From an optimization exercise on the open Yosys and OpenROAD flow, aimed at small area and a short achievable clock period; shortcuts taken in it are not production practice. Function was checked by simulation only, so behaviour that the tests miss may differ from the original. Not every run is shown, and edits may drop behaviour that the tests do not exercise. The clock cells of runs 4 to 8 come from the design's own scripts or RTL, not from TritonCTS. The clock input has no modelled driver; a real chip could not lean on it and would need a root buffer or a full tree. Power and IR drop assume default switching activity.

### The metal 1 layer, run 1

Bar = 100 µm. Cells faint in the background.
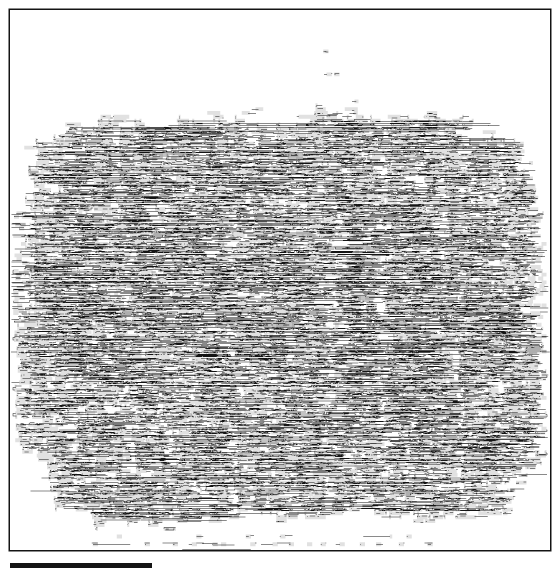
### Met2 routing, run 1

Bar = 100 µm.
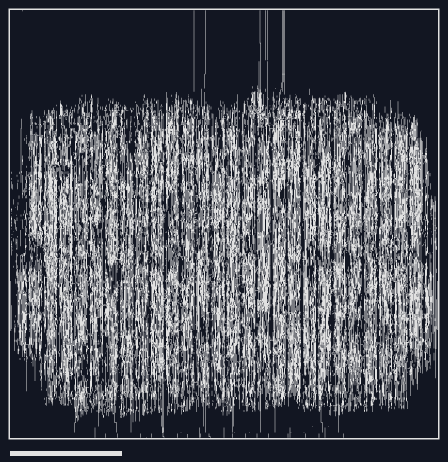
### Metal 3, run 1

Bar = 100 µm.
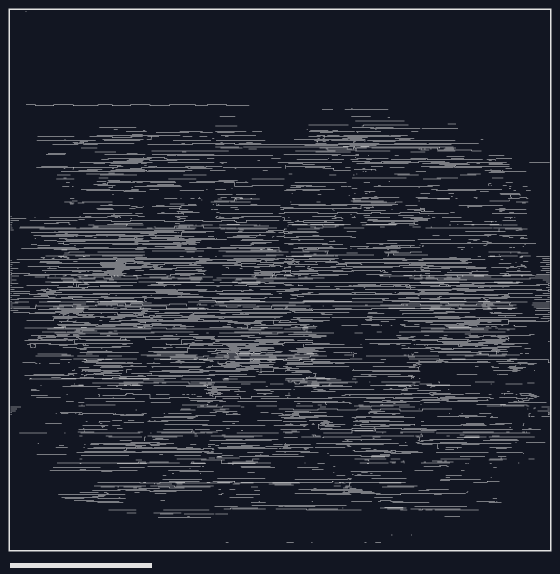
==> design/flow/config.mk <==
export PLATFORM = sky130hd
export DESIGN_NAME = module_regfile
export DESIGN_NICKNAME = module_regfile
export VERILOG_FILES = /design/flow/design.v
export SDC_FILE = /design/flow/constraint.sdc
export NUM_CORES = 4
export LEC_CHECK = 0
export CAP_MARGIN = 20
export CORE_MARGIN = 2
export CORE_UTILIZATION = 40
export SLEW_MARGIN = 20
==> design/flow/design.v <==
module module_regfile (
    input logic            clk_i,  
    input logic            rst_i,  
    input logic            we3_i,  
    input logic   [4 : 0]  a1_i,   
    input logic   [4 : 0]  a2_i,   
    input logic   [4 : 0]  a3_i,   
    input logic   [31 : 0] wd3_i,  
    output logic  [31 : 0] rd1_o,  
    output logic  [31 : 0] rd2_o   
);
    typedef logic [31 : 0] register; 
    register      [31 : 0] rf_r;   
    always_ff @ (negedge clk_i) begin
        if (!rst_i)
            rf_r <= '0;
        else if (we3_i) 
            rf_r[a3_i] <= wd3_i;
        else
            rf_r[a3_i] <= rf_r[a3_i];
    end
    assign rd1_o = (a1_i != 0) ? rf_r[a1_i] : 0;  
    assign rd2_o = (a2_i != 0) ? rf_r[a2_i] : 0;  
endmodule
==> design/flow/run.sh <==
#!/bin/bash
# synth_recipe.tcl (not shown) runs the flow's synth.tcl, then flattens the netlist and writes it again
# the make line also repeats each setting of config.mk as NAME=value (left out here)
make -C /OpenROAD-flow-scripts/flow DESIGN_CONFIG=/design/flow/config.mk WORK_HOME=/design/flow/orfs CLKGATE_MAP_FILE= SYNTH_SCRIPT=/design/flow/synth_recipe.tcl finish
==> design/flow/constraint.sdc <==
create_clock -name core_clock -period 12.0 [get_ports {clk_i}]
set_input_delay 2.4000 -clock core_clock [delete_from_list [all_inputs] [get_ports {clk_i}]]
set_output_delay 2.4000 -clock core_clock [all_outputs]
set_load 0.01 [all_outputs]
==> impl_results.md, run 1 <==
* Status: complete, no violations
* Largest net degree at the start of global routing at roughly 140
* R2R Path End: rf_r[41]
* Clock Tree Root: clkbuf_16
* DP Worst Slack at approximately 600 ps
* Most used standard cell by instance count after synthesis: dfxtp_1
* Min-delay src: rf_r[913]
* Fin area at a little under 70,000 µm²
* Synth-to-Final Area Change at 20.9%
* Setup crit start: rf_r[426]
* RSZ-0062 raised after global routing: no
* Die footprint at ~150,000 µm²
* Clock power frac at between 50% and 60%
* Max power group: clock
* Non-filler instance count after layout at ~8,300
* All-Layer GR Usage at between 30% and 40%
* CORE AREA at approximately 140,000 µm²
* Most common cell after layout, fill and taps aside: inv_1
* Reg clk slew, reported paths at roughly 40 ps
* RR Startpoint: rf_r[265]
* Gate count of the mapped netlist at 5,396
* Syn Std Cell Area at between 50,000 and 60,000 µm²
* Area post-placement at about 61,000 µm²
* Largest registers: rf_r: 1024 flops
* R2R setup slack at 9550 ps
* Final Util at ~49%
* Port Buf Inserts at between 100 and 150
* Hold Path End: rf_r[913]
* Hpwl dp at about 150,000 µm
* # Post-CTS Setup Buffers at 0
* Synth area leaders: dfxtp_1 36%, mux4_2 27%, o21ai_0 5.8%
* Synthesis-stage register bit count at approximately 1,000
* EDFF count, synth at 0
* Die width at around 380 µm
* CTS tree: yes
* N_diodes at 0
* Switching share of power at between 30% and 40%
* Hold_ws at ~470 ps
* Biggest register: rf_r
* Flip-flop count of the largest register after layout at between 1,000 and 1,500
* # rows at around 140
* Max_slew headroom at roughly 17%
* Reg2Reg Depth at 6
* Final WS setup at ~140 ps
* Clock tree buffer depth at 3
* Post-synth top area share at 36.0%
* Vias/cell at approximately 6.7
* CP Max Fanout at 4
* PD cells at ~140 nW/µm²
* Total grt overflow at 0
* CTS sink count at around 1,000
* Drt pass-1 iters at 8
* CP endpoint kind: output pin
* Setup_tns at 0 ps
* Max Slew Vio Count at 0
* Most frequent cells in the layout: 1,057 x inv_1, 1,024 x dfxtp_1, 838 x nand2_1
* First-pass GRT wire length at about 360,000 µm
* Asr flop ratio synth at 0%
* NetSw at 3.31 mW
* Final clock skew at approximately 31 ps
Back to the opening pictures, 'The metal 1 layer':
wire length on this layer = 90.7 mm
longest straight run = 127 µm
share of all routed wire = 36%
nets with wire on the layer = 6,081
main direction = horizontal
met1 usage: 42.1%
Total Wirelength: 253,000 µm
DR vias: 55,300

Back to the opening pictures, 'Met2 routing':
wire length on this layer = 105 mm
longest straight run = 158 µm
main direction = vertical
nets with wire on the layer = 5,168
share of all routed wire = 42%
GRT met2 Usage: 46.9%

Back to the opening pictures, 'Metal 3':
longest straight run = 179 µm
nets with wire on the layer = 948
wire length on this layer = 37.1 mm
GR met3 Demand/Resource: 13.3%

## run 1: cell type report
class                           instances  area [µm²]
Timing Repair Buffer                  375        3660
Fill cell                           13000       72500
Clock inverter                       1114        4800
Tap cell                             1890        2360
Inverter                               13        56.3
Clock buffer                          115        2880
Multi-Input combinational cell       3723       34600
Sequential cell                      1024       20500
## run 1: routing by layer
| metal | vias to the layer above | routed length, µm | track usage, % |
|---|---|---|---|
| li1 | 22500 | - | - |
| met1 | 27100 | 90700 | 42.1 |
| met2 | 4643 | 105000 | 46.9 |
| met3 | 972 | 37100 | 13.3 |
| met4 | 6 | 20100 | 25.5 |
| met5 | - | 42 | 0 |
## run 1: logic make-up (layout without fill, tap and decap cells)
kind of cell,count (synthesis),after routing,share of synthesized area [%]
AO/OA/AOI/OAI,1546,1546,17.4
AND/OR/NAND/NOR,1167,1167,8.63
flip-flops,1024,1024,36.0
multiplexers,1003,1003,33.1
buffers and inverters,649,1617,4.80
adder cells (fa/ha/maj),5,5,0.110
XOR/XNOR,2,2,0.0439
## run 1: critical path: stages, from the launching register on
cell and delay [ps]:
dfxtp_1 340, mux4_2 460, mux4_2 570, mux2i_1 730
nor2_1 110, clkdlybuf4s50_1 530
### Clock tree after CTS, run 1

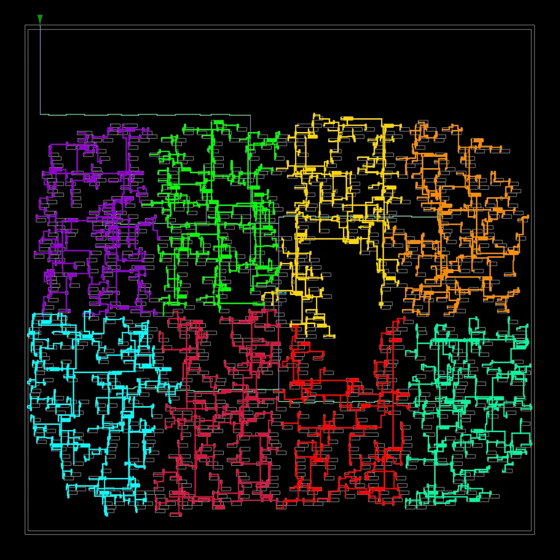

==> run 2: changes to the inputs <==
==> design/flow/design.v (replaced) <==
module rf_nand2 (input logic a, b, output logic y);
    assign y = ~(a & b);
endmodule
module rf_nand3 (input logic a, b, c, output logic y);
    assign y = ~(a & b & c);
endmodule
module rf_nand4 (input logic a, b, c, d, output logic y);
    assign y = ~(a & b & c & d);
endmodule
module rf_or3 (input logic a, b, c, output logic y);
    assign y = a | b | c;
endmodule
module rf_o21ai (input logic a1, a2, b1, output logic y);
    assign y = ~((a1 | a2) & b1);
endmodule
module rf_a222oi (input logic a1, a2, b1, b2, c1, c2, output logic y);
    assign y = ~((a1 & a2) | (b1 & b2) | (c1 & c2));
endmodule
module rf_rdbit (input logic [31 : 1] q, s, output logic y);
    logic [10 : 0] p;
    logic [2 : 0]  t;
    genvar g;
    generate
        for (g = 0; g < 10; g++) begin : grp
            rf_a222oi u (.a1(q[3*g+1]), .a2(s[3*g+1]), .b1(q[3*g+2]), .b2(s[3*g+2]),
                         .c1(q[3*g+3]), .c2(s[3*g+3]), .y(p[g]));
        end
    endgenerate
    rf_nand2 u31 (.a(q[31]), .b(s[31]), .y(p[10]));
    rf_nand4 un0 (.a(p[0]), .b(p[1]), .c(p[2]),  .d(p[3]), .y(t[0]));
    rf_nand4 un1 (.a(p[4]), .b(p[5]), .c(p[6]),  .d(p[7]), .y(t[1]));
    rf_nand3 un2 (.a(p[8]), .b(p[9]), .c(p[10]), .y(t[2]));
    rf_or3   uo  (.a(t[0]), .b(t[1]), .c(t[2]), .y(y));
endmodule
module module_regfile (
    input logic            clk_i,  
    input logic            rst_i,  
    input logic            we3_i,  
    input logic   [4 : 0]  a1_i,   
    input logic   [4 : 0]  a2_i,   
    input logic   [4 : 0]  a3_i,   
    input logic   [31 : 0] wd3_i,  
    output logic  [31 : 0] rd1_o,  
    output logic  [31 : 0] rd2_o   
);
    logic [31 : 0] rf_r [1 : 31];
    logic [31 : 0] rf_d [1 : 31];
    logic [31 : 1] hold;
    logic [31 : 0] wdn;
    assign wdn = ~(wd3_i & {32{rst_i}});
    always_comb begin
        for (int i = 1; i < 32; i++)
            hold[i] = rst_i && !(we3_i && (a3_i == i[4:0]));
    end
    logic [31 : 1] s1, s2;
    always_comb begin
        for (int i = 1; i < 32; i++) begin
            s1[i] = (a1_i == i[4:0]);
            s2[i] = (a2_i == i[4:0]);
        end
    end
    genvar r, b;
    generate
        for (r = 1; r < 32; r++) begin : row
            for (b = 0; b < 32; b++) begin : col
                logic n;
                rf_nand2  un (.a(rf_r[r][b]), .b(hold[r]), .y(n));
                rf_o21ai  uo (.a1(wdn[b]), .a2(hold[r]), .b1(n), .y(rf_d[r][b]));
            end
        end
        for (b = 0; b < 32; b++) begin : rdcol
            logic [31 : 1] q;
            for (r = 1; r < 32; r++) begin : rq
                assign q[r] = rf_r[r][b];
            end
            rf_rdbit u1 (.q(q), .s(s1), .y(rd1_o[b]));
            rf_rdbit u2 (.q(q), .s(s2), .y(rd2_o[b]));
        end
    endgenerate
    always_ff @ (negedge clk_i) begin
        for (int i = 1; i < 32; i++)
            rf_r[i] <= rf_d[i];
    end
endmodule
--- a/design/flow/config.mk
+++ b/design/flow/config.mk
@@ -10,2 +10,4 @@
 export CORE_UTILIZATION = 40
 export SLEW_MARGIN = 20
+export SYNTH_HIERARCHICAL = 1
+export SYNTH_MINIMUM_KEEP_SIZE = 0
### Clock tree after CTS, run 2

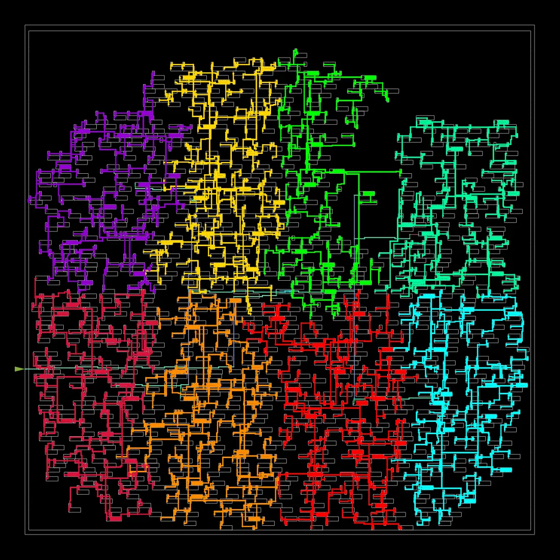
total CTS buffers: 108
Clock Tree Root: clkbuf_16

### M4 wires, run 2

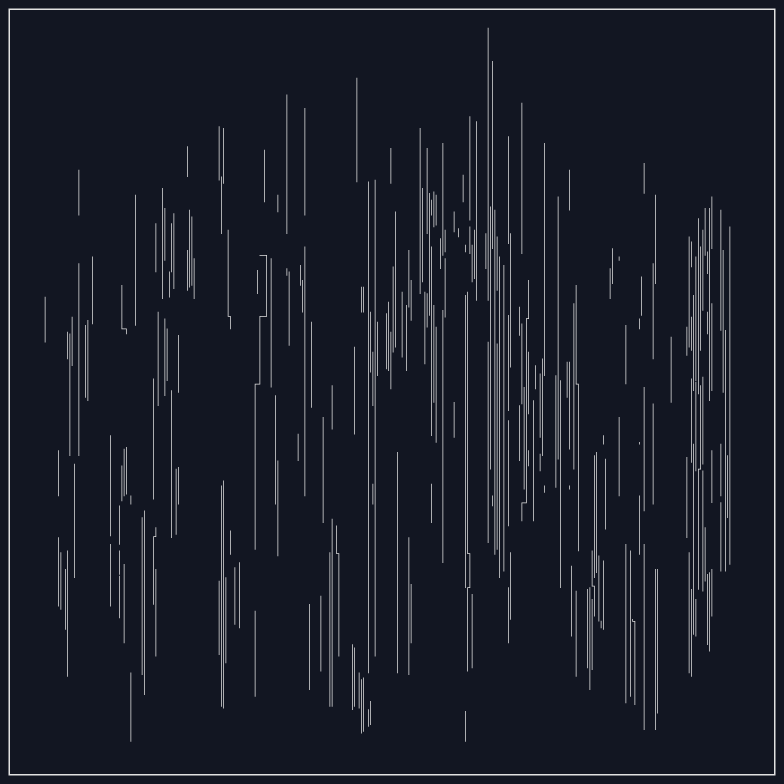
wire length on this layer = 9,830 µm
longest straight run = 200 µm

### Met2 routing, run 2

Bar = 100 µm.
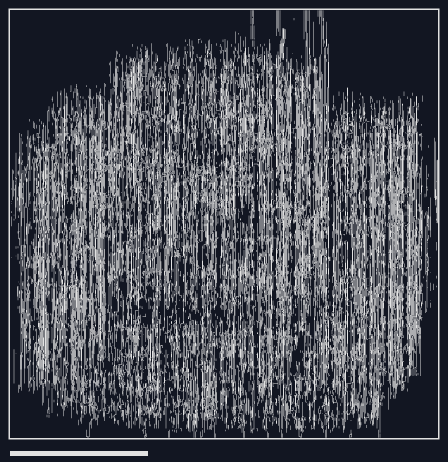
wire length on this layer = 76.0 mm
share of all routed wire = 42%
main direction = vertical
GRT met2 Usage: 51.0%
Total Wirelength: 179,000 µm
DR vias: 43,400

### Metal 3, run 2

Bar = 100 µm.
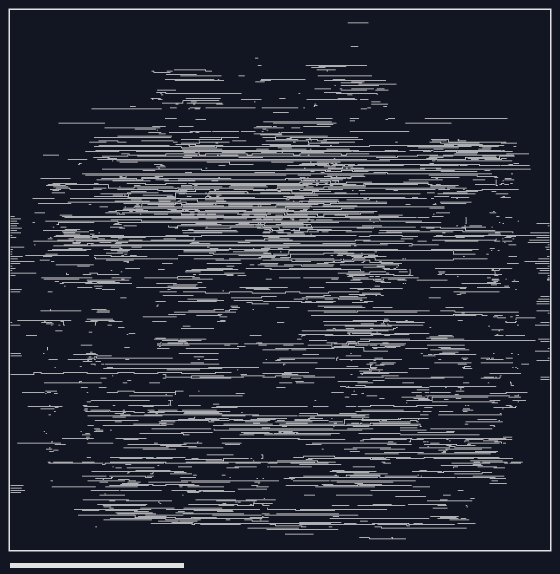
share of all routed wire = 15%
nets with wire on the layer = 676
longest straight run = 202 µm
main direction = horizontal

==> run 2 against run 1 <==
Net effect: synthesized cell count down 24%; critical path type unchanged; via count down 21%; register-to-register slack better by 1800 ps; hold slack about the same; non-clock buffer count down 131; synthesized area down 34%; clock power down 9.2%; die area down 34%; sequential share of layout area up 10 points; still clean on timing, DRC and antenna; wire length down 29%.
==> impl_results.md, run 2 <==
* Ratio of cells with drive above 1 in the final layout at between 7 and 8%
* Most frequent cells in the layout: 1,091 x nand2_1, 1,015 x inv_1, 992 x o21ai_1, 992 x dfxtp_1, 640 x a222oi_1
* Max-cap violations at 0
* Least-Margin Pin Slew at about 1400 ps
* Hold crit path type: register to register
* Met1 usage at 42.0% (-0.17 points)
* Most common cell after layout, fill and taps aside: nand2_1
* Post-synth net total at 4,168
* Port Buf Inserts at 113 (unchanged)
* Cts repair resizes at 0
* Area post-placement at 42,200 µm² (-31%)
* Data arrival, critical path at 9360 ps
* # Post-CTS Setup Buffers at 0 (unchanged)
* Final clock skew at 0 ps (-31.1 ps)
* Status: complete, no violations
* PD cells at 187 nW/µm² (+32%)
* Power, Total at slightly above 9 mW
* CP delay by family, top: simple AND/OR/NAND/NOR gates
* Largest family of logic cells by synthesized area: compound AO/OA/AOI/OAI gates
* Most used DFF post-synth: dfxtp_1
* Post-synth top area share at 52.7% (+17 points)
* Drt pass-1 iters at 17 (+9)
* Max_slew headroom at 7.53% (-9.3 points)
* DR WL/cell at between 20 and 30 µm
* Vias/cell at 6.39 (-4.5%)
* # H-tree levels at 3
* Final WS setup at 239 ps (+104 ps)
* Startpoint types: register
* Synth Area in Compound Gates at 30.8% (+13 points)
* GP Congestion at about 0.91
* Flip-flop count of the largest register after layout at 992 (-3.1%)
* Clk Latency, worst-skew pair at approximately 710 ps
* P_seq at 3.83 mW
* Avg Cell Area, Syn at between 9 and 10 µm²
* # setup viols final at 0
* Synth-to-Final Area Change at 31.1%
* Leading area contributor after synthesis: dfxtp_1
* Final nets at around 5,500
* CP Class: register to output pin
* Most used standard cell by instance count after synthesis: nand2_1
* Antenna Nets Post-Route at 0
* Clock tree buffer depth at 3 (unchanged)
* Pleak at roughly 22 nW
* Most frequent cells after synthesis: 1,093 x nand2_1, 992 x dfxtp_1, 992 x o21ai_1
* GRT busiest layer: met2
* NetSw at 3.05 mW (-7.8%)
* Post-Synth Adder-Cell Area at 0% (-0.11 points)
* Initial Utilization at a little over 40%
* Peak supply drop at 134 µV
* Max Slew Vio Count at 0 (unchanged)
* Placed Cells at about 5,600
* # rows at 112 (-19%)
* Worst EP required at 9600 ps
* Reg clk slew, reported paths at 40 ps (about the same)
* Die width at 311 µm (-18%)
* CORE AREA at 93,300 µm² (-34%)
* Post-synthesis mux area share at 0% (-33 points)
* Combinational gate power at roughly 0.8 mW
* Vias in the first global route at between 40,000 and 50,000
* Internal at a little over 6 mW
* Ports at 114
* RSZ-0062 raised after global routing: no
* Fin area at 49,400 µm² (-28%)
* CP endpoint kind: output pin
* Die footprint at 96,700 µm² (-34%)
* Gate count of the mapped netlist at 4,118 (-24%)
* Largest registers: rf_r: 992 flops
* Die height at 311 µm
* XOR/XNOR share of the synthesized area at 0% (-0.044 points)
* Combinational power share at roughly 8.6%
* WL met2 at 76,000 µm (-28%)
* Total grt overflow at 0 (unchanged)
* CP peak stage delay at 860 ps (+130 ps)
* Initial antenna violation count at 12
* Routed length on met1 at 67,200 µm (-26%)
* Switching share of power at 33.0% (-0.90 points)
* Hpwl dp at 99,900 µm (-32%)
* GR met3 Demand/Resource at 15.5% (+2.2 points)
* Share of power burned in registers at approximately two fifths
* Routed wl met3 at 26,200 µm (-29%)
* Unique cell type count in the Yosys netlist at 24
* Non-filler instance count after layout at 6,787 (-18%)
* CTS sink count at 992 (-3.1%)
* Sequential fraction of the synthesis area at 52.7%
* First-pass GRT wire length at 255,000 µm (-30%)
* Setup_tns at 0 ps (unchanged)
* Max power group: clock
* CP Max Fanout at 3 (-1)
* Clock power frac at 50.0% (-2.1 points)
* Syn Std Cell Area at 37,700 µm² (-34%)
* Synthesized-area fraction occupied by and/or/nand/nor cells at 16.3% (+7.7 points)
* DRC at 0
* DP Worst Slack at 952 ps (+362 ps)
* Yosys warns at 10
* Cell Chain, Critical Path: a222oi_1 > nand4_1 > or3_1 > clkdlybuf4s50_1
* Synthesis-stage register bit count at 992 (-3.1%)
* Synth area leaders: dfxtp_1 53%, a222oi_1 17%, o21ai_1 13%
* Asr flop ratio synth at 0% (unchanged)
* Iter 0 DRT Violations at between 9,000 and 10,000
* Uppermost layer routed: met5
* EDFF count, synth at 0 (unchanged)
* Largest net degree at the start of global routing at 65 (-53%)
* Biggest register: rf_r
* CP Buf/Inv Count at 1 (unchanged)
* Final hold vios at 0
* Clock Power at about 4.6 mW
* All-Layer GR Usage at 35.0% (+1.1 points)
* Hold buffer count at CTS at 0
* Hold_ws at 470 ps (+0.0280 ps)
* Final Util at 52.9% (+4.2 points)
* Slowest-stage cell, CP: a222oi_1
* CTS tree: yes
run 2: cell types whose count changed after synthesis, moves of 128 or more:
cell / previous run / this run
o21ai_0: 665 / 0
a222oi_1: 0 / 640
clkbuf_1: 431 / 8
buf_2: 159 / 7
mux4_2: 684 / 0
nand4_1: 1 / 129
nand2_1: 845 / 1093
o21ai_1: 71 / 992
o2bb2ai_1: 288 / 0
mux2_2: 202 / 0
run 2: per-module statistics from Yosys (local to each module, per instance), a selection:
module          flops+latches  cells
module_regfile            992   1174
rf_a222oi                   0      1
rf_nand4                    0      1
rf_or3                      0      1
rf_nand3                    0      1
rf_o21ai                    0      1
rf_nand2                    0      1
run 2: cell type report:
type	instances	area (µm²)
Sequential cell	992	19900
Multi-Input combinational cell	3110	18400
Antenna cell	9	22.5
Timing Repair Buffer	244	2350
Fill cell	9070	43900
Clock buffer	109	2730
Clock inverter	1069	4440
Tap cell	1254	1570
run 2: worst paths after layout:
path	startpoint	end	slack (ps)	depth (start not counted)
max	rf_r[1][18]	rd1_o[18]	240	4
min	rf_r[3][4]	rf_r[3][4]	470	2
max reg2reg	rf_r[22][28]	rf_r[22][28]	11340	2
min reg2reg	rf_r[3][4]	rf_r[3][4]	470	2
### The metal 1 layer, run 2

Bar = 100 µm. Cells faint in the background.
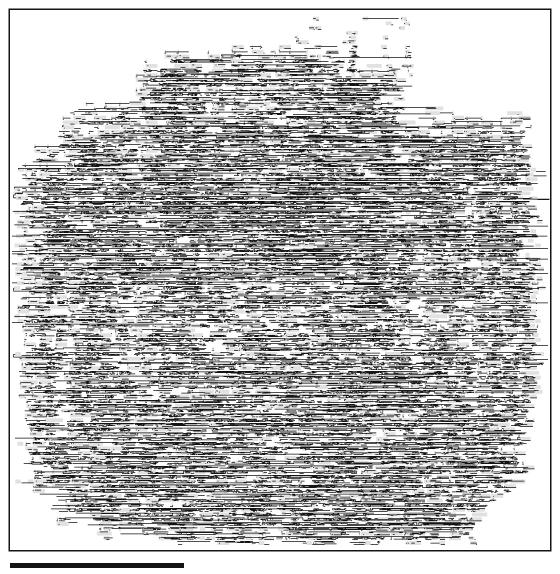

==> run 3: changes to the inputs <==
==> design/flow/flow/run.sh (new file) <==
#!/bin/bash
# The standard layout, with one change: the clock inverter that feeds the
# negative-edge registers is kept as one cell at the root of the clock tree
# (see pre_cts.tcl), instead of a copy next to every register.
set -euo pipefail
W=$PWD
bash standard.sh PRE_CTS_TCL=$W/flow/pre_cts.tcl finish > $W/standard.log 2>&1
==> design/flow/flow/pre_cts.tcl (new file) <==
# The negative-edge registers share one clock inverter at the root of the
# clock tree: do not clone it next to every register.
proc repair_clock_inverters {args} {
  puts "pre_cts.tcl: repair_clock_inverters skipped"
}
==> design/flow/standard.sh (new file) <==
#!/bin/bash
# synth_recipe.tcl (not shown) runs the flow's synth.tcl, then flattens the netlist and writes it again
# the make line also repeats each setting of config.mk as NAME=value (left out here)
make -C /OpenROAD-flow-scripts/flow DESIGN_CONFIG=/design/flow/config.mk WORK_HOME=/design/flow/orfs CLKGATE_MAP_FILE= SYNTH_SCRIPT=/design/flow/synth_recipe.tcl "${@:-finish}"
removed: design/flow/run.sh
### The metal 1 layer, run 3

Bar = 100 µm. Cells faint in the background.
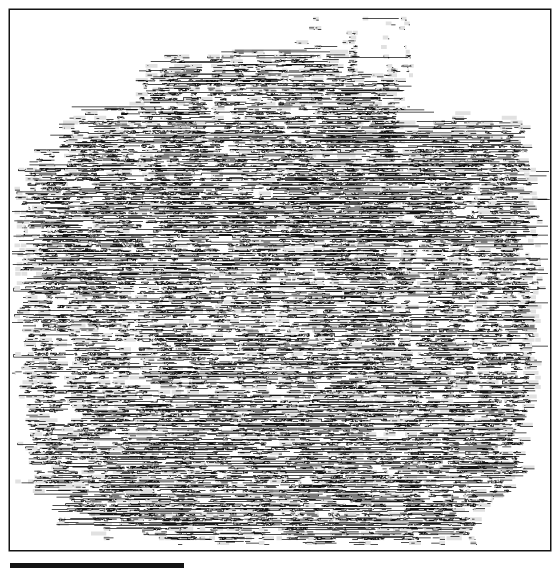
main direction = horizontal
longest straight run = 161 µm
met1 usage: 43.2%
Total Wirelength: 172,000 µm

### M4 wires, run 3

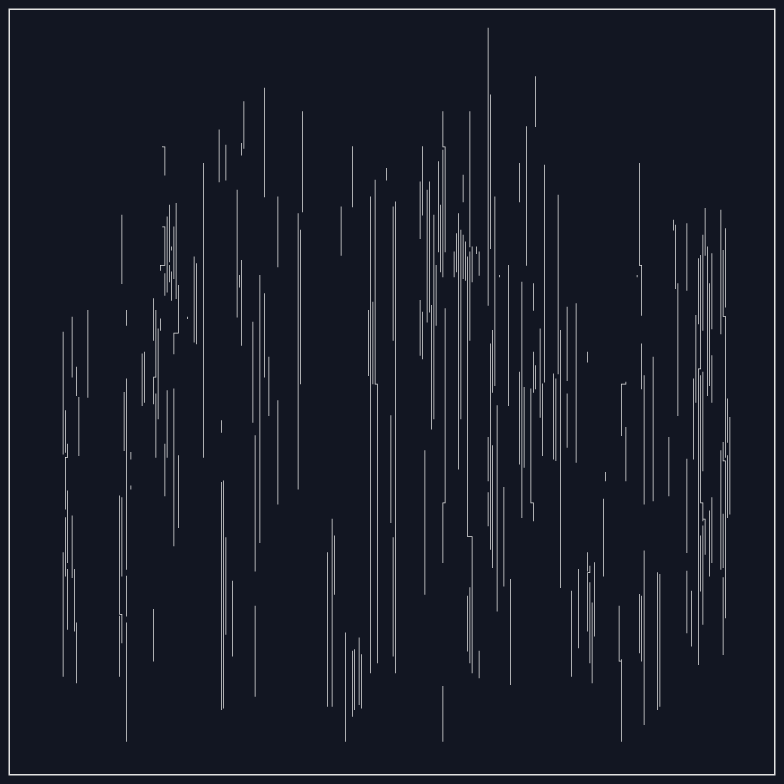
share of all routed wire = 5.0%
nets with wire on the layer = 125
longest straight run = 194 µm
main direction = vertical
DR vias: 38,900

==> run 3 against run 2 <==
Net effect: synthesized area unchanged; die area unchanged; core utilization down 3.9 points; wire length down 4.0%; count of clock-buffer cells in the layout up 32; first-iteration DRC count down 1.8%; hold slack better by 3.3 ps; cell area down 7.3%; non-clock buffer count unchanged; clock power down 27%; largest power group is now sequential cells.
==> impl_results.md, run 3 <==
* Combinational gate power at 0.793 mW (-0.9%)
* Top cell category: flip-flops and latches
* # Post-CTS Setup Buffers at 0 (unchanged)
* Count of cells along the worst hold path at 2 (unchanged)
* Sequential cells at 992 (unchanged)
* #MultiIn Comb at 3,110 (unchanged)
* All-Layer GR Usage at 33.6% (-1.4 points)
* Clock Power at 3.39 mW (-27%)
* RSZ-0062 raised after global routing: no
* Clk Latency, worst-skew pair at 1040 ps (+330 ps)
* Drt pass-1 iters at 13 (-4)
* Combinational power share at 9.9% (+1.3 points)
* GRT busiest layer: met2
* DR WL/cell at 29.7 µm (+12%)
* Unique cell type count in the Yosys netlist at 24 (unchanged)
* # rows at 112 (unchanged)
* WL met2 at 73,200 µm (-3.7%)
* Largest registers: rf_r: 992 flops
* Hold Path End: rf_r[3][4]
* Sequential fraction of the synthesis area at 52.7% (unchanged)
* Die height at 311 µm (unchanged)
* Num tapcells at 1,254 (unchanged)
* Switching share of power at 27.4% (-5.6 points)
* Final hold vios at 0 (unchanged)
* CP delay by family, top: simple AND/OR/NAND/NOR gates
* Non-clock buffering overhead at 5.11% (+0.35 points)
* Port Buf Inserts at 113 (unchanged)
* Antenna Nets Post-Route at 0 (unchanged)
* Most used DFF post-synth: dfxtp_1
* Peak supply drop at 122 µV (-8.9%)
* CORE AREA at 93,300 µm² (unchanged)
* Clock-cell share of area at 7.81% (-6.7 points)
* P_seq at 3.80 mW (about the same)
* Max power group: sequential cells
* Number of clock buffers in the layout at 141 (+29%)
* Total grt overflow at 0 (unchanged)
* CP endpoint kind: output pin
* Hold buffer count at CTS at 0 (unchanged)
* CP Class: register to output pin
* Routed length on met1 at 66,600 µm (-1.0%)
* Biggest register: rf_r
* Data arrival, critical path at 9490 ps (+130 ps)
* R2R Path End: rf_r[6][24]
* First-pass GRT wire length at 242,000 µm (-4.9%)
* Internal at 5.80 mW (-6.5%)
* Post-synth top area share at 52.7% (unchanged)
* Storage cell area at 19,900 µm² (unchanged)
* Ports at 114 (unchanged)
* Synth area leaders: dfxtp_1 53%, a222oi_1 17%, o21ai_1 13%
* Most used standard cell by instance count after synthesis: nand2_1
* DP Worst Slack at 952 ps (unchanged)
* Flip-flop count of the largest register after layout at 992 (unchanged)
* Hpwl dp at 99,900 µm (unchanged)
* NetSw at 2.19 mW (-28%)
* Reg2Reg Depth at 2 (unchanged)
* Synth-to-Final Area Change at 21.6%
* Slowest-stage cell, CP: a222oi_1
* Avg Cell Area, Syn at 9.15 µm² (unchanged)
* DRC at 0 (unchanged)
* Most frequent cells after synthesis: 1,093 x nand2_1, 992 x dfxtp_1, 992 x o21ai_1
* R2R setup slack at 11,330 ps (about the same)
* Gate count of the mapped netlist at 4,118 (unchanged)
* Final nets at 4,504 (-18%)
* Cell Chain, Critical Path: a222oi_1 > nand4_1 > or3_1 > clkdlybuf4s50_1
* Syn Std Cell Area at 37,700 µm² (unchanged)
* CP Max Fanout at 3 (unchanged)
* Die footprint at 96,700 µm² (unchanged)
* Final WS setup at 111 ps (-128 ps)
* Post-synth net total at 4,168 (unchanged)
* Vias in the first global route at 35,000 (-16%)
* Worst EP required at 9600 ps (about the same)
* Status: complete, no violations
* Setup_tns at 0 ps (unchanged)
* CP Buf/Inv Count at 1 (unchanged)
* Vias/cell at 6.71 (+4.9%)
* EDFF count, synth at 0 (unchanged)
* CTS tree: yes
* Reg clk slew, reported paths at 60 ps (+20 ps)
* Share of power burned in registers at 47.6% (+6.2 points)
* Non-CTS buffers at 244 (unchanged)
* Yosys warns at 10 (unchanged)
* Final clock skew at 0 ps (unchanged)
* Clock power frac at 42.5% (-7.5 points)
* Routed wl met3 at 23,600 µm (-10%)
* Setup crit start: rf_r[7][18]
* Leading area contributor after synthesis: dfxtp_1
* Max-cap violations at 0 (unchanged)
* Initial Utilization at 40.4% (unchanged)
* Max_slew headroom at 12.1% (+4.6 points)
* Non-CTS inverters at 1 (+1)
* Fillcell total at 8,988 (-0.90%)
* GP Congestion at 0.909 (unchanged)
* GR met3 Demand/Resource at 11.0% (-4.5 points)
* Startpoint types: register
### Clock tree after CTS, run 3

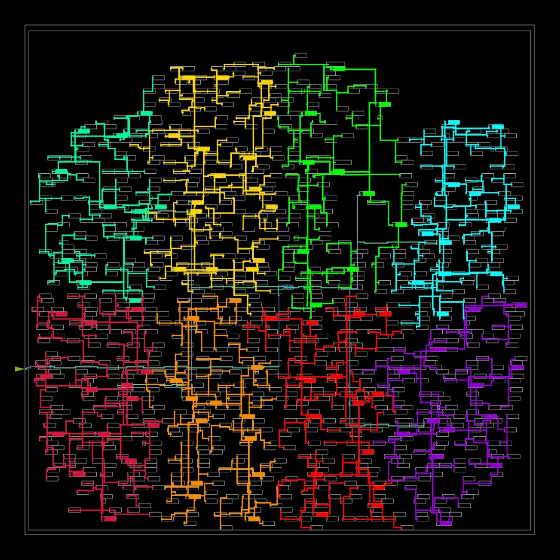
total CTS buffers: 105
CTS sink count: 992

### Met2 routing, run 3

Bar = 100 µm.
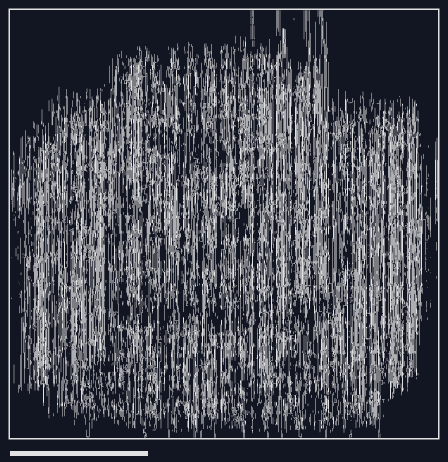
wire length on this layer = 73.2 mm
share of all routed wire = 42%
GRT met2 Usage: 50.3%

[run 3: timing repair]
item,CTS,global route
resized for setup,0,0
setup endpoints to repair,0,1
endpoints found under the hold margin,0,0
[run 3: cells by family after synthesis]
logic type / Yosys count / synth area share [%]
compound gates: 1663 / 30.8
flops: 992 / 52.7
simple gates: 1447 / 16.3
buf+inv: 16 / 0.183
[run 3: worst max-delay path by stage]
stage / endpoint / cells past startpoint
after floorplan: rf_r[3][0] / 4
after global routing: rd2_o[18] / 4
after global placement: rf_r[9][5] / 5
final: rd1_o[18] / 4
after detailed placement: rf_r[9][18] / 5
after CTS: rd2_o[14] / 4
[run 3: per-module statistics from Yosys (local to each module, per instance), excerpt]
| module | flops+latches | times used |
|---|---|---|
| rf_nand4 | 0 | 128 |
| rf_a222oi | 0 | 640 |
| module_regfile | 992 | 1 |
| rf_o21ai | 0 | 992 |
| rf_nand2 | 0 | 1056 |
| rf_or3 | 0 | 64 |
[run 3: through the flow]
stage	hold slack (ps)	cells	instance area [µm²]
detailed placement	464	5598	42200
CTS	473	5791	45700
floorplan	451	4118	37700
global placement	458	5591	42000
global route	488	5797	45800
finish	473	5805	45800
### Metal 3, run 3

Bar = 100 µm.
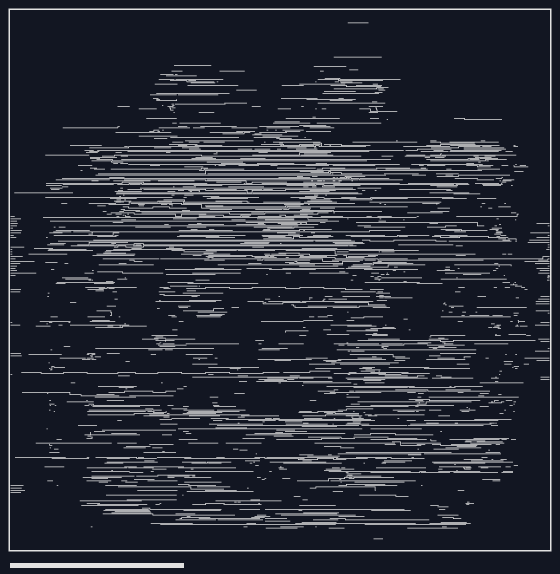

==> run 4: a larger rewrite; changed files in full <==
removed: design/flow/flow/pre_cts.tcl
==> design/flow/design.v <==
module rf_nand2 (input logic a, b, output logic y);
    assign y = ~(a & b);
endmodule
module rf_nand3 (input logic a, b, c, output logic y);
    assign y = ~(a & b & c);
endmodule
module rf_and3 (input logic a, b, c, output logic y);
    assign y = a & b & c;
endmodule
module rf_and4 (input logic a, b, c, d, output logic y);
    assign y = a & b & c & d;
endmodule
module rf_o21ai (input logic a1, a2, b1, output logic y);
    assign y = ~((a1 | a2) & b1);
endmodule
module rf_a222oi (input logic a1, a2, b1, b2, c1, c2, output logic y);
    assign y = ~((a1 & a2) | (b1 & b2) | (c1 & c2));
endmodule
module rf_rdbit (input logic [31 : 1] q, s, output logic y);
    logic [10 : 0] p;
    logic [2 : 0]  t;
    genvar g;
    generate
        for (g = 0; g < 10; g++) begin : grp
            rf_a222oi u (.a1(q[3*g+1]), .a2(s[3*g+1]), .b1(q[3*g+2]), .b2(s[3*g+2]),
                         .c1(q[3*g+3]), .c2(s[3*g+3]), .y(p[g]));
        end
    endgenerate
    rf_nand2 u31 (.a(q[31]), .b(s[31]), .y(p[10]));
    rf_and4  ua0 (.a(p[0]), .b(p[1]), .c(p[2]),  .d(p[3]), .y(t[0]));
    rf_and4  ua1 (.a(p[4]), .b(p[5]), .c(p[6]),  .d(p[7]), .y(t[1]));
    rf_and3  ua2 (.a(p[8]), .b(p[9]), .c(p[10]), .y(t[2]));
    rf_nand3 uo  (.a(t[0]), .b(t[1]), .c(t[2]), .y(y));
endmodule
module module_regfile (
    input logic            clk_i,  
    input logic            rst_i,  
    input logic            we3_i,  
    input logic   [4 : 0]  a1_i,   
    input logic   [4 : 0]  a2_i,   
    input logic   [4 : 0]  a3_i,   
    input logic   [31 : 0] wd3_i,  
    output logic  [31 : 0] rd1_o,  
    output logic  [31 : 0] rd2_o   
);
    logic [31 : 0] rf_r [1 : 31];
    logic [31 : 0] rf_d [1 : 31];
    logic [31 : 1] hold;
    logic [31 : 0] wdn;
    assign wdn = ~(wd3_i & {32{rst_i}});
    always_comb begin
        for (int i = 1; i < 32; i++)
            hold[i] = rst_i && !(we3_i && (a3_i == i[4:0]));
    end
    logic [31 : 1] s1, s2;
    always_comb begin
        for (int i = 1; i < 32; i++) begin
            s1[i] = (a1_i == i[4:0]);
            s2[i] = (a2_i == i[4:0]);
        end
    end
    genvar r, b;
    generate
        for (r = 1; r < 32; r++) begin : row
            for (b = 0; b < 32; b++) begin : col
                logic n;
                rf_nand2  un (.a(rf_r[r][b]), .b(hold[r]), .y(n));
                rf_o21ai  uo (.a1(wdn[b]), .a2(hold[r]), .b1(n), .y(rf_d[r][b]));
            end
        end
        for (b = 0; b < 32; b++) begin : rdcol
            logic [31 : 1] q;
            for (r = 1; r < 32; r++) begin : rq
                assign q[r] = rf_r[r][b];
            end
            rf_rdbit u1 (.q(q), .s(s1), .y(rd1_o[b]));
            rf_rdbit u2 (.q(q), .s(s2), .y(rd2_o[b]));
        end
    endgenerate
    always_ff @ (negedge clk_i) begin
        for (int i = 1; i < 32; i++)
            rf_r[i] <= rf_d[i];
    end
endmodule
==> design/flow/flow/run.sh <==
#!/bin/bash
# The standard layout (standard.sh, all steps), with these changes:
# - clock tree: clock_tree.tcl builds it in place of TritonCTS (it is
#   sourced as the PRE_CTS hook and replaces clock_tree_synthesis). The clock
#   port drives 4 buf_16 roots, each root 16 inv_8 leaves, each leaf a
#   cluster of about 15 nearby negative-edge registers. The clock inverter
#   that synthesis makes is not cloned next to every register.
# - ports are buffered with buf_2 cells.
# The make output goes to standard.log; ORFS writes each step's log under
# orfs/logs.
set -euo pipefail
W=$PWD
bash standard.sh PRE_CTS_TCL=$W/flow/clock_tree.tcl \
  CTREE_LEAVES=64 CTREE_LEAF=sky130_fd_sc_hd__inv_8 CTREE_ROOT=sky130_fd_sc_hd__buf_16 CTREE_ROOTS=4 \
  "BUFFER_PORTS_ARGS=-buffer_cell sky130_fd_sc_hd__buf_2" \
  finish > $W/standard.log 2>&1
==> design/flow/flow/clock_tree.tcl <==
# Clock tree for the negative-edge registers, built here in place of
# TritonCTS (see run.sh). The clock port drives a few root cells; each root
# drives a set of leaf cells; each leaf drives a cluster of nearby registers
# of about the same size (recursive bisection of the placed registers), so
# that every register has the same path from the clock port and a similar
# load. The one clock
# inverter that synthesis makes is replaced by the tree: with the default
# cells the roots are buffers and the leaves inverters.

proc repair_clock_inverters {args} {
  puts "clock tree: repair_clock_inverters skipped"
}

proc ctree_env {name default} {
  if {[info exists ::env($name)] && $::env($name) ne ""} { return $::env($name) }
  return $default
}

proc ctree_inverts {master} {
  return [string match "*inv*" [$master getName]]
}

proc ctree_out {inst} {
  foreach it [$inst getITerms] {
    if {[$it getIoType] eq "OUTPUT"} { return $it }
  }
}

proc ctree_in {inst} {
  foreach it [$inst getITerms] {
    if {[$it getIoType] eq "INPUT" && [$it isInputSignal]} { return $it }
  }
}

# split items {obj x y} into k groups of about equal count and compact shape:
# cut across the longer side of their bounding box, recursively
proc ctree_bisect {items k} {
  if {$k <= 1} { return [list $items] }
  set xs [lsort -integer [lmap s $items {lindex $s 1}]]
  set ys [lsort -integer [lmap s $items {lindex $s 2}]]
  set idx [expr {([lindex $xs end] - [lindex $xs 0]) >= ([lindex $ys end] - [lindex $ys 0]) ? 1 : 2}]
  set items [lsort -integer -index $idx $items]
  set k1 [expr {$k / 2}]
  set m [expr {[llength $items] * $k1 / $k}]
  return [concat [ctree_bisect [lrange $items 0 [expr {$m - 1}]] $k1] \
                 [ctree_bisect [lrange $items $m end] [expr {$k - $k1}]]]
}

proc ctree_center {items} {
  set sx 0; set sy 0
  foreach s $items { incr sx [lindex $s 1]; incr sy [lindex $s 2] }
  set n [llength $items]
  return [list [expr {$sx / $n}] [expr {$sy / $n}]]
}

proc ctree_place {inst xy} {
  $inst setLocation [lindex $xy 0] [lindex $xy 1]
  $inst setPlacementStatus PLACED
}

proc clock_tree_synthesis {args} {
  set db [ord::get_db]
  set block [ord::get_db_block]
  set nleaves [ctree_env CTREE_LEAVES 48]
  set nroots [ctree_env CTREE_ROOTS 4]
  set leafm [$db findMaster [ctree_env CTREE_LEAF sky130_fd_sc_hd__inv_8]]
  set rootm [$db findMaster [ctree_env CTREE_ROOT sky130_fd_sc_hd__clkbuf_16]]

  # the synthesized clock inverter between clk_i and the registers
  set cnet [$block findNet clk_i]
  set loads {}
  foreach it [$cnet getITerms] { lappend loads $it }
  if {[llength $loads] != 1} { error "clock tree: clk_i drives [llength $loads] pins, expected 1" }
  set inv [[lindex $loads 0] getInst]
  if {![ctree_inverts [$inv getMaster]]} { error "clock tree: [$inv getName] is not an inverter" }
  set onet [[ctree_out $inv] getNet]
  set sinks {}
  foreach it [$onet getITerms] {
    if {[$it getIoType] ne "INPUT"} { continue }
    set bb [[$it getInst] getBBox]
    lappend sinks [list $it [expr {([$bb xMin] + [$bb xMax]) / 2}] [expr {([$bb yMin] + [$bb yMax]) / 2}]]
  }
  if {[ctree_inverts $leafm] == [ctree_inverts $rootm]} {
    error "clock tree: exactly one of root and leaf must invert"
  }
  puts "clock tree: [llength $sinks] sinks, $nleaves leaves ([$leafm getName]), $nroots roots ([$rootm getName])"
  foreach it [$inv getITerms] { $it disconnect }
  odb::dbInst_destroy $inv
  odb::dbNet_destroy $onet

  # leaves
  set leaves {}
  set k 0
  foreach grp [ctree_bisect $sinks $nleaves] {
    if {1} {
      if {[llength $grp] == 0} { continue }
      set b [odb::dbInst_create $block $leafm "ctree_leaf_$k"]
      set n [odb::dbNet_create $block "ctree_leaf_net_$k"]
      $n setSigType CLOCK
      [ctree_out $b] connect $n
      foreach s $grp {
        set it [lindex $s 0]
        $it disconnect
        $it connect $n
      }
      set xy [ctree_center $grp]
      ctree_place $b $xy
      lappend leaves [list $b {*}$xy]
      incr k
    }
  }
  # roots: the leaves split the same way into nroots groups
  set groups [ctree_bisect $leaves $nroots]
  set r 0
  foreach grp $groups {
    set b [odb::dbInst_create $block $rootm "ctree_root_$r"]
    set n [odb::dbNet_create $block "ctree_root_net_$r"]
    $n setSigType CLOCK
    [ctree_in $b] connect $cnet
    [ctree_out $b] connect $n
    foreach l $grp { [ctree_in [lindex $l 0]] connect $n }
    ctree_place $b [ctree_center $grp]
    incr r
  }
  $cnet setSigType CLOCK
  puts "clock tree: inserted $k leaves and $r roots"
  global_connect
  set_propagated_clock [all_clocks]
  estimate_parasitics -placement
  report_clock_latency
}
==> design/flow/config.mk <==
export PLATFORM = sky130hd
export DESIGN_NAME = module_regfile
export DESIGN_NICKNAME = module_regfile
export VERILOG_FILES = /design/flow/design.v
export SDC_FILE = /design/flow/constraint.sdc
export NUM_CORES = 4
export LEC_CHECK = 0
export CAP_MARGIN = 20
export CORE_MARGIN = 2
export CORE_UTILIZATION = 55
export SLEW_MARGIN = 20
export SYNTH_HIERARCHICAL = 1
export SYNTH_MINIMUM_KEEP_SIZE = 0
### Metal 3, run 4

Bar = 100 µm.
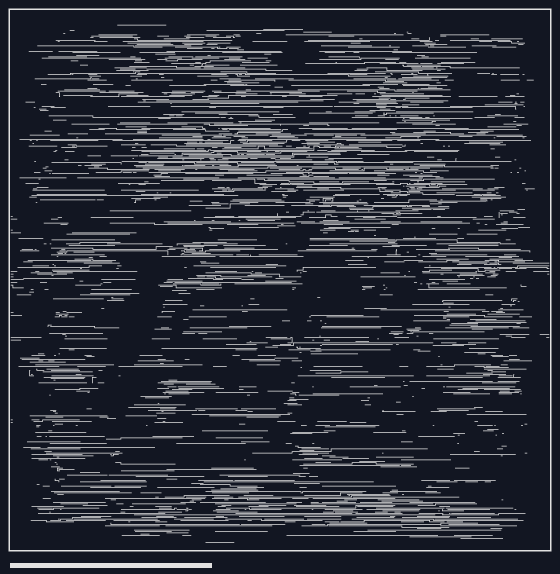
nets with wire on the layer = 591
longest straight run = 149 µm
wire length on this layer = 23.5 mm
share of all routed wire = 14%
DR vias: 39,100
Total Wirelength: 169,000 µm

### The metal 1 layer, run 4

Bar = 100 µm. Cells faint in the background.
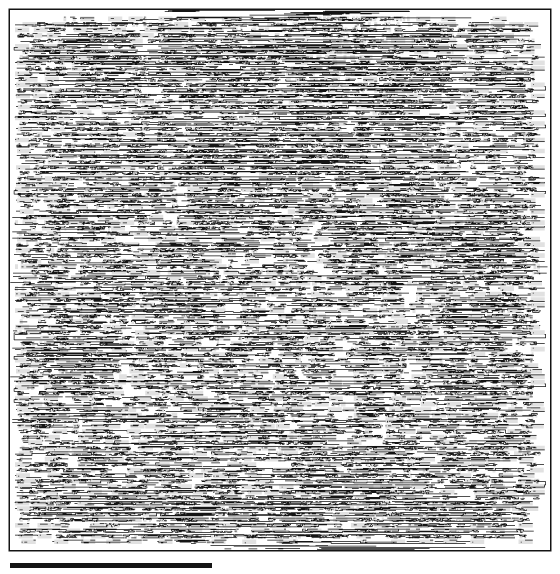
longest straight run = 93.8 µm
main direction = horizontal
nets with wire on the layer = 4,399
share of all routed wire = 37%
met1 usage: 57.2%

==> run 4 against run 3 <==
Net effect: core utilization up 13 points; largest cell class unchanged; critical path depth is the same; sequential cell count unchanged; combinational power is 4.3% lower; synthesized cell count unchanged; critical path type unchanged; first-iteration DRC count grew 0.40%; power fell by 24%; critical endpoint is now rd1_o[30]; sequential power barely moved; via count rose by 0.45%; global-route usage up 11 points.
==> impl_results.md, run 4 <==
* Data arrival, critical path at 8090 ps (-1400 ps)
* Die footprint at 71,200 µm² (-26%)
* Reg clk slew, reported paths at 100 ps (+40 ps)
* Sequential fraction of the synthesis area at 52.2% (-0.44 points)
* Worst EP required at 9600 ps (about the same)
* Yosys warns at 10 (unchanged)
* Port Buf Inserts at 113 (unchanged)
* Placed Cells at 5,239 (-6.4%)
* Cts repair resizes at 0 (unchanged)
* Most frequent cells after synthesis: 1,093 x nand2_1, 992 x dfxtp_1, 992 x o21ai_1
* Post-synth top area share at 52.2% (-0.44 points)
* Synth-to-Final Area Change at 11.1%
* Drt pass-1 iters at 17 (+4)
* EDFF count, synth at 0 (unchanged)
* Top cell category: flip-flops and latches
* CP Max Fanout at 3 (unchanged)
* Unique cell type count in the Yosys netlist at 26 (+8.3%)
* Area post-placement at 41,300 µm² (-1.9%)
* Most common cell after layout, fill and taps aside: nand2_1
* Peak supply drop at 196 µV (+61%)
* Startpoint types: register
* XOR/XNOR share of the synthesized area at 0% (unchanged)
* Post-Synth Adder-Cell Area at 0% (unchanged)
* Largest registers: rf_r: 992 flops
* Asr flop ratio synth at 0%
* Most frequent cells in the layout: 1,092 x nand2_1, 992 x o21ai_1, 992 x dfxtp_1
* Hold Path End: rf_r[2][9]
* # rows at 96 (-14%)
* NetSw at 2.02 mW (-7.5%)
* Combinational gate power at 0.759 mW (-4.3%)
* Count of cells along the worst hold path at 2 (unchanged)
* Flip-flop count of the largest register after layout at 992 (unchanged)
* RSZ-0062 raised after global routing: no
* Total grt overflow at 0 (unchanged)
* Initial Utilization at 55.5% (+15 points)
* Hold buffer count at CTS at 0 (unchanged)
* Hold_ws at 479 ps (+5.76 ps)
* Max_slew headroom at 12.8% (+0.64 points)
* Biggest register: rf_r
* Vias in the first global route at 34,900 (-0.47%)
* Post-synth net total at 4,168 (unchanged)
* All-Layer GR Usage at 44.9% (+11 points)
* Final clock skew at 0 ps (unchanged)
* First-pass GRT wire length at 237,000 µm (-2.2%)
* Final WS setup at 1510 ps (+1400 ps)
* Setup_tns at 0 ps (unchanged)
* CP Class: register to output pin
* R2R Path End: rf_r[12][30]
* Non-filler instance count after layout at 5,311 (-8.5%)
* Syn Std Cell Area at 38,000 µm² (+0.85%)
* Final hold vios at 0 (unchanged)
* Status: complete, no violations
* Clock Power at 1.53 mW (-55%)
* Sequential cells at 992 (unchanged)
* Avg Cell Area, Syn at 9.23 µm² (+0.85%)
* Synthesized-area fraction occupied by and/or/nand/nor cells at 17.0% (+0.71 points)
* DRC at 0 (unchanged)
* Gate count of the mapped netlist at 4,118 (unchanged)
* R2R setup slack at 11,290 ps (-40 ps)
* Max power group: sequential cells
* Vias/cell at 7.36 (+9.8%)
* Leading area contributor after synthesis: dfxtp_1
* Non-CTS inverters at 64 (+63)
* Switching share of power at 33.3% (+5.9 points)
* Multi-input gate share of total cell area at between 40% and 50%
* # Post-CTS Setup Buffers at 0 (unchanged)
* Clk Latency, worst-skew pair at 410 ps (-630 ps)
* Share of power burned in registers at 62.4% (+15 points)
* Most used DFF post-synth: dfxtp_1
* Hpwl dp at 101,000 µm (+1.4%)
* Reg2Reg Depth at 2 (unchanged)
* Largest family of logic cells by synthesized area: compound AO/OA/AOI/OAI gates
* DR WL/cell at 31.9 µm (+7.4%)
* Most used standard cell by instance count after synthesis: nand2_1
* DP Worst Slack at 1400 ps (+446 ps)
* Storage cell area at 19,900 µm² (unchanged)
* Max-cap violations at 0 (unchanged)
* Synth area leaders: dfxtp_1 52%, a222oi_1 17%, o21ai_1 13%
* CP endpoint kind: output pin
* #MultiIn Comb at 3,110 (unchanged)
* Final nets at 4,478 (-0.58%)
* Ports at 114 (unchanged)
* Antenna Nets Post-Route at 0 (unchanged)
* Die height at 267 µm (-14%)
* RR Startpoint: rf_r[12][30]
* Fin area at 42,200 µm² (-7.8%)
* GP Congestion at 0.908 (about the same)
* Num tapcells at 882 (-30%)
### Met2 routing, run 4

Bar = 100 µm.
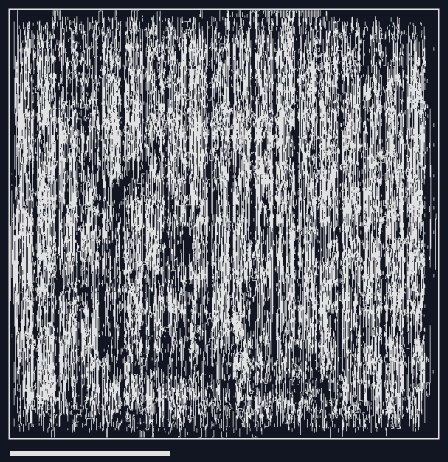
nets with wire on the layer = 3,562
share of all routed wire = 42%

### M4 wires, run 4

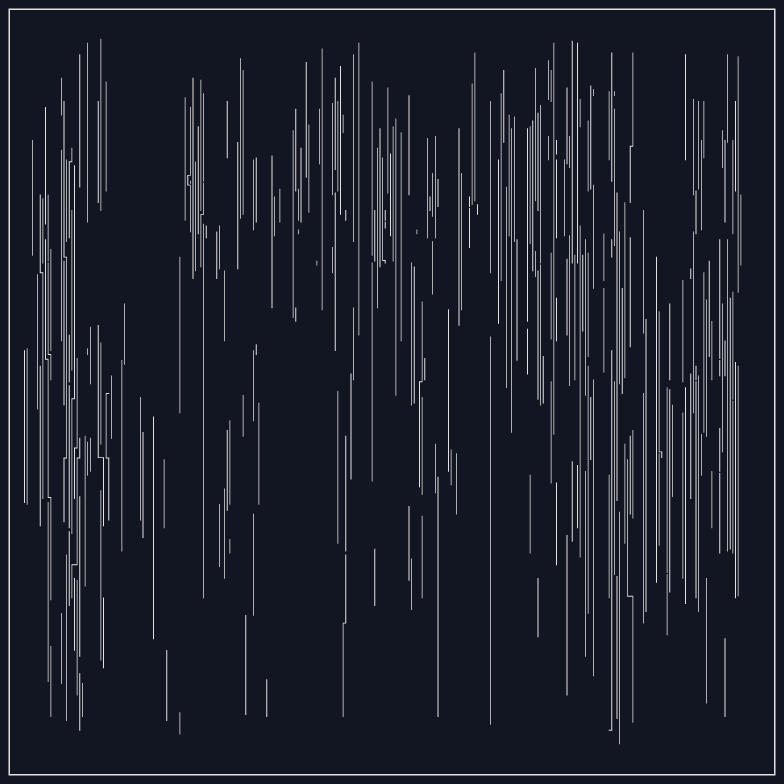
nets with wire on the layer = 155
main direction = vertical
wire length on this layer = 12,100 µm
share of all routed wire = 7.1%
longest straight run = 137 µm

==> run 4: how the worst max path moves through the flow <==
stage	from	end	slack, ps	cells past startpoint
6_report	rf_r[13][30]	rd1_o[30]	1510	4
5_1_grt	rf_r[13][30]	rd2_o[30]	1540	4
4_1_cts	rf_r[13][30]	rd1_o[30]	1620	4
3_5_place_dp	rst_i	rf_r[30][14]	1400	4
3_3_place_gp	rst_i	rf_r[31][5]	1430	4
2_1_floorplan	rst_i	rf_r[3][0]	-580	4
==> run 4: critical path, cell delays in order, from the launching register on <==
cell and delay (ps):
dfxtp_1 340, a222oi_1 510, and4_1 380, nand3_1 220
buf_2 210
==> run 4: per-layer routing <==
| layer | wire [µm] | vias up | GRT usage (%) | part of all wire, % |
|---|---|---|---|---|
| li1 | - | 17200 | - | - |
| met1 | 62400 | 18200 | 57.2 | 37 |
| met2 | 71200 | 3026 | 67.1 | 42 |
| met3 | 23500 | 679 | 12.6 | 14 |
| met4 | 12100 | 2 | 28.3 | 7.1 |
| met5 | 41 | - | 0 | 0.024 |
==> run 5: changes to the inputs <==
==> design/flow/flow/run.sh (replaced) <==
#!/bin/bash
# The standard layout (standard.sh, all steps), with these changes:
# - clock tree: clock_tree.tcl builds it in place of TritonCTS (it is
#   sourced as the PRE_CTS hook and replaces clock_tree_synthesis). The clock
#   port drives 4 inv_16 roots, each root 16 clkbuf_8 leaves, each leaf a
#   cluster of about 15 nearby negative-edge registers. The clock inverter
#   that synthesis makes is not cloned next to every register.
# - right after the clock tree, repair_timing works on the paths from the
#   inputs to the registers as if the inputs arrived 2 ns later; the
#   constraint's input delay is then put back (see clock_tree.tcl).
# - ports are buffered with buf_2 cells.
# The make output goes to standard.log; ORFS writes each step's log under
# orfs/logs.
set -euo pipefail
W=$PWD
bash standard.sh PRE_CTS_TCL=$W/flow/clock_tree.tcl \
  CTREE_LEAVES=64 CTREE_LEAF=sky130_fd_sc_hd__clkbuf_8 CTREE_ROOT=sky130_fd_sc_hd__inv_16 CTREE_ROOTS=4 \
  CTREE_INPUT_MARGIN=2.0 \
  "BUFFER_PORTS_ARGS=-buffer_cell sky130_fd_sc_hd__buf_2" \
  finish > $W/standard.log 2>&1
--- a/design/flow/flow/clock_tree.tcl
+++ b/design/flow/flow/clock_tree.tcl
@@ -129,3 +129,23 @@
   estimate_parasitics -placement
   report_clock_latency
+  ctree_repair_inputs [ctree_env CTREE_INPUT_MARGIN 0]
 }
+
+# The paths from the input ports to the registers (the reset and write
+# controls fan out to every register) have plenty of slack for repair_timing
+# to leave them alone, but not much more than the paths from the registers
+# to the outputs. Let repair_timing work on them alone, as if the inputs
+# arrived margin ns later than the constraint says, then put the
+# constraint's input delay back.
+proc ctree_repair_inputs {margin} {
+  if {$margin <= 0} { return }
+  set clk [lindex [all_clocks] 0]
+  set delay [expr {0.2 * [get_property $clk period]}]
+  set ins [delete_from_list [all_inputs] [get_ports clk_i]]
+  set_input_delay [expr {$delay + $margin}] -clock $clk $ins
+  puts "clock tree: repair_timing with input delay [expr {$delay + $margin}]"
+  report_worst_slack -max
+  repair_timing -setup -setup_margin 0 -skip_last_gasp
+  report_worst_slack -max
+  set_input_delay $delay -clock $clk $ins
+}
### The metal 1 layer, run 5

Bar = 100 µm. Cells faint in the background.
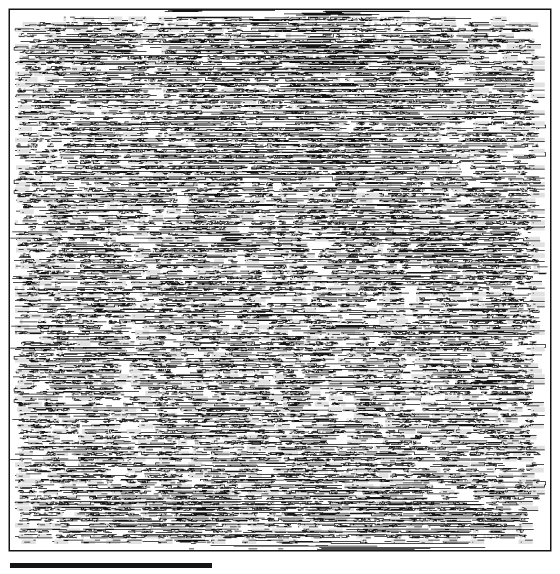
share of all routed wire = 37%
nets with wire on the layer = 4,395
main direction = horizontal
longest straight run = 92.5 µm
wire length on this layer = 62.4 mm

### Metal 3, run 5

Bar = 100 µm.
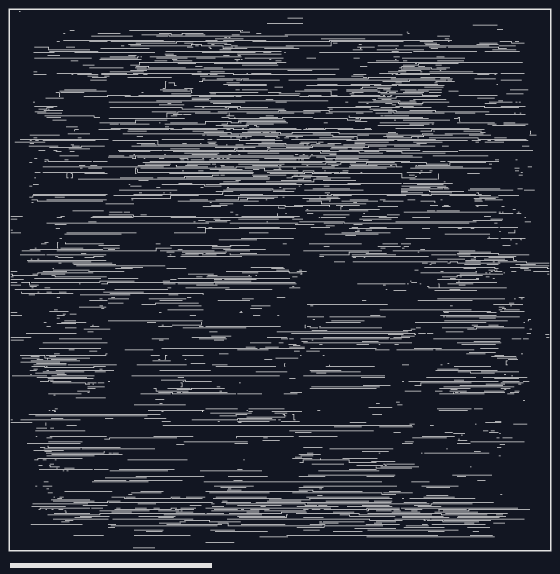
longest straight run = 128 µm
share of all routed wire = 14%

==> run 5 against run 4 <==
Net effect: still clean; via count grew 0.25%; clock power is essentially flat; register-to-register slack is essentially flat; power grew 0.10%; sequential power is essentially flat; combinational power is essentially flat; critical endpoint unchanged; largest power group unchanged; highest routed layer unchanged.
==> impl_results.md, run 5 <==
* Total grt overflow at 0 (unchanged)
* Most frequent cells after synthesis: 1,093 x nand2_1, 992 x dfxtp_1, 992 x o21ai_1
* CP Capture Point: rd1_o[30]
* Storage cell area at 19,900 µm² (unchanged)
* Vias in the first global route at 35,000 (+0.26%)
* DRC at 0 (unchanged)
* Synth area leaders: dfxtp_1 52%, a222oi_1 17%, o21ai_1 13%
* Final hold vios at 0 (unchanged)
* CP Class: register to output pin
* Status: complete, no violations
* Sequential cells at 992 (unchanged)
* Final nets at 4,479 (+0.022%)
* Drt pass-1 iters at 13 (-4)
* Gate count of the mapped netlist at 4,118 (unchanged)
* RR Startpoint: rf_r[12][30]
* Antenna Nets Post-Route at 0 (unchanged)
* CP endpoint kind: output pin
* Share of power burned in registers at 62.3% (about the same)
* Syn Std Cell Area at 38,000 µm² (unchanged)
* Switching share of power at 29.3% (-4.0 points)
* Yosys warns at 10 (unchanged)
* Clock Power at 1.54 mW (about the same)
* Most used DFF post-synth: dfxtp_1
* Max-cap violations at 0 (unchanged)
* Die footprint at 71,200 µm² (unchanged)
* R2R Path End: rf_r[12][30]
* Clk Latency, worst-skew pair at 350 ps (-60 ps)
* R2R setup slack at 11,290 ps (about the same)
* Initial Utilization at 55.5% (unchanged)
* Biggest register: rf_r
* Hold buffer count at CTS at 0 (unchanged)
* Hold_ws at 480 ps (+1.47 ps)
* First-pass GRT wire length at 237,000 µm (+0.11%)
* Post-synth net total at 4,168 (unchanged)
* DR vias at 39,200 (+0.25%)
* Hpwl dp at 101,000 µm (unchanged)
* Area post-placement at 41,300 µm² (unchanged)
* Top cell category: flip-flops and latches
* Avg Cell Area, Syn at 9.23 µm² (unchanged)
* Num tapcells at 882 (unchanged)
* Peak supply drop at 113 µV (-42%)
* Asr flop ratio synth at 0% (unchanged)
* Post-synth top area share at 52.2% (unchanged)
* # rows at 96 (unchanged)
* Sequential fraction of the synthesis area at 52.2% (unchanged)
* Unique cell type count in the Yosys netlist at 26 (unchanged)
* Die height at 267 µm (unchanged)
* Multi-input gate share of total cell area at 44.1% (-0.16 points)
* CP Max Fanout at 3 (unchanged)
* Most common cell after layout, fill and taps aside: nand2_1
* Final clock skew at 0 ps (unchanged)
* Max power group: sequential cells
* Final WS setup at 1560 ps (+47.0 ps)
* Most frequent cells in the layout: 1,092 x nand2_1, 992 x o21ai_1, 992 x dfxtp_1
* Ports at 114 (unchanged)
* Setup crit start: rf_r[13][30]
* Placed Cells at 5,239 (unchanged)
* Most used standard cell by instance count after synthesis: nand2_1
* Leading area contributor after synthesis: dfxtp_1
* Count of cells along the worst hold path at 2 (unchanged)
* Vias/cell at 7.37 (+0.17%)
* #MultiIn Comb at 3,110 (unchanged)
* Non-CTS inverters at 4 (-94%)
* Port Buf Inserts at 113 (unchanged)
* Worst EP required at 9600 ps (about the same)
* DR WL/cell at 31.8 µm (-0.22%)
* DP Worst Slack at 1400 ps (unchanged)
* Largest registers: rf_r: 992 flops
* Combinational gate power at 0.758 mW (about the same)
* All-Layer GR Usage at 45.0% (+0.057 points)
* Startpoint types: register
* NetSw at 1.78 mW (-12%)
### M4 wires, run 5

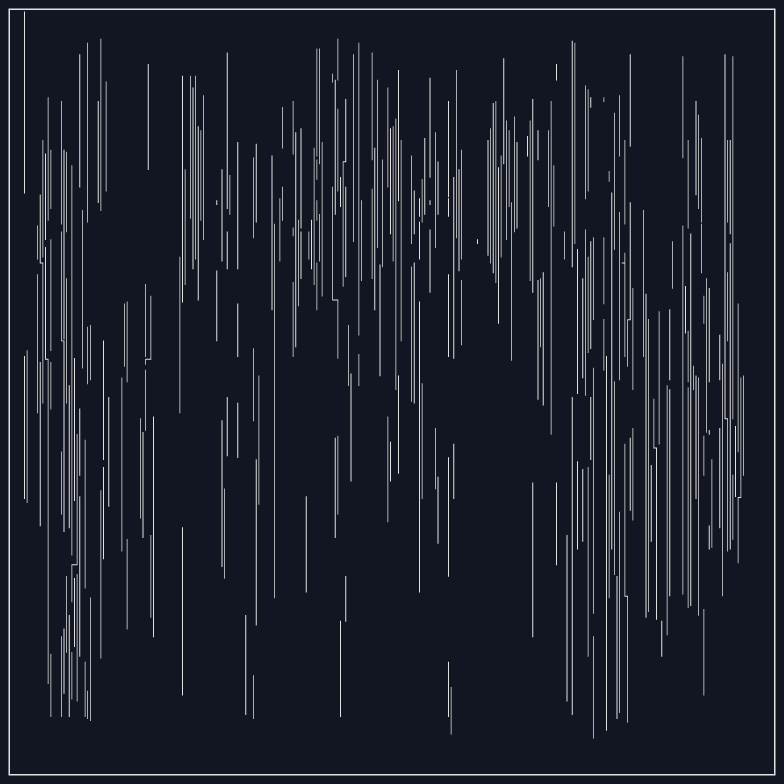
share of all routed wire = 7.1%
longest straight run = 136 µm
wire length on this layer = 11,900 µm
main direction = vertical
nets with wire on the layer = 163

### Met2 routing, run 5

Bar = 100 µm.
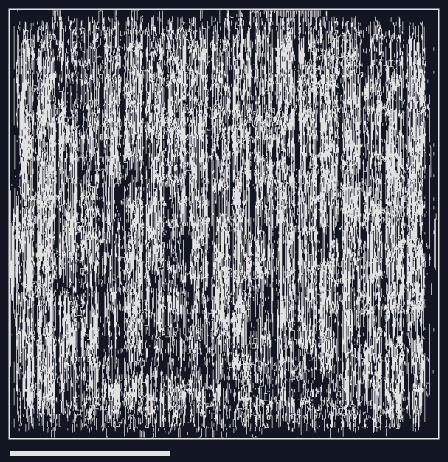
share of all routed wire = 42%
wire length on this layer = 71.1 mm

==> run 5: cell counts after synthesis <==
Identical to the previous run, type by type.
==> run 5: logic make-up after synthesis <==
kind of cell	synth area share [%]
and+or+nand+nor	17.0
DFF	52.2
buffers and inverters	0.181
AOI/OAI and AO/OA	30.5
==> run 5: per-layer routing <==
metal  vias to the layer above  track usage, %  routed length, µm
li1                      17100               -                  -
met5                         -            1.39                161
met4                         4            28.2              11900
met2                      3062            67.0              71100
met1                     18300            57.2              62400
met3                       688            12.9              23400
==> run 5: worst min-delay path by stage <==
stage	startpoint	endpoint	slack, ps
floorplan	rf_r[11][0]	rf_r[11][0]	450
global placement	rf_r[5][31]	rf_r[5][31]	460
detailed placement	rf_r[31][16]	rf_r[31][16]	460
CTS	rf_r[31][13]	rf_r[31][13]	480
global route	rf_r[14][10]	rf_r[14][10]	490
finish	rf_r[5][24]	rf_r[5][24]	480
==> run 5: worst max-delay path, cell delays in order, from the launching register on <==
cell and delay, ps:
dfxtp_1 340, a222oi_1 530, and4_1 380, nand3_1 210, buf_2 210
==> run 5: timing repair <==
action	4_1_cts	5_1_grt
hold endpoints to repair	0	0
setup buffers	0	0
gates resized for setup	4	0
setup endpoints to repair	242	0
==> run 6: changes to the inputs <==
--- a/design/flow/flow/run.sh
+++ b/design/flow/flow/run.sh
@@ -9,5 +9,5 @@
 #   inputs to the registers as if the inputs arrived 2 ns later; the
 #   constraint's input delay is then put back (see clock_tree.tcl).
-# - ports are buffered with buf_2 cells.
+# - ports are buffered with buf_1 cells.
 # The make output goes to standard.log; ORFS writes each step's log under
 # orfs/logs.
@@ -17,4 +17,4 @@
   CTREE_LEAVES=64 CTREE_LEAF=sky130_fd_sc_hd__clkbuf_8 CTREE_ROOT=sky130_fd_sc_hd__inv_16 CTREE_ROOTS=4 \
   CTREE_INPUT_MARGIN=2.0 \
-  "BUFFER_PORTS_ARGS=-buffer_cell sky130_fd_sc_hd__buf_2" \
+  "BUFFER_PORTS_ARGS=-buffer_cell sky130_fd_sc_hd__buf_1" \
   finish > $W/standard.log 2>&1
### Metal 3, run 6

Bar = 100 µm.
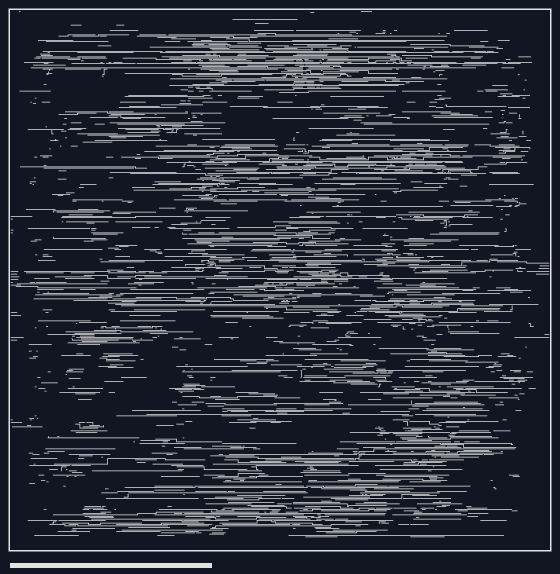
wire length on this layer = 24.3 mm
nets with wire on the layer = 596
share of all routed wire = 14%
longest straight run = 150 µm

### M4 wires, run 6

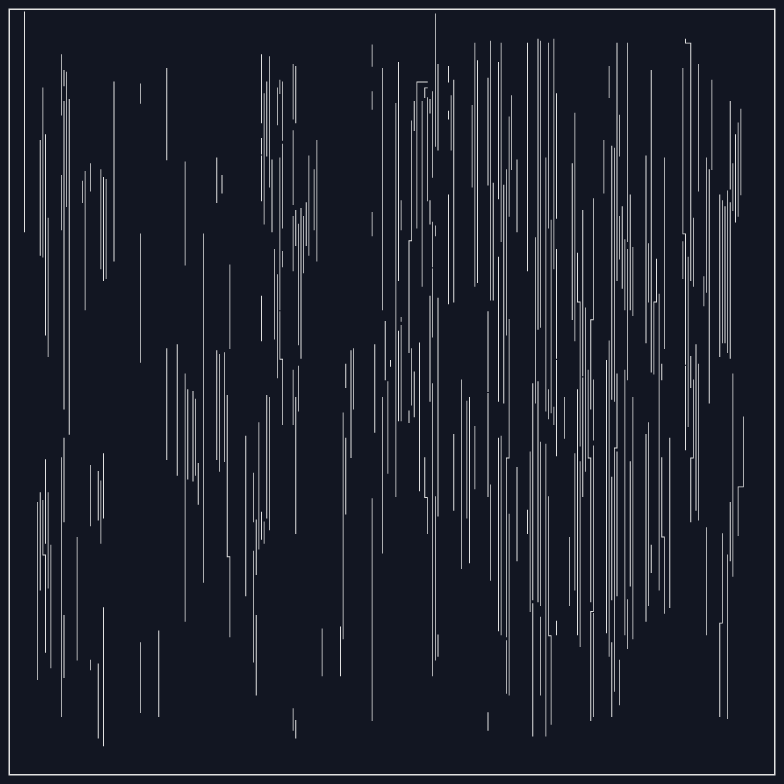
main direction = vertical
nets with wire on the layer = 145
share of all routed wire = 7.1%
wire length on this layer = 12,100 µm
Total Wirelength: 170,000 µm
DR vias: 39,500

==> run 6 against run 5 <==
Net effect: synthesized cell count unchanged; sequential power about the same; setup slack better by 120 ps; core utilization up 0.11 points; via count up 0.72%; global-route usage up 0.31 points; sequential cell count unchanged; register-to-register slack better by 60 ps; final cell count about the same; sequential share of layout area down 0.081 points; critical path depth unchanged; clock skew unchanged.
==> impl_results.md, run 6 <==
* Gate count of the mapped netlist at 4,118 (unchanged)
* Multi-input gate share of total cell area at 44.1% (about the same)
* Storage cell area at 19,900 µm² (unchanged)
* Total grt overflow at 0 (unchanged)
* Most used standard cell by instance count after synthesis: nand2_1
* Most frequent cells in the layout: 1,091 x nand2_1, 992 x o21ai_1, 992 x dfxtp_1
* GRT busiest layer: met2
* Cell Chain, Critical Path: a222oi_1 > and4_1 > nand3_1 > buf_1
* Unique cell type count in the Yosys netlist at 26 (unchanged)
* Die width at roughly 270 µm
* CP delay by family, top: simple AND/OR/NAND/NOR gates
* Worst EP required at 9600 ps (about the same)
* Ports at 114 (unchanged)
* Initial Utilization at 55.5% (unchanged)
* Hold_ws at 479 ps (-0.696 ps)
* GP Congestion at between 0.9 and 1
* Largest registers: rf_r: 992 flops
* Top cell category: flip-flops and latches
* DR WL/cell at 32.0 µm (+0.76%)
* EDFF count, synth at 0
* CP endpoint kind: output pin
* Fin area at about 42,000 µm²
* DP Worst Slack at 1520 ps (+126 ps)
* Count of cells along the worst hold path at 2 (unchanged)
* Syn Std Cell Area at 38,000 µm² (unchanged)
* Iter 0 DRT Violations at 10,100
* Biggest register: rf_r
* XOR/XNOR share of the synthesized area at 0% (unchanged)
* Most frequent cells after synthesis: 1,093 x nand2_1, 992 x dfxtp_1, 992 x o21ai_1
* Synthesized-area fraction occupied by and/or/nand/nor cells at 17.0% (unchanged)
* Most common cell after layout, fill and taps aside: nand2_1
* Status: complete, no violations
* Most used DFF post-synth: dfxtp_1
* Placed Cells at 5,242 (+0.057%)
* R2R setup slack at 11,350 ps (+60 ps)
* Antenna Nets Post-Route at 0 (unchanged)
* CP peak stage delay at 450 ps (-80 ps)
* GRT met2 Usage at 65.4% (-1.6 points)
* Max Slew Vio Count at 0
* Ratio of cells with drive above 1 in the final layout at under 10%
* Initial antenna violation count at 4
* CP Buf/Inv Count at 1 (unchanged)
* Final clock skew at 0 ps (unchanged)
* Post-synth top area share at 52.2% (unchanged)
* All-Layer GR Usage at 45.3% (+0.31 points)
* Asr flop ratio synth at 0% (unchanged)
* Port Buf Inserts at 113 (unchanged)
* Drt pass-1 iters at 13 (unchanged)
* Avg Cell Area, Syn at 9.23 µm² (unchanged)
* Post-synth net total at 4,168 (unchanged)
* Sequential fraction of the synthesis area at 52.2% (unchanged)
* GR met3 Demand/Resource at 14.3% (+1.4 points)
* Cts repair resizes at 2 (-2)
* Hpwl dp at 100,000 µm (-1.2%)
* Clk Latency, worst-skew pair at 350 ps (about the same)
* CP Max Fanout at 3 (unchanged)
* Hold buffer count at CTS at 0 (unchanged)
* Max-cap violations at 0 (unchanged)
* Startpoint types: register
* First-pass GRT wire length at 239,000 µm (+0.78%)
* DRC at 0 (unchanged)
* Area post-placement at 41,400 µm² (about the same)
* R2R Path End: rf_r[2][7]
* Yosys warns at 10 (unchanged)
* Synth area leaders: dfxtp_1 52%, a222oi_1 17%, o21ai_1 13%
* Non-filler instance count after layout at about 5,300
* Combinational power share at 12.4%
* Largest family of logic cells by synthesized area: compound AO/OA/AOI/OAI gates
* Final hold vios at 0 (unchanged)
* Post-Synth Adder-Cell Area at 0% (unchanged)
* RR Startpoint: rf_r[2][7]
* Die footprint at 71,200 µm² (unchanged)
* Final WS setup at 1680 ps (+117 ps)
* Met1 usage at 58.3% (+1.1 points)
* Max_slew headroom at 18.5%
* Peak supply drop at 100 µV (-11%)
* Slowest-stage cell, CP: a222oi_1
* Final nets at 4,486 (+0.16%)
* Vias/cell at 7.42 (+0.63%)
* Die height at 267 µm (unchanged)
* #MultiIn Comb at 3,111 (+0.032%)
* CP Class: register to output pin
* Hold Path End: rf_r[25][12]
* # rows at 96 (unchanged)
* Post-synthesis mux area share at 0% (unchanged)
* # Post-CTS Setup Buffers at 3 (+3)
* Num tapcells at 882 (unchanged)
* Switching share of power at 29.4% (+0.11 points)
* Min-delay src: rf_r[25][12]
* NetSw at 1.79 mW (+0.44%)
* Synth Area in Compound Gates at 30.5% (unchanged)
* Leading area contributor after synthesis: dfxtp_1
* Vias in the first global route at 35,500 (+1.4%)
* Sequential cells at 992 (unchanged)
* Non-CTS inverters at 4 (unchanged)
* Share of power burned in registers at 62.2% (about the same)
* Least-Margin Pin Slew at 1220 ps
### The metal 1 layer, run 6

Bar = 100 µm. Cells faint in the background.
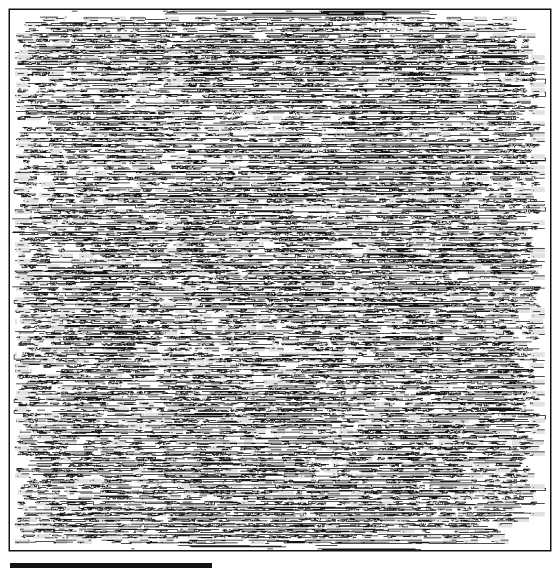
longest straight run = 130 µm
main direction = horizontal

### Met2 routing, run 6

Bar = 100 µm.
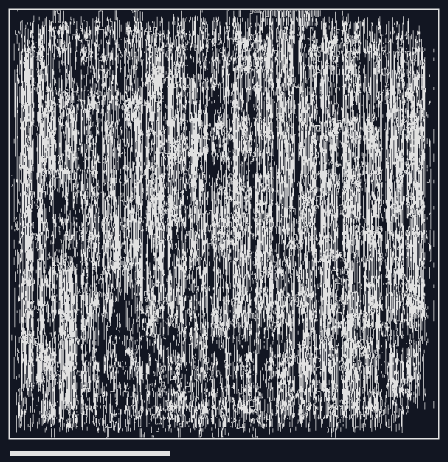
wire length on this layer = 69.9 mm
share of all routed wire = 41%
nets with wire on the layer = 3,582
main direction = vertical

==> run 6: power groups by stage <==
stage	clock, mW	sequential, mW	combinational, mW
floorplan	0.498	3.80	0.416
detailed placement	0.498	3.85	0.718
global route	1.65	3.83	0.796
global placement	0.498	3.85	0.702
CTS	1.54	3.78	0.721
finish	1.54	3.79	0.758
==> run 6: layer usage <==
metal / wire length (µm) / vias up
li1: - / 17200
met1: 63900 / 18500
met2: 69900 / 3116
met3: 24300 / 691
met4: 12100 / 6
met5: 161 / -
==> run 6: worst max path at each step <==
stage | cells past startpoint | slack, ps | from | to
finish | 4 | 1680 | rf_r[10][17] | rd1_o[17]
global placement | 5 | 1540 | a3_i[0] | rf_r[2][13]
detailed placement | 5 | 1520 | a3_i[0] | rf_r[2][4]
global route | 4 | 1660 | rf_r[10][17] | rd1_o[17]
CTS | 4 | 1750 | rf_r[19][18] | rd1_o[18]
floorplan | 4 | -580 | rst_i | rf_r[3][0]
==> run 6: modules after synthesis (local to each module, per instance), excerpt <==
module / times used / cells inside
module_regfile: 1 / 1174
rf_a222oi: 640 / 1
rf_and4: 128 / 1
rf_and3: 64 / 1
rf_nand3: 64 / 1
rf_o21ai: 992 / 1
rf_nand2: 1056 / 1
==> run 7: changes to the inputs <==
==> design/flow/flow/run.sh (replaced) <==
#!/bin/bash
# The standard layout (standard.sh, all steps), with these changes:
# - clock tree: clock_tree.tcl builds it in place of TritonCTS (it is
#   sourced as the PRE_CTS hook and replaces clock_tree_synthesis). The clock
#   port drives 4 inv_16 roots, each root 16 clkbuf_8 leaves, each leaf a
#   cluster of about 15 nearby negative-edge registers. The clock inverter
#   that synthesis makes is not cloned next to every register.
# - right after the clock tree (see clock_tree.tcl): repair_timing downsizes
#   cells on paths with at least 1.75 ns of slack; then it works on the
#   paths from the inputs to the registers as if the inputs arrived 2 ns
#   later, and the constraint's input delay is put back; then it swaps
#   commutative pins on paths with less than 3 ns of slack.
# - ports are buffered with buf_2 cells.
# The make output goes to standard.log; ORFS writes each step's log under
# orfs/logs.
set -euo pipefail
W=$PWD
bash standard.sh PRE_CTS_TCL=$W/flow/clock_tree.tcl \
  CTREE_LEAVES=64 CTREE_LEAF=sky130_fd_sc_hd__clkbuf_8 CTREE_ROOT=sky130_fd_sc_hd__inv_16 CTREE_ROOTS=4 \
  CTREE_RECOVER=1.75 CTREE_INPUT_MARGIN=2.0 CTREE_SWAP_MARGIN=3 \
  "BUFFER_PORTS_ARGS=-buffer_cell sky130_fd_sc_hd__buf_2" \
  finish > $W/standard.log 2>&1
--- a/design/flow/flow/clock_tree.tcl
+++ b/design/flow/flow/clock_tree.tcl
@@ -4,7 +4,12 @@
 # of about the same size (recursive bisection of the placed registers), so
 # that every register has the same path from the clock port and a similar
-# load. The one clock
-# inverter that synthesis makes is replaced by the tree: with the default
-# cells the roots are buffers and the leaves inverters.
+# load. The one clock inverter that synthesis makes is replaced by the tree
+# (one of root and leaf cells inverts).
+#
+# After the tree, three optional repair_timing passes (see the CTREE_*
+# variables in run.sh): downsizing of cells whose paths keep at least
+# CTREE_RECOVER ns of slack; upsizing on the paths from the inputs to the
+# registers (ctree_repair_inputs); and pin swaps alone on every path with
+# less than CTREE_SWAP_MARGIN ns of slack.
 
 proc repair_clock_inverters {args} {
@@ -129,5 +134,18 @@
   estimate_parasitics -placement
   report_clock_latency
+  set rp [ctree_env CTREE_RECOVER 0]
+  if {$rp > 0} {
+    report_design_area
+    repair_timing -recover_power 100 -slack_margin $rp -verbose
+    report_design_area
+    report_worst_slack -max
+  }
   ctree_repair_inputs [ctree_env CTREE_INPUT_MARGIN 0]
+  set sm [ctree_env CTREE_SWAP_MARGIN 0]
+  if {$sm > 0} {
+    report_worst_slack -max
+    repair_timing -setup -setup_margin $sm -sequence swap -skip_last_gasp
+    report_worst_slack -max
+  }
 }
 
### Metal 3, run 7

Bar = 100 µm.
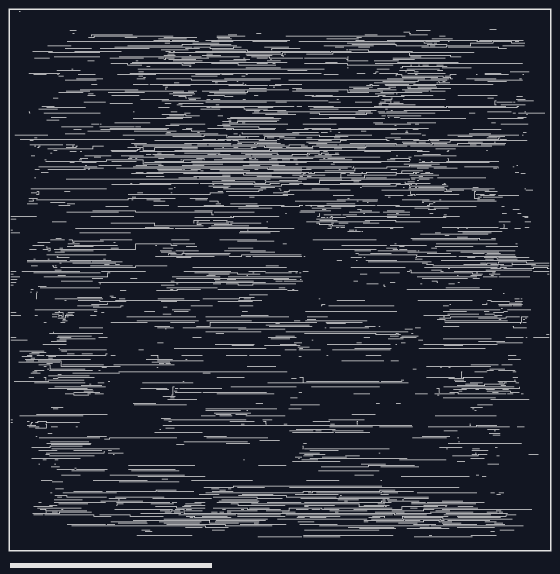
longest straight run = 124 µm
wire length on this layer = 23.1 mm

### The metal 1 layer, run 7

Bar = 100 µm. Cells faint in the background.
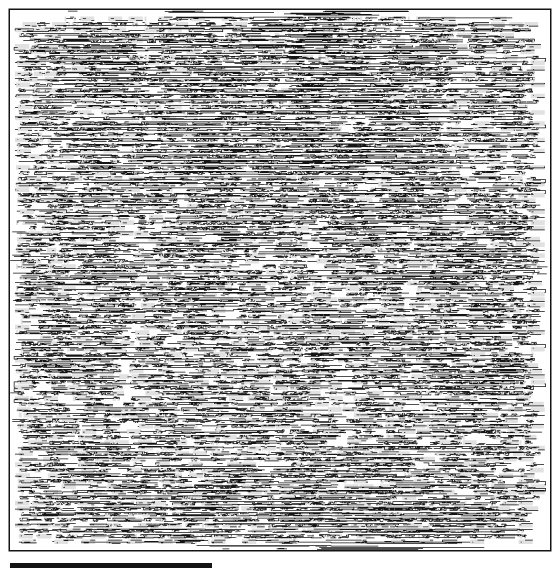
longest straight run = 88.8 µm
wire length on this layer = 62.6 mm
nets with wire on the layer = 4,387

### M4 wires, run 7

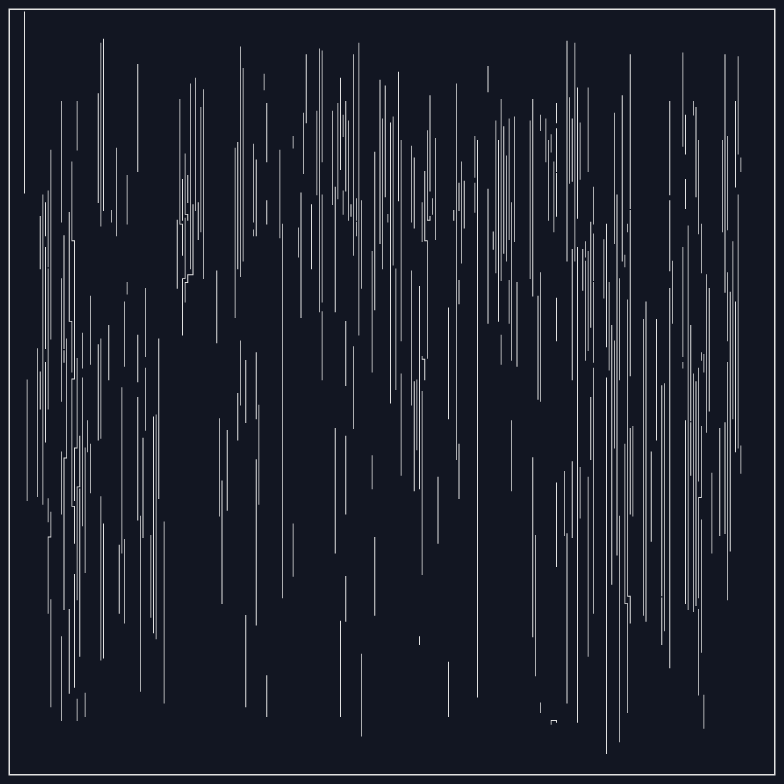
main direction = vertical
share of all routed wire = 7.0%
wire length on this layer = 11,900 µm
nets with wire on the layer = 165

### Met2 routing, run 7

Bar = 100 µm.
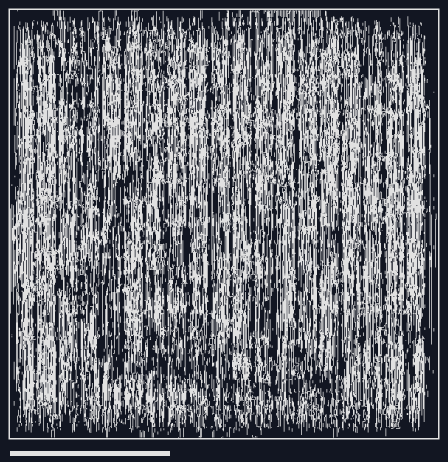
share of all routed wire = 42%
wire length on this layer = 71.4 mm

==> run 7 against run 6 <==
Net effect: still clean; power is 0.84% lower; register-to-register slack got worse by 80 ps; critical path depth stayed put; via count shrank 0.28%; sequential power barely moved; combinational power is 6.9% lower; hold slack lost 7.9 ps; largest power group unchanged; highest routed layer unchanged.
==> impl_results.md, run 7 <==
* DR WL/cell at 31.8 µm (-0.60%)
* Power, Total at 6.05 mW
* Hpwl dp at 101,000 µm (+1.2%)
* Slowest-stage cell, CP: a222oi_1
* Iter 0 DRT Violations at 9,265 (-7.9%)
* Yosys warns at 10 (unchanged)
* Final hold vios at 0 (unchanged)
* Cell Chain, Critical Path: a222oi_1 > and4_1 > nand3_1 > clkbuf_1
* Fin area at 42,100 µm² (-0.85%)
* Avg Cell Area, Syn at 9.23 µm² (unchanged)
* DP Worst Slack at 1400 ps (-126 ps)
* Biggest register: rf_r
* Most used DFF post-synth: dfxtp_1
* Initial Utilization at 55.5% (unchanged)
* Max_slew headroom at 14.9% (-3.5 points)
* Vias/cell at 7.42 (about the same)
* Max Slew Vio Count at 0 (unchanged)
* Post-synth top area share at 52.2% (unchanged)
* Hold buffer count at CTS at 0 (unchanged)
* PD cells at roughly 140 nW/µm²
* Sequential fraction of the synthesis area at 52.2% (unchanged)
* Reg clk slew, reported paths at 100 ps
* Synth-to-Final Area Change at 10.8%
* First-pass GRT wire length at 237,000 µm (-0.77%)
* Drt pass-1 iters at 15 (+2)
* Pleak at 14.1 nW
* Area post-placement at 41,300 µm² (about the same)
* Unique cell type count in the Yosys netlist at 26 (unchanged)
* CP Class: register to output pin
* Final nets at 4,472 (-0.31%)
* Largest net degree at the start of global routing at 65
* CORE AREA at ~70,000 µm²
* Status: complete, no violations
* Hold crit path type: register to register
* Die width at 267 µm (unchanged)
* Post-Synth Adder-Cell Area at 0% (unchanged)
* Ports at 114 (unchanged)
* Gate count of the mapped netlist at 4,118 (unchanged)
* Non-filler instance count after layout at 5,307 (-0.24%)
* Total grt overflow at 0 (unchanged)
* All-Layer GR Usage at 44.9% (-0.34 points)
* CP peak stage delay at 510 ps (+60 ps)
* Flip-flop count of the largest register after layout at around 1,000
* Final Util at 61.5%
* Most frequent cells in the layout: 1,088 x nand2_1, 992 x dfxtp_1, 890 x o21ai_0
* Most common cell after layout, fill and taps aside: nand2_1
* CP delay by family, top: simple AND/OR/NAND/NOR gates
* GP Congestion at 0.908 (-4.5%)
* CP endpoint kind: output pin
* Area of the multi-input gates at 18,600 µm²
* # rows at 96 (unchanged)
* Syn Std Cell Area at 38,000 µm² (unchanged)
* Synth Area in Compound Gates at 30.5% (unchanged)
* Startpoint types: register
* Vias in the first global route at 35,000 (-1.4%)
* Post-synth net total at 4,168 (unchanged)
* Least-Margin Pin Slew at 1270 ps (+52.7 ps)
* Ratio of cells with drive above 1 in the final layout at 7.65% (+0.48 points)
* CP Max Fanout at 3 (unchanged)
* Peak supply drop at 113 µV (+13%)
* Post-synthesis mux area share at 0% (unchanged)
* Fillcell total at about 6,300
* DRC at 0 (unchanged)
* Data arrival, critical path at around 8000 ps
* RSZ-0062 raised after global routing: no
* Die height at 267 µm (unchanged)
* Final WS setup at 1600 ps (-73.7 ps)
* Most frequent cells after synthesis: 1,093 x nand2_1, 992 x dfxtp_1, 992 x o21ai_1
* Largest registers: rf_r: 992 flops
* Leading area contributor after synthesis: dfxtp_1
* Largest family of logic cells by synthesized area: compound AO/OA/AOI/OAI gates
* Initial antenna violation count at 3 (-1)
* CP Buf/Inv Count at 1 (unchanged)
* Setup_tns at 0 ps
* Port Buf Inserts at 113 (unchanged)
* Most used standard cell by instance count after synthesis: nand2_1
* Placed Cells at 5,239 (-0.057%)
* Hold_ws at 472 ps (-7.88 ps)
* XOR/XNOR share of the synthesized area at 0% (unchanged)
* Synthesis-stage register bit count at 992
* EDFF count, synth at 0 (unchanged)
* Max-cap violations at 0 (unchanged)
* Clk Latency, worst-skew pair at 340 ps (about the same)
* Synthesized-area fraction occupied by and/or/nand/nor cells at 17.0% (unchanged)
* Asr flop ratio synth at 0% (unchanged)
* Synth area leaders: dfxtp_1 52%, a222oi_1 17%, o21ai_1 13%
* # setup viols final at 0
* DR vias at 39,400 (-0.28%)
* Final clock skew at 0 ps (unchanged)
* Die footprint at 71,200 µm² (unchanged)
* Antenna Nets Post-Route at 0 (unchanged)
* Worst EP required at 9600 ps (about the same)
* Storage cell area at 19,900 µm² (unchanged)
* Total Wirelength at 169,000 µm (-0.84%)
## run 7: power breakdown
part	leakage [nW]	switching, mW	internal, mW	total [mW]
combinational	5.35	0.507	0.199	0.706
clock	0.499	1.04	0.508	1.55
sequential	8.25	0.220	3.57	3.79
## run 7: final timing paths
check             slack [ps]  depth (start not counted)         start           end
setup / recovery        1600                          4  rf_r[13][30]     rd1_o[30]
hold / removal           470                          2   rf_r[23][6]   rf_r[23][6]
setup reg to reg       11270                          2  rf_r[12][30]  rf_r[12][30]
hold reg to reg          470                          2   rf_r[23][6]   rf_r[23][6]
## run 7: metal layers
metal / share of wire [%] / routed length [µm] / global-route usage [%]
met5: 0.0077 / 13 / 0.832
met2: 42 / 71400 / 67.0
met3: 14 / 23100 / 12.7
met1: 37 / 62600 / 57.1
met4: 7.0 / 11900 / 28.6
## run 7: timing repair
action                                  4_1_cts  5_1_grt
setup buffers                                 0        0
endpoints found under the setup margin      992        0
resized for setup                            29        0
## run 7: final cells by class
type / instances / share of cell area [%]
Sequential cell: 992 / 47.1
Multi-Input combinational cell: 3110 / 44.1
Timing Repair Buffer: 250 / 3.81
Tap cell: 882 / 2.62
Buffer: 64 / 2.09
Inverter: 4 / 0.190
Antenna cell: 5 / 0.0297
==> run 8: changes to the inputs <==
--- a/design/flow/flow/run.sh
+++ b/design/flow/flow/run.sh
@@ -11,4 +11,7 @@
 #   later, and the constraint's input delay is put back; then it swaps
 #   commutative pins on paths with less than 3 ns of slack.
+# - global route (grt_hook.tcl, the PRE_GLOBAL_ROUTE hook): after the
+#   standard repair_timing on global-route parasitics, the same input-path
+#   repair (2 ns) and pin swaps (3 ns) again.
 # - ports are buffered with buf_2 cells.
 # The make output goes to standard.log; ORFS writes each step's log under
@@ -19,4 +22,5 @@
   CTREE_LEAVES=64 CTREE_LEAF=sky130_fd_sc_hd__clkbuf_8 CTREE_ROOT=sky130_fd_sc_hd__inv_16 CTREE_ROOTS=4 \
   CTREE_RECOVER=1.75 CTREE_INPUT_MARGIN=2.0 CTREE_SWAP_MARGIN=3 \
+  PRE_GLOBAL_ROUTE_TCL=$W/flow/grt_hook.tcl GRT_INPUT_MARGIN=2.0 GRT_SWAP_MARGIN=3 \
   "BUFFER_PORTS_ARGS=-buffer_cell sky130_fd_sc_hd__buf_2" \
   finish > $W/standard.log 2>&1
==> design/flow/flow/grt_hook.tcl (new file) <==
# PRE_GLOBAL_ROUTE hook: after the standard repair_timing on global-route
# parasitics, upsize on the paths from the inputs to the registers as if
# the inputs arrived GRT_INPUT_MARGIN ns later (the constraint's input delay
# is put back after), then swap commutative pins on the paths with less than
# GRT_SWAP_MARGIN ns of slack. The standard flow then legalizes and updates
# the global routes as it does after its own repair_timing.
rename repair_timing_helper grt_hook_repair_timing_helper
proc repair_timing_helper {args} {
  grt_hook_repair_timing_helper {*}$args
  set margin 0
  if {[info exists ::env(GRT_INPUT_MARGIN)]} { set margin $::env(GRT_INPUT_MARGIN) }
  if {$margin > 0} {
    set clk [lindex [all_clocks] 0]
    set delay [expr {0.2 * [get_property $clk period]}]
    set ins [delete_from_list [all_inputs] [get_ports clk_i]]
    set_input_delay [expr {$delay + $margin}] -clock $clk $ins
    puts "grt hook: repair_timing with input delay [expr {$delay + $margin}]"
    report_worst_slack -max
    repair_timing -setup -setup_margin 0 -skip_last_gasp
    report_worst_slack -max
    set_input_delay $delay -clock $clk $ins
  }
  set sm 0
  if {[info exists ::env(GRT_SWAP_MARGIN)]} { set sm $::env(GRT_SWAP_MARGIN) }
  if {$sm > 0} {
    repair_timing -setup -setup_margin $sm -sequence swap -skip_last_gasp
  }
  report_worst_slack -max
  report_design_area
}
### The metal 1 layer, run 8

Bar = 100 µm. Cells faint in the background.
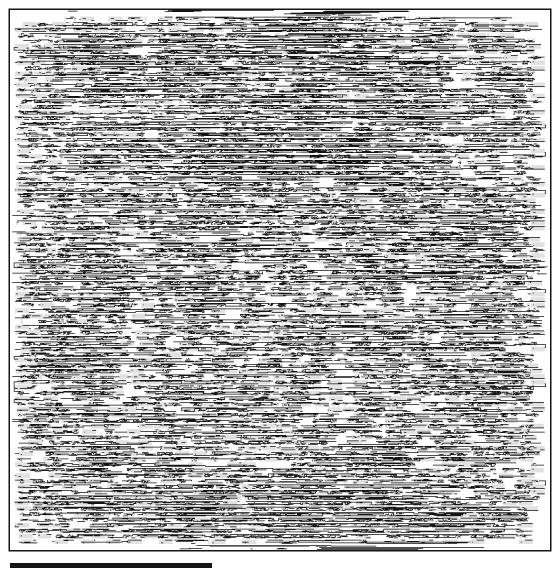
nets with wire on the layer = 4,374
main direction = horizontal
share of all routed wire = 37%

### M4 wires, run 8

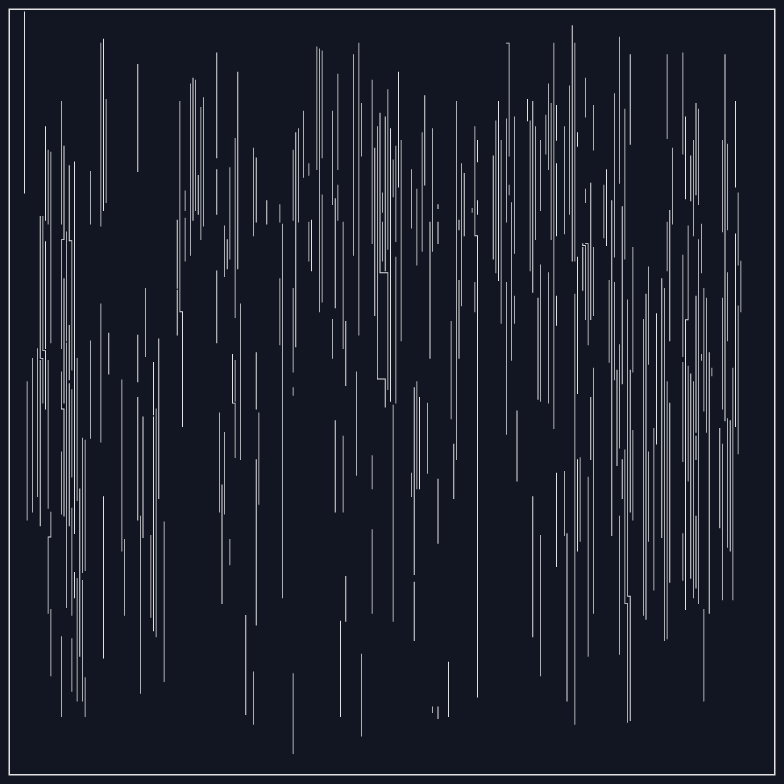
main direction = vertical
longest straight run = 161 µm
Total Wirelength: 168,000 µm
DR vias: 39,100

### Met2 routing, run 8

Bar = 100 µm.
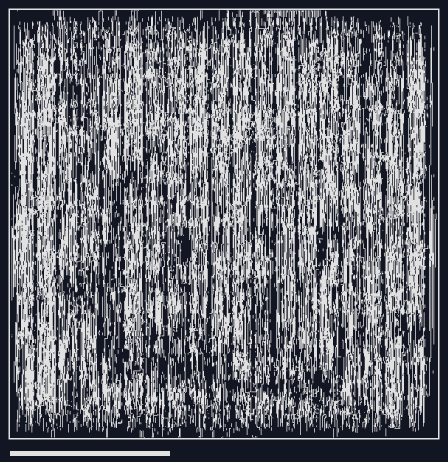
wire length on this layer = 70.5 mm
share of all routed wire = 42%
main direction = vertical
nets with wire on the layer = 3,594
longest straight run = 103 µm
GRT met2 Usage: 67.0%

### Metal 3, run 8

Bar = 100 µm.
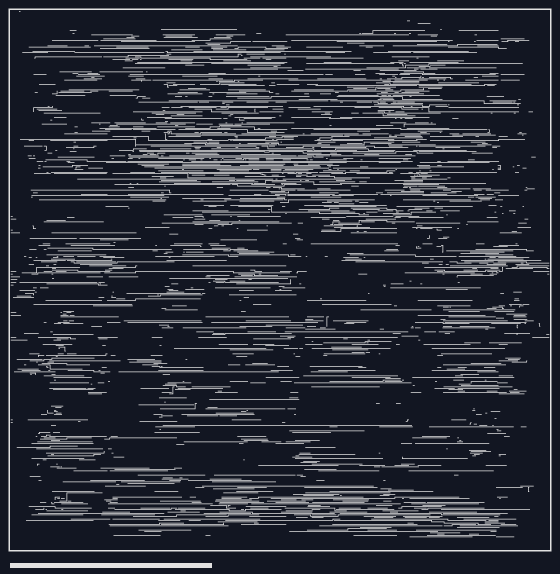
share of all routed wire = 14%
main direction = horizontal
wire length on this layer = 23.0 mm
longest straight run = 123 µm

==> run 8 against run 7 <==
Net effect: die area unchanged; sequential cell count unchanged; via count down 0.70%; largest power group unchanged.
==> impl_results.md, run 8 <==
* Status: complete, no violations
* Combinational power share at 11.7% (about the same)
* CP delay by family, top: simple AND/OR/NAND/NOR gates
* Drt pass-1 iters at 12 (-3)
* Sequential fraction of the synthesis area at 52.2% (unchanged)
* Worst EP required at 9600 ps (about the same)
* Most frequent cells in the layout: 1,085 x nand2_1, 992 x dfxtp_1, 890 x o21ai_0
* Share of power burned in registers at 62.8% (about the same)
* Synthesis-stage register bit count at 992 (unchanged)
* GR met3 Demand/Resource at 12.7% (unchanged)
* CORE AREA at 68,500 µm² (unchanged)
* # setup viols final at 0 (unchanged)
* Post-Synth Adder-Cell Area at 0% (unchanged)
* DRC at 0 (unchanged)
* Fin area at 42,200 µm² (+0.26%)
* Clock Power at 1.54 mW (about the same)
* Vias/cell at 7.36 (-0.75%)
* Initial Utilization at 55.5% (unchanged)
* Reg clk slew, reported paths at 100 ps (about the same)
* Count of cells along the worst hold path at 2 (unchanged)
* Setup crit start: rf_r[13][30]
* RR Startpoint: rf_r[12][30]
* Cell Chain, Critical Path: a222oi_1 > and4_1 > nand3_1 > clkbuf_1
* Max-cap violations at 0 (unchanged)
* Iter 0 DRT Violations at 9,038 (-2.5%)
* PD cells at 143 nW/µm² (-0.38%)
* Slowest-stage cell, CP: a222oi_1
* All-Layer GR Usage at 44.9% (unchanged)
* Met1 usage at 57.1% (unchanged)
* Data arrival, critical path at 8010 ps (about the same)
* Final Util at 61.7% (+0.16 points)
* CP Buf/Inv Count at 1 (unchanged)
* Initial antenna violation count at 2 (-1)
* Synth area leaders: dfxtp_1 52%, a222oi_1 17%, o21ai_1 13%
* Synth Area in Compound Gates at 30.5% (unchanged)
* Most common cell after layout, fill and taps aside: nand2_1
* Reg2Reg Depth at 2 (unchanged)
* Max_slew headroom at 16.2% (+1.3 points)
* Avg Cell Area, Syn at 9.23 µm² (unchanged)
* Leading area contributor after synthesis: dfxtp_1
* Yosys warns at 10 (unchanged)
* CP Capture Point: rd1_o[30]
* Flip-flop count of the largest register after layout at 992 (unchanged)
* GP Congestion at 0.908 (unchanged)
* Min-delay src: rf_r[21][8]
* Least-Margin Pin Slew at 1250 ps (-19.1 ps)
* Unique cell type count in the Yosys netlist at 26 (unchanged)
* Hold crit path type: register to register
* Critical Path Stages at 4 (unchanged)
* Setup_tns at 0 ps (unchanged)
* Hold buffer count at CTS at 0 (unchanged)
* Hold Path End: rf_r[21][8]
* Post-synthesis mux area share at 0% (unchanged)
* Most used DFF post-synth: dfxtp_1
* Total grt overflow at 0 (unchanged)
* Final hold vios at 0 (unchanged)
* Die width at 267 µm (unchanged)
* DR WL/cell at 31.6 µm (-0.64%)
* # rows at 96 (unchanged)
* Die height at 267 µm (unchanged)
* Antenna Nets Post-Route at 0 (unchanged)
* Ports at 114 (unchanged)
* P_seq at 3.79 mW (about the same)
* Largest registers: rf_r: 992 flops
* XOR/XNOR share of the synthesized area at 0% (unchanged)
* Most used standard cell by instance count after synthesis: nand2_1
* Hpwl dp at 101,000 µm (unchanged)
* Most frequent cells after synthesis: 1,093 x nand2_1, 992 x dfxtp_1, 992 x o21ai_1
* Ratio of cells with drive above 1 in the final layout at 7.89% (+0.24 points)
* Clk Latency, worst-skew pair at 340 ps (about the same)
* Max Slew Vio Count at 0 (unchanged)
* Syn Std Cell Area at 38,000 µm² (unchanged)
* Biggest register: rf_r
* Largest net degree at the start of global routing at 65 (unchanged)
* CP endpoint kind: output pin
* Max power group: sequential cells
* Pleak at 14.1 nW (+0.32%)
* CP Max Fanout at 3 (unchanged)
* CP peak stage delay at 550 ps (+40 ps)
* RSZ-0062 raised after global routing: yes
* Vias in the first global route at 35,000 (unchanged)
* Post-synth top area share at 52.2% (unchanged)
* Post-synth net total at 4,168 (unchanged)
* GRT busiest layer: met2
* Startpoint types: register
* Largest family of logic cells by synthesized area: compound AO/OA/AOI/OAI gates
* Gate count of the mapped netlist at 4,118 (unchanged)
* EDFF count, synth at 0 (unchanged)
* Final nets at 4,477 (+0.11%)
* Synth-to-Final Area Change at 11.1%
* Asr flop ratio synth at 0% (unchanged)
* R2R setup slack at 11,280 ps (about the same)
run 8: cell counts after synthesis:
Identical to the previous run, type by type.
run 8: layout make-up:
class,count,area [µm²]
Fill cell,6303,26200
Sequential cell,992,19900
Multi-Input combinational cell,3110,18600
Timing Repair Buffer,255,1690
Tap cell,882,1100
Buffer,64,881
Inverter,4,80.1
Antenna cell,3,7.51
run 8: tightest hold or removal path: cells and delay by family (launching register included):
family	cells	cell delay [ps]
AOI/OAI and AO/OA	1	50
and+or+nand+nor	1	50
DFF	1	330
run 8: layer usage:
layer  vias up  share of wire [%]
li1      17100                  -
met1     18300                 37
met2      3022                 42
met3       695                 14
met4         0                7.5
met5         -                  0
run 8: repair_timing:
action                     in CTS  in global routing
resized for setup              29                 19
pin swaps                    1150                417
buffers inserted                0                  5
gates cloned                    0                  0
setup endpoints to repair     992                311
run 8: metrics by stage:
step                      power [mW]  std cells  hold slack [ps]  setup WS [ps]
after floorplan                 4.72       4118              451           -580
after global placement          5.05       5239              458           1430
after detailed placement        5.08       5239              464           1400
after CTS                       5.98       5298              471           1710
after global routing            6.22       5307              490           1660
final                           6.04       5310              468           1590
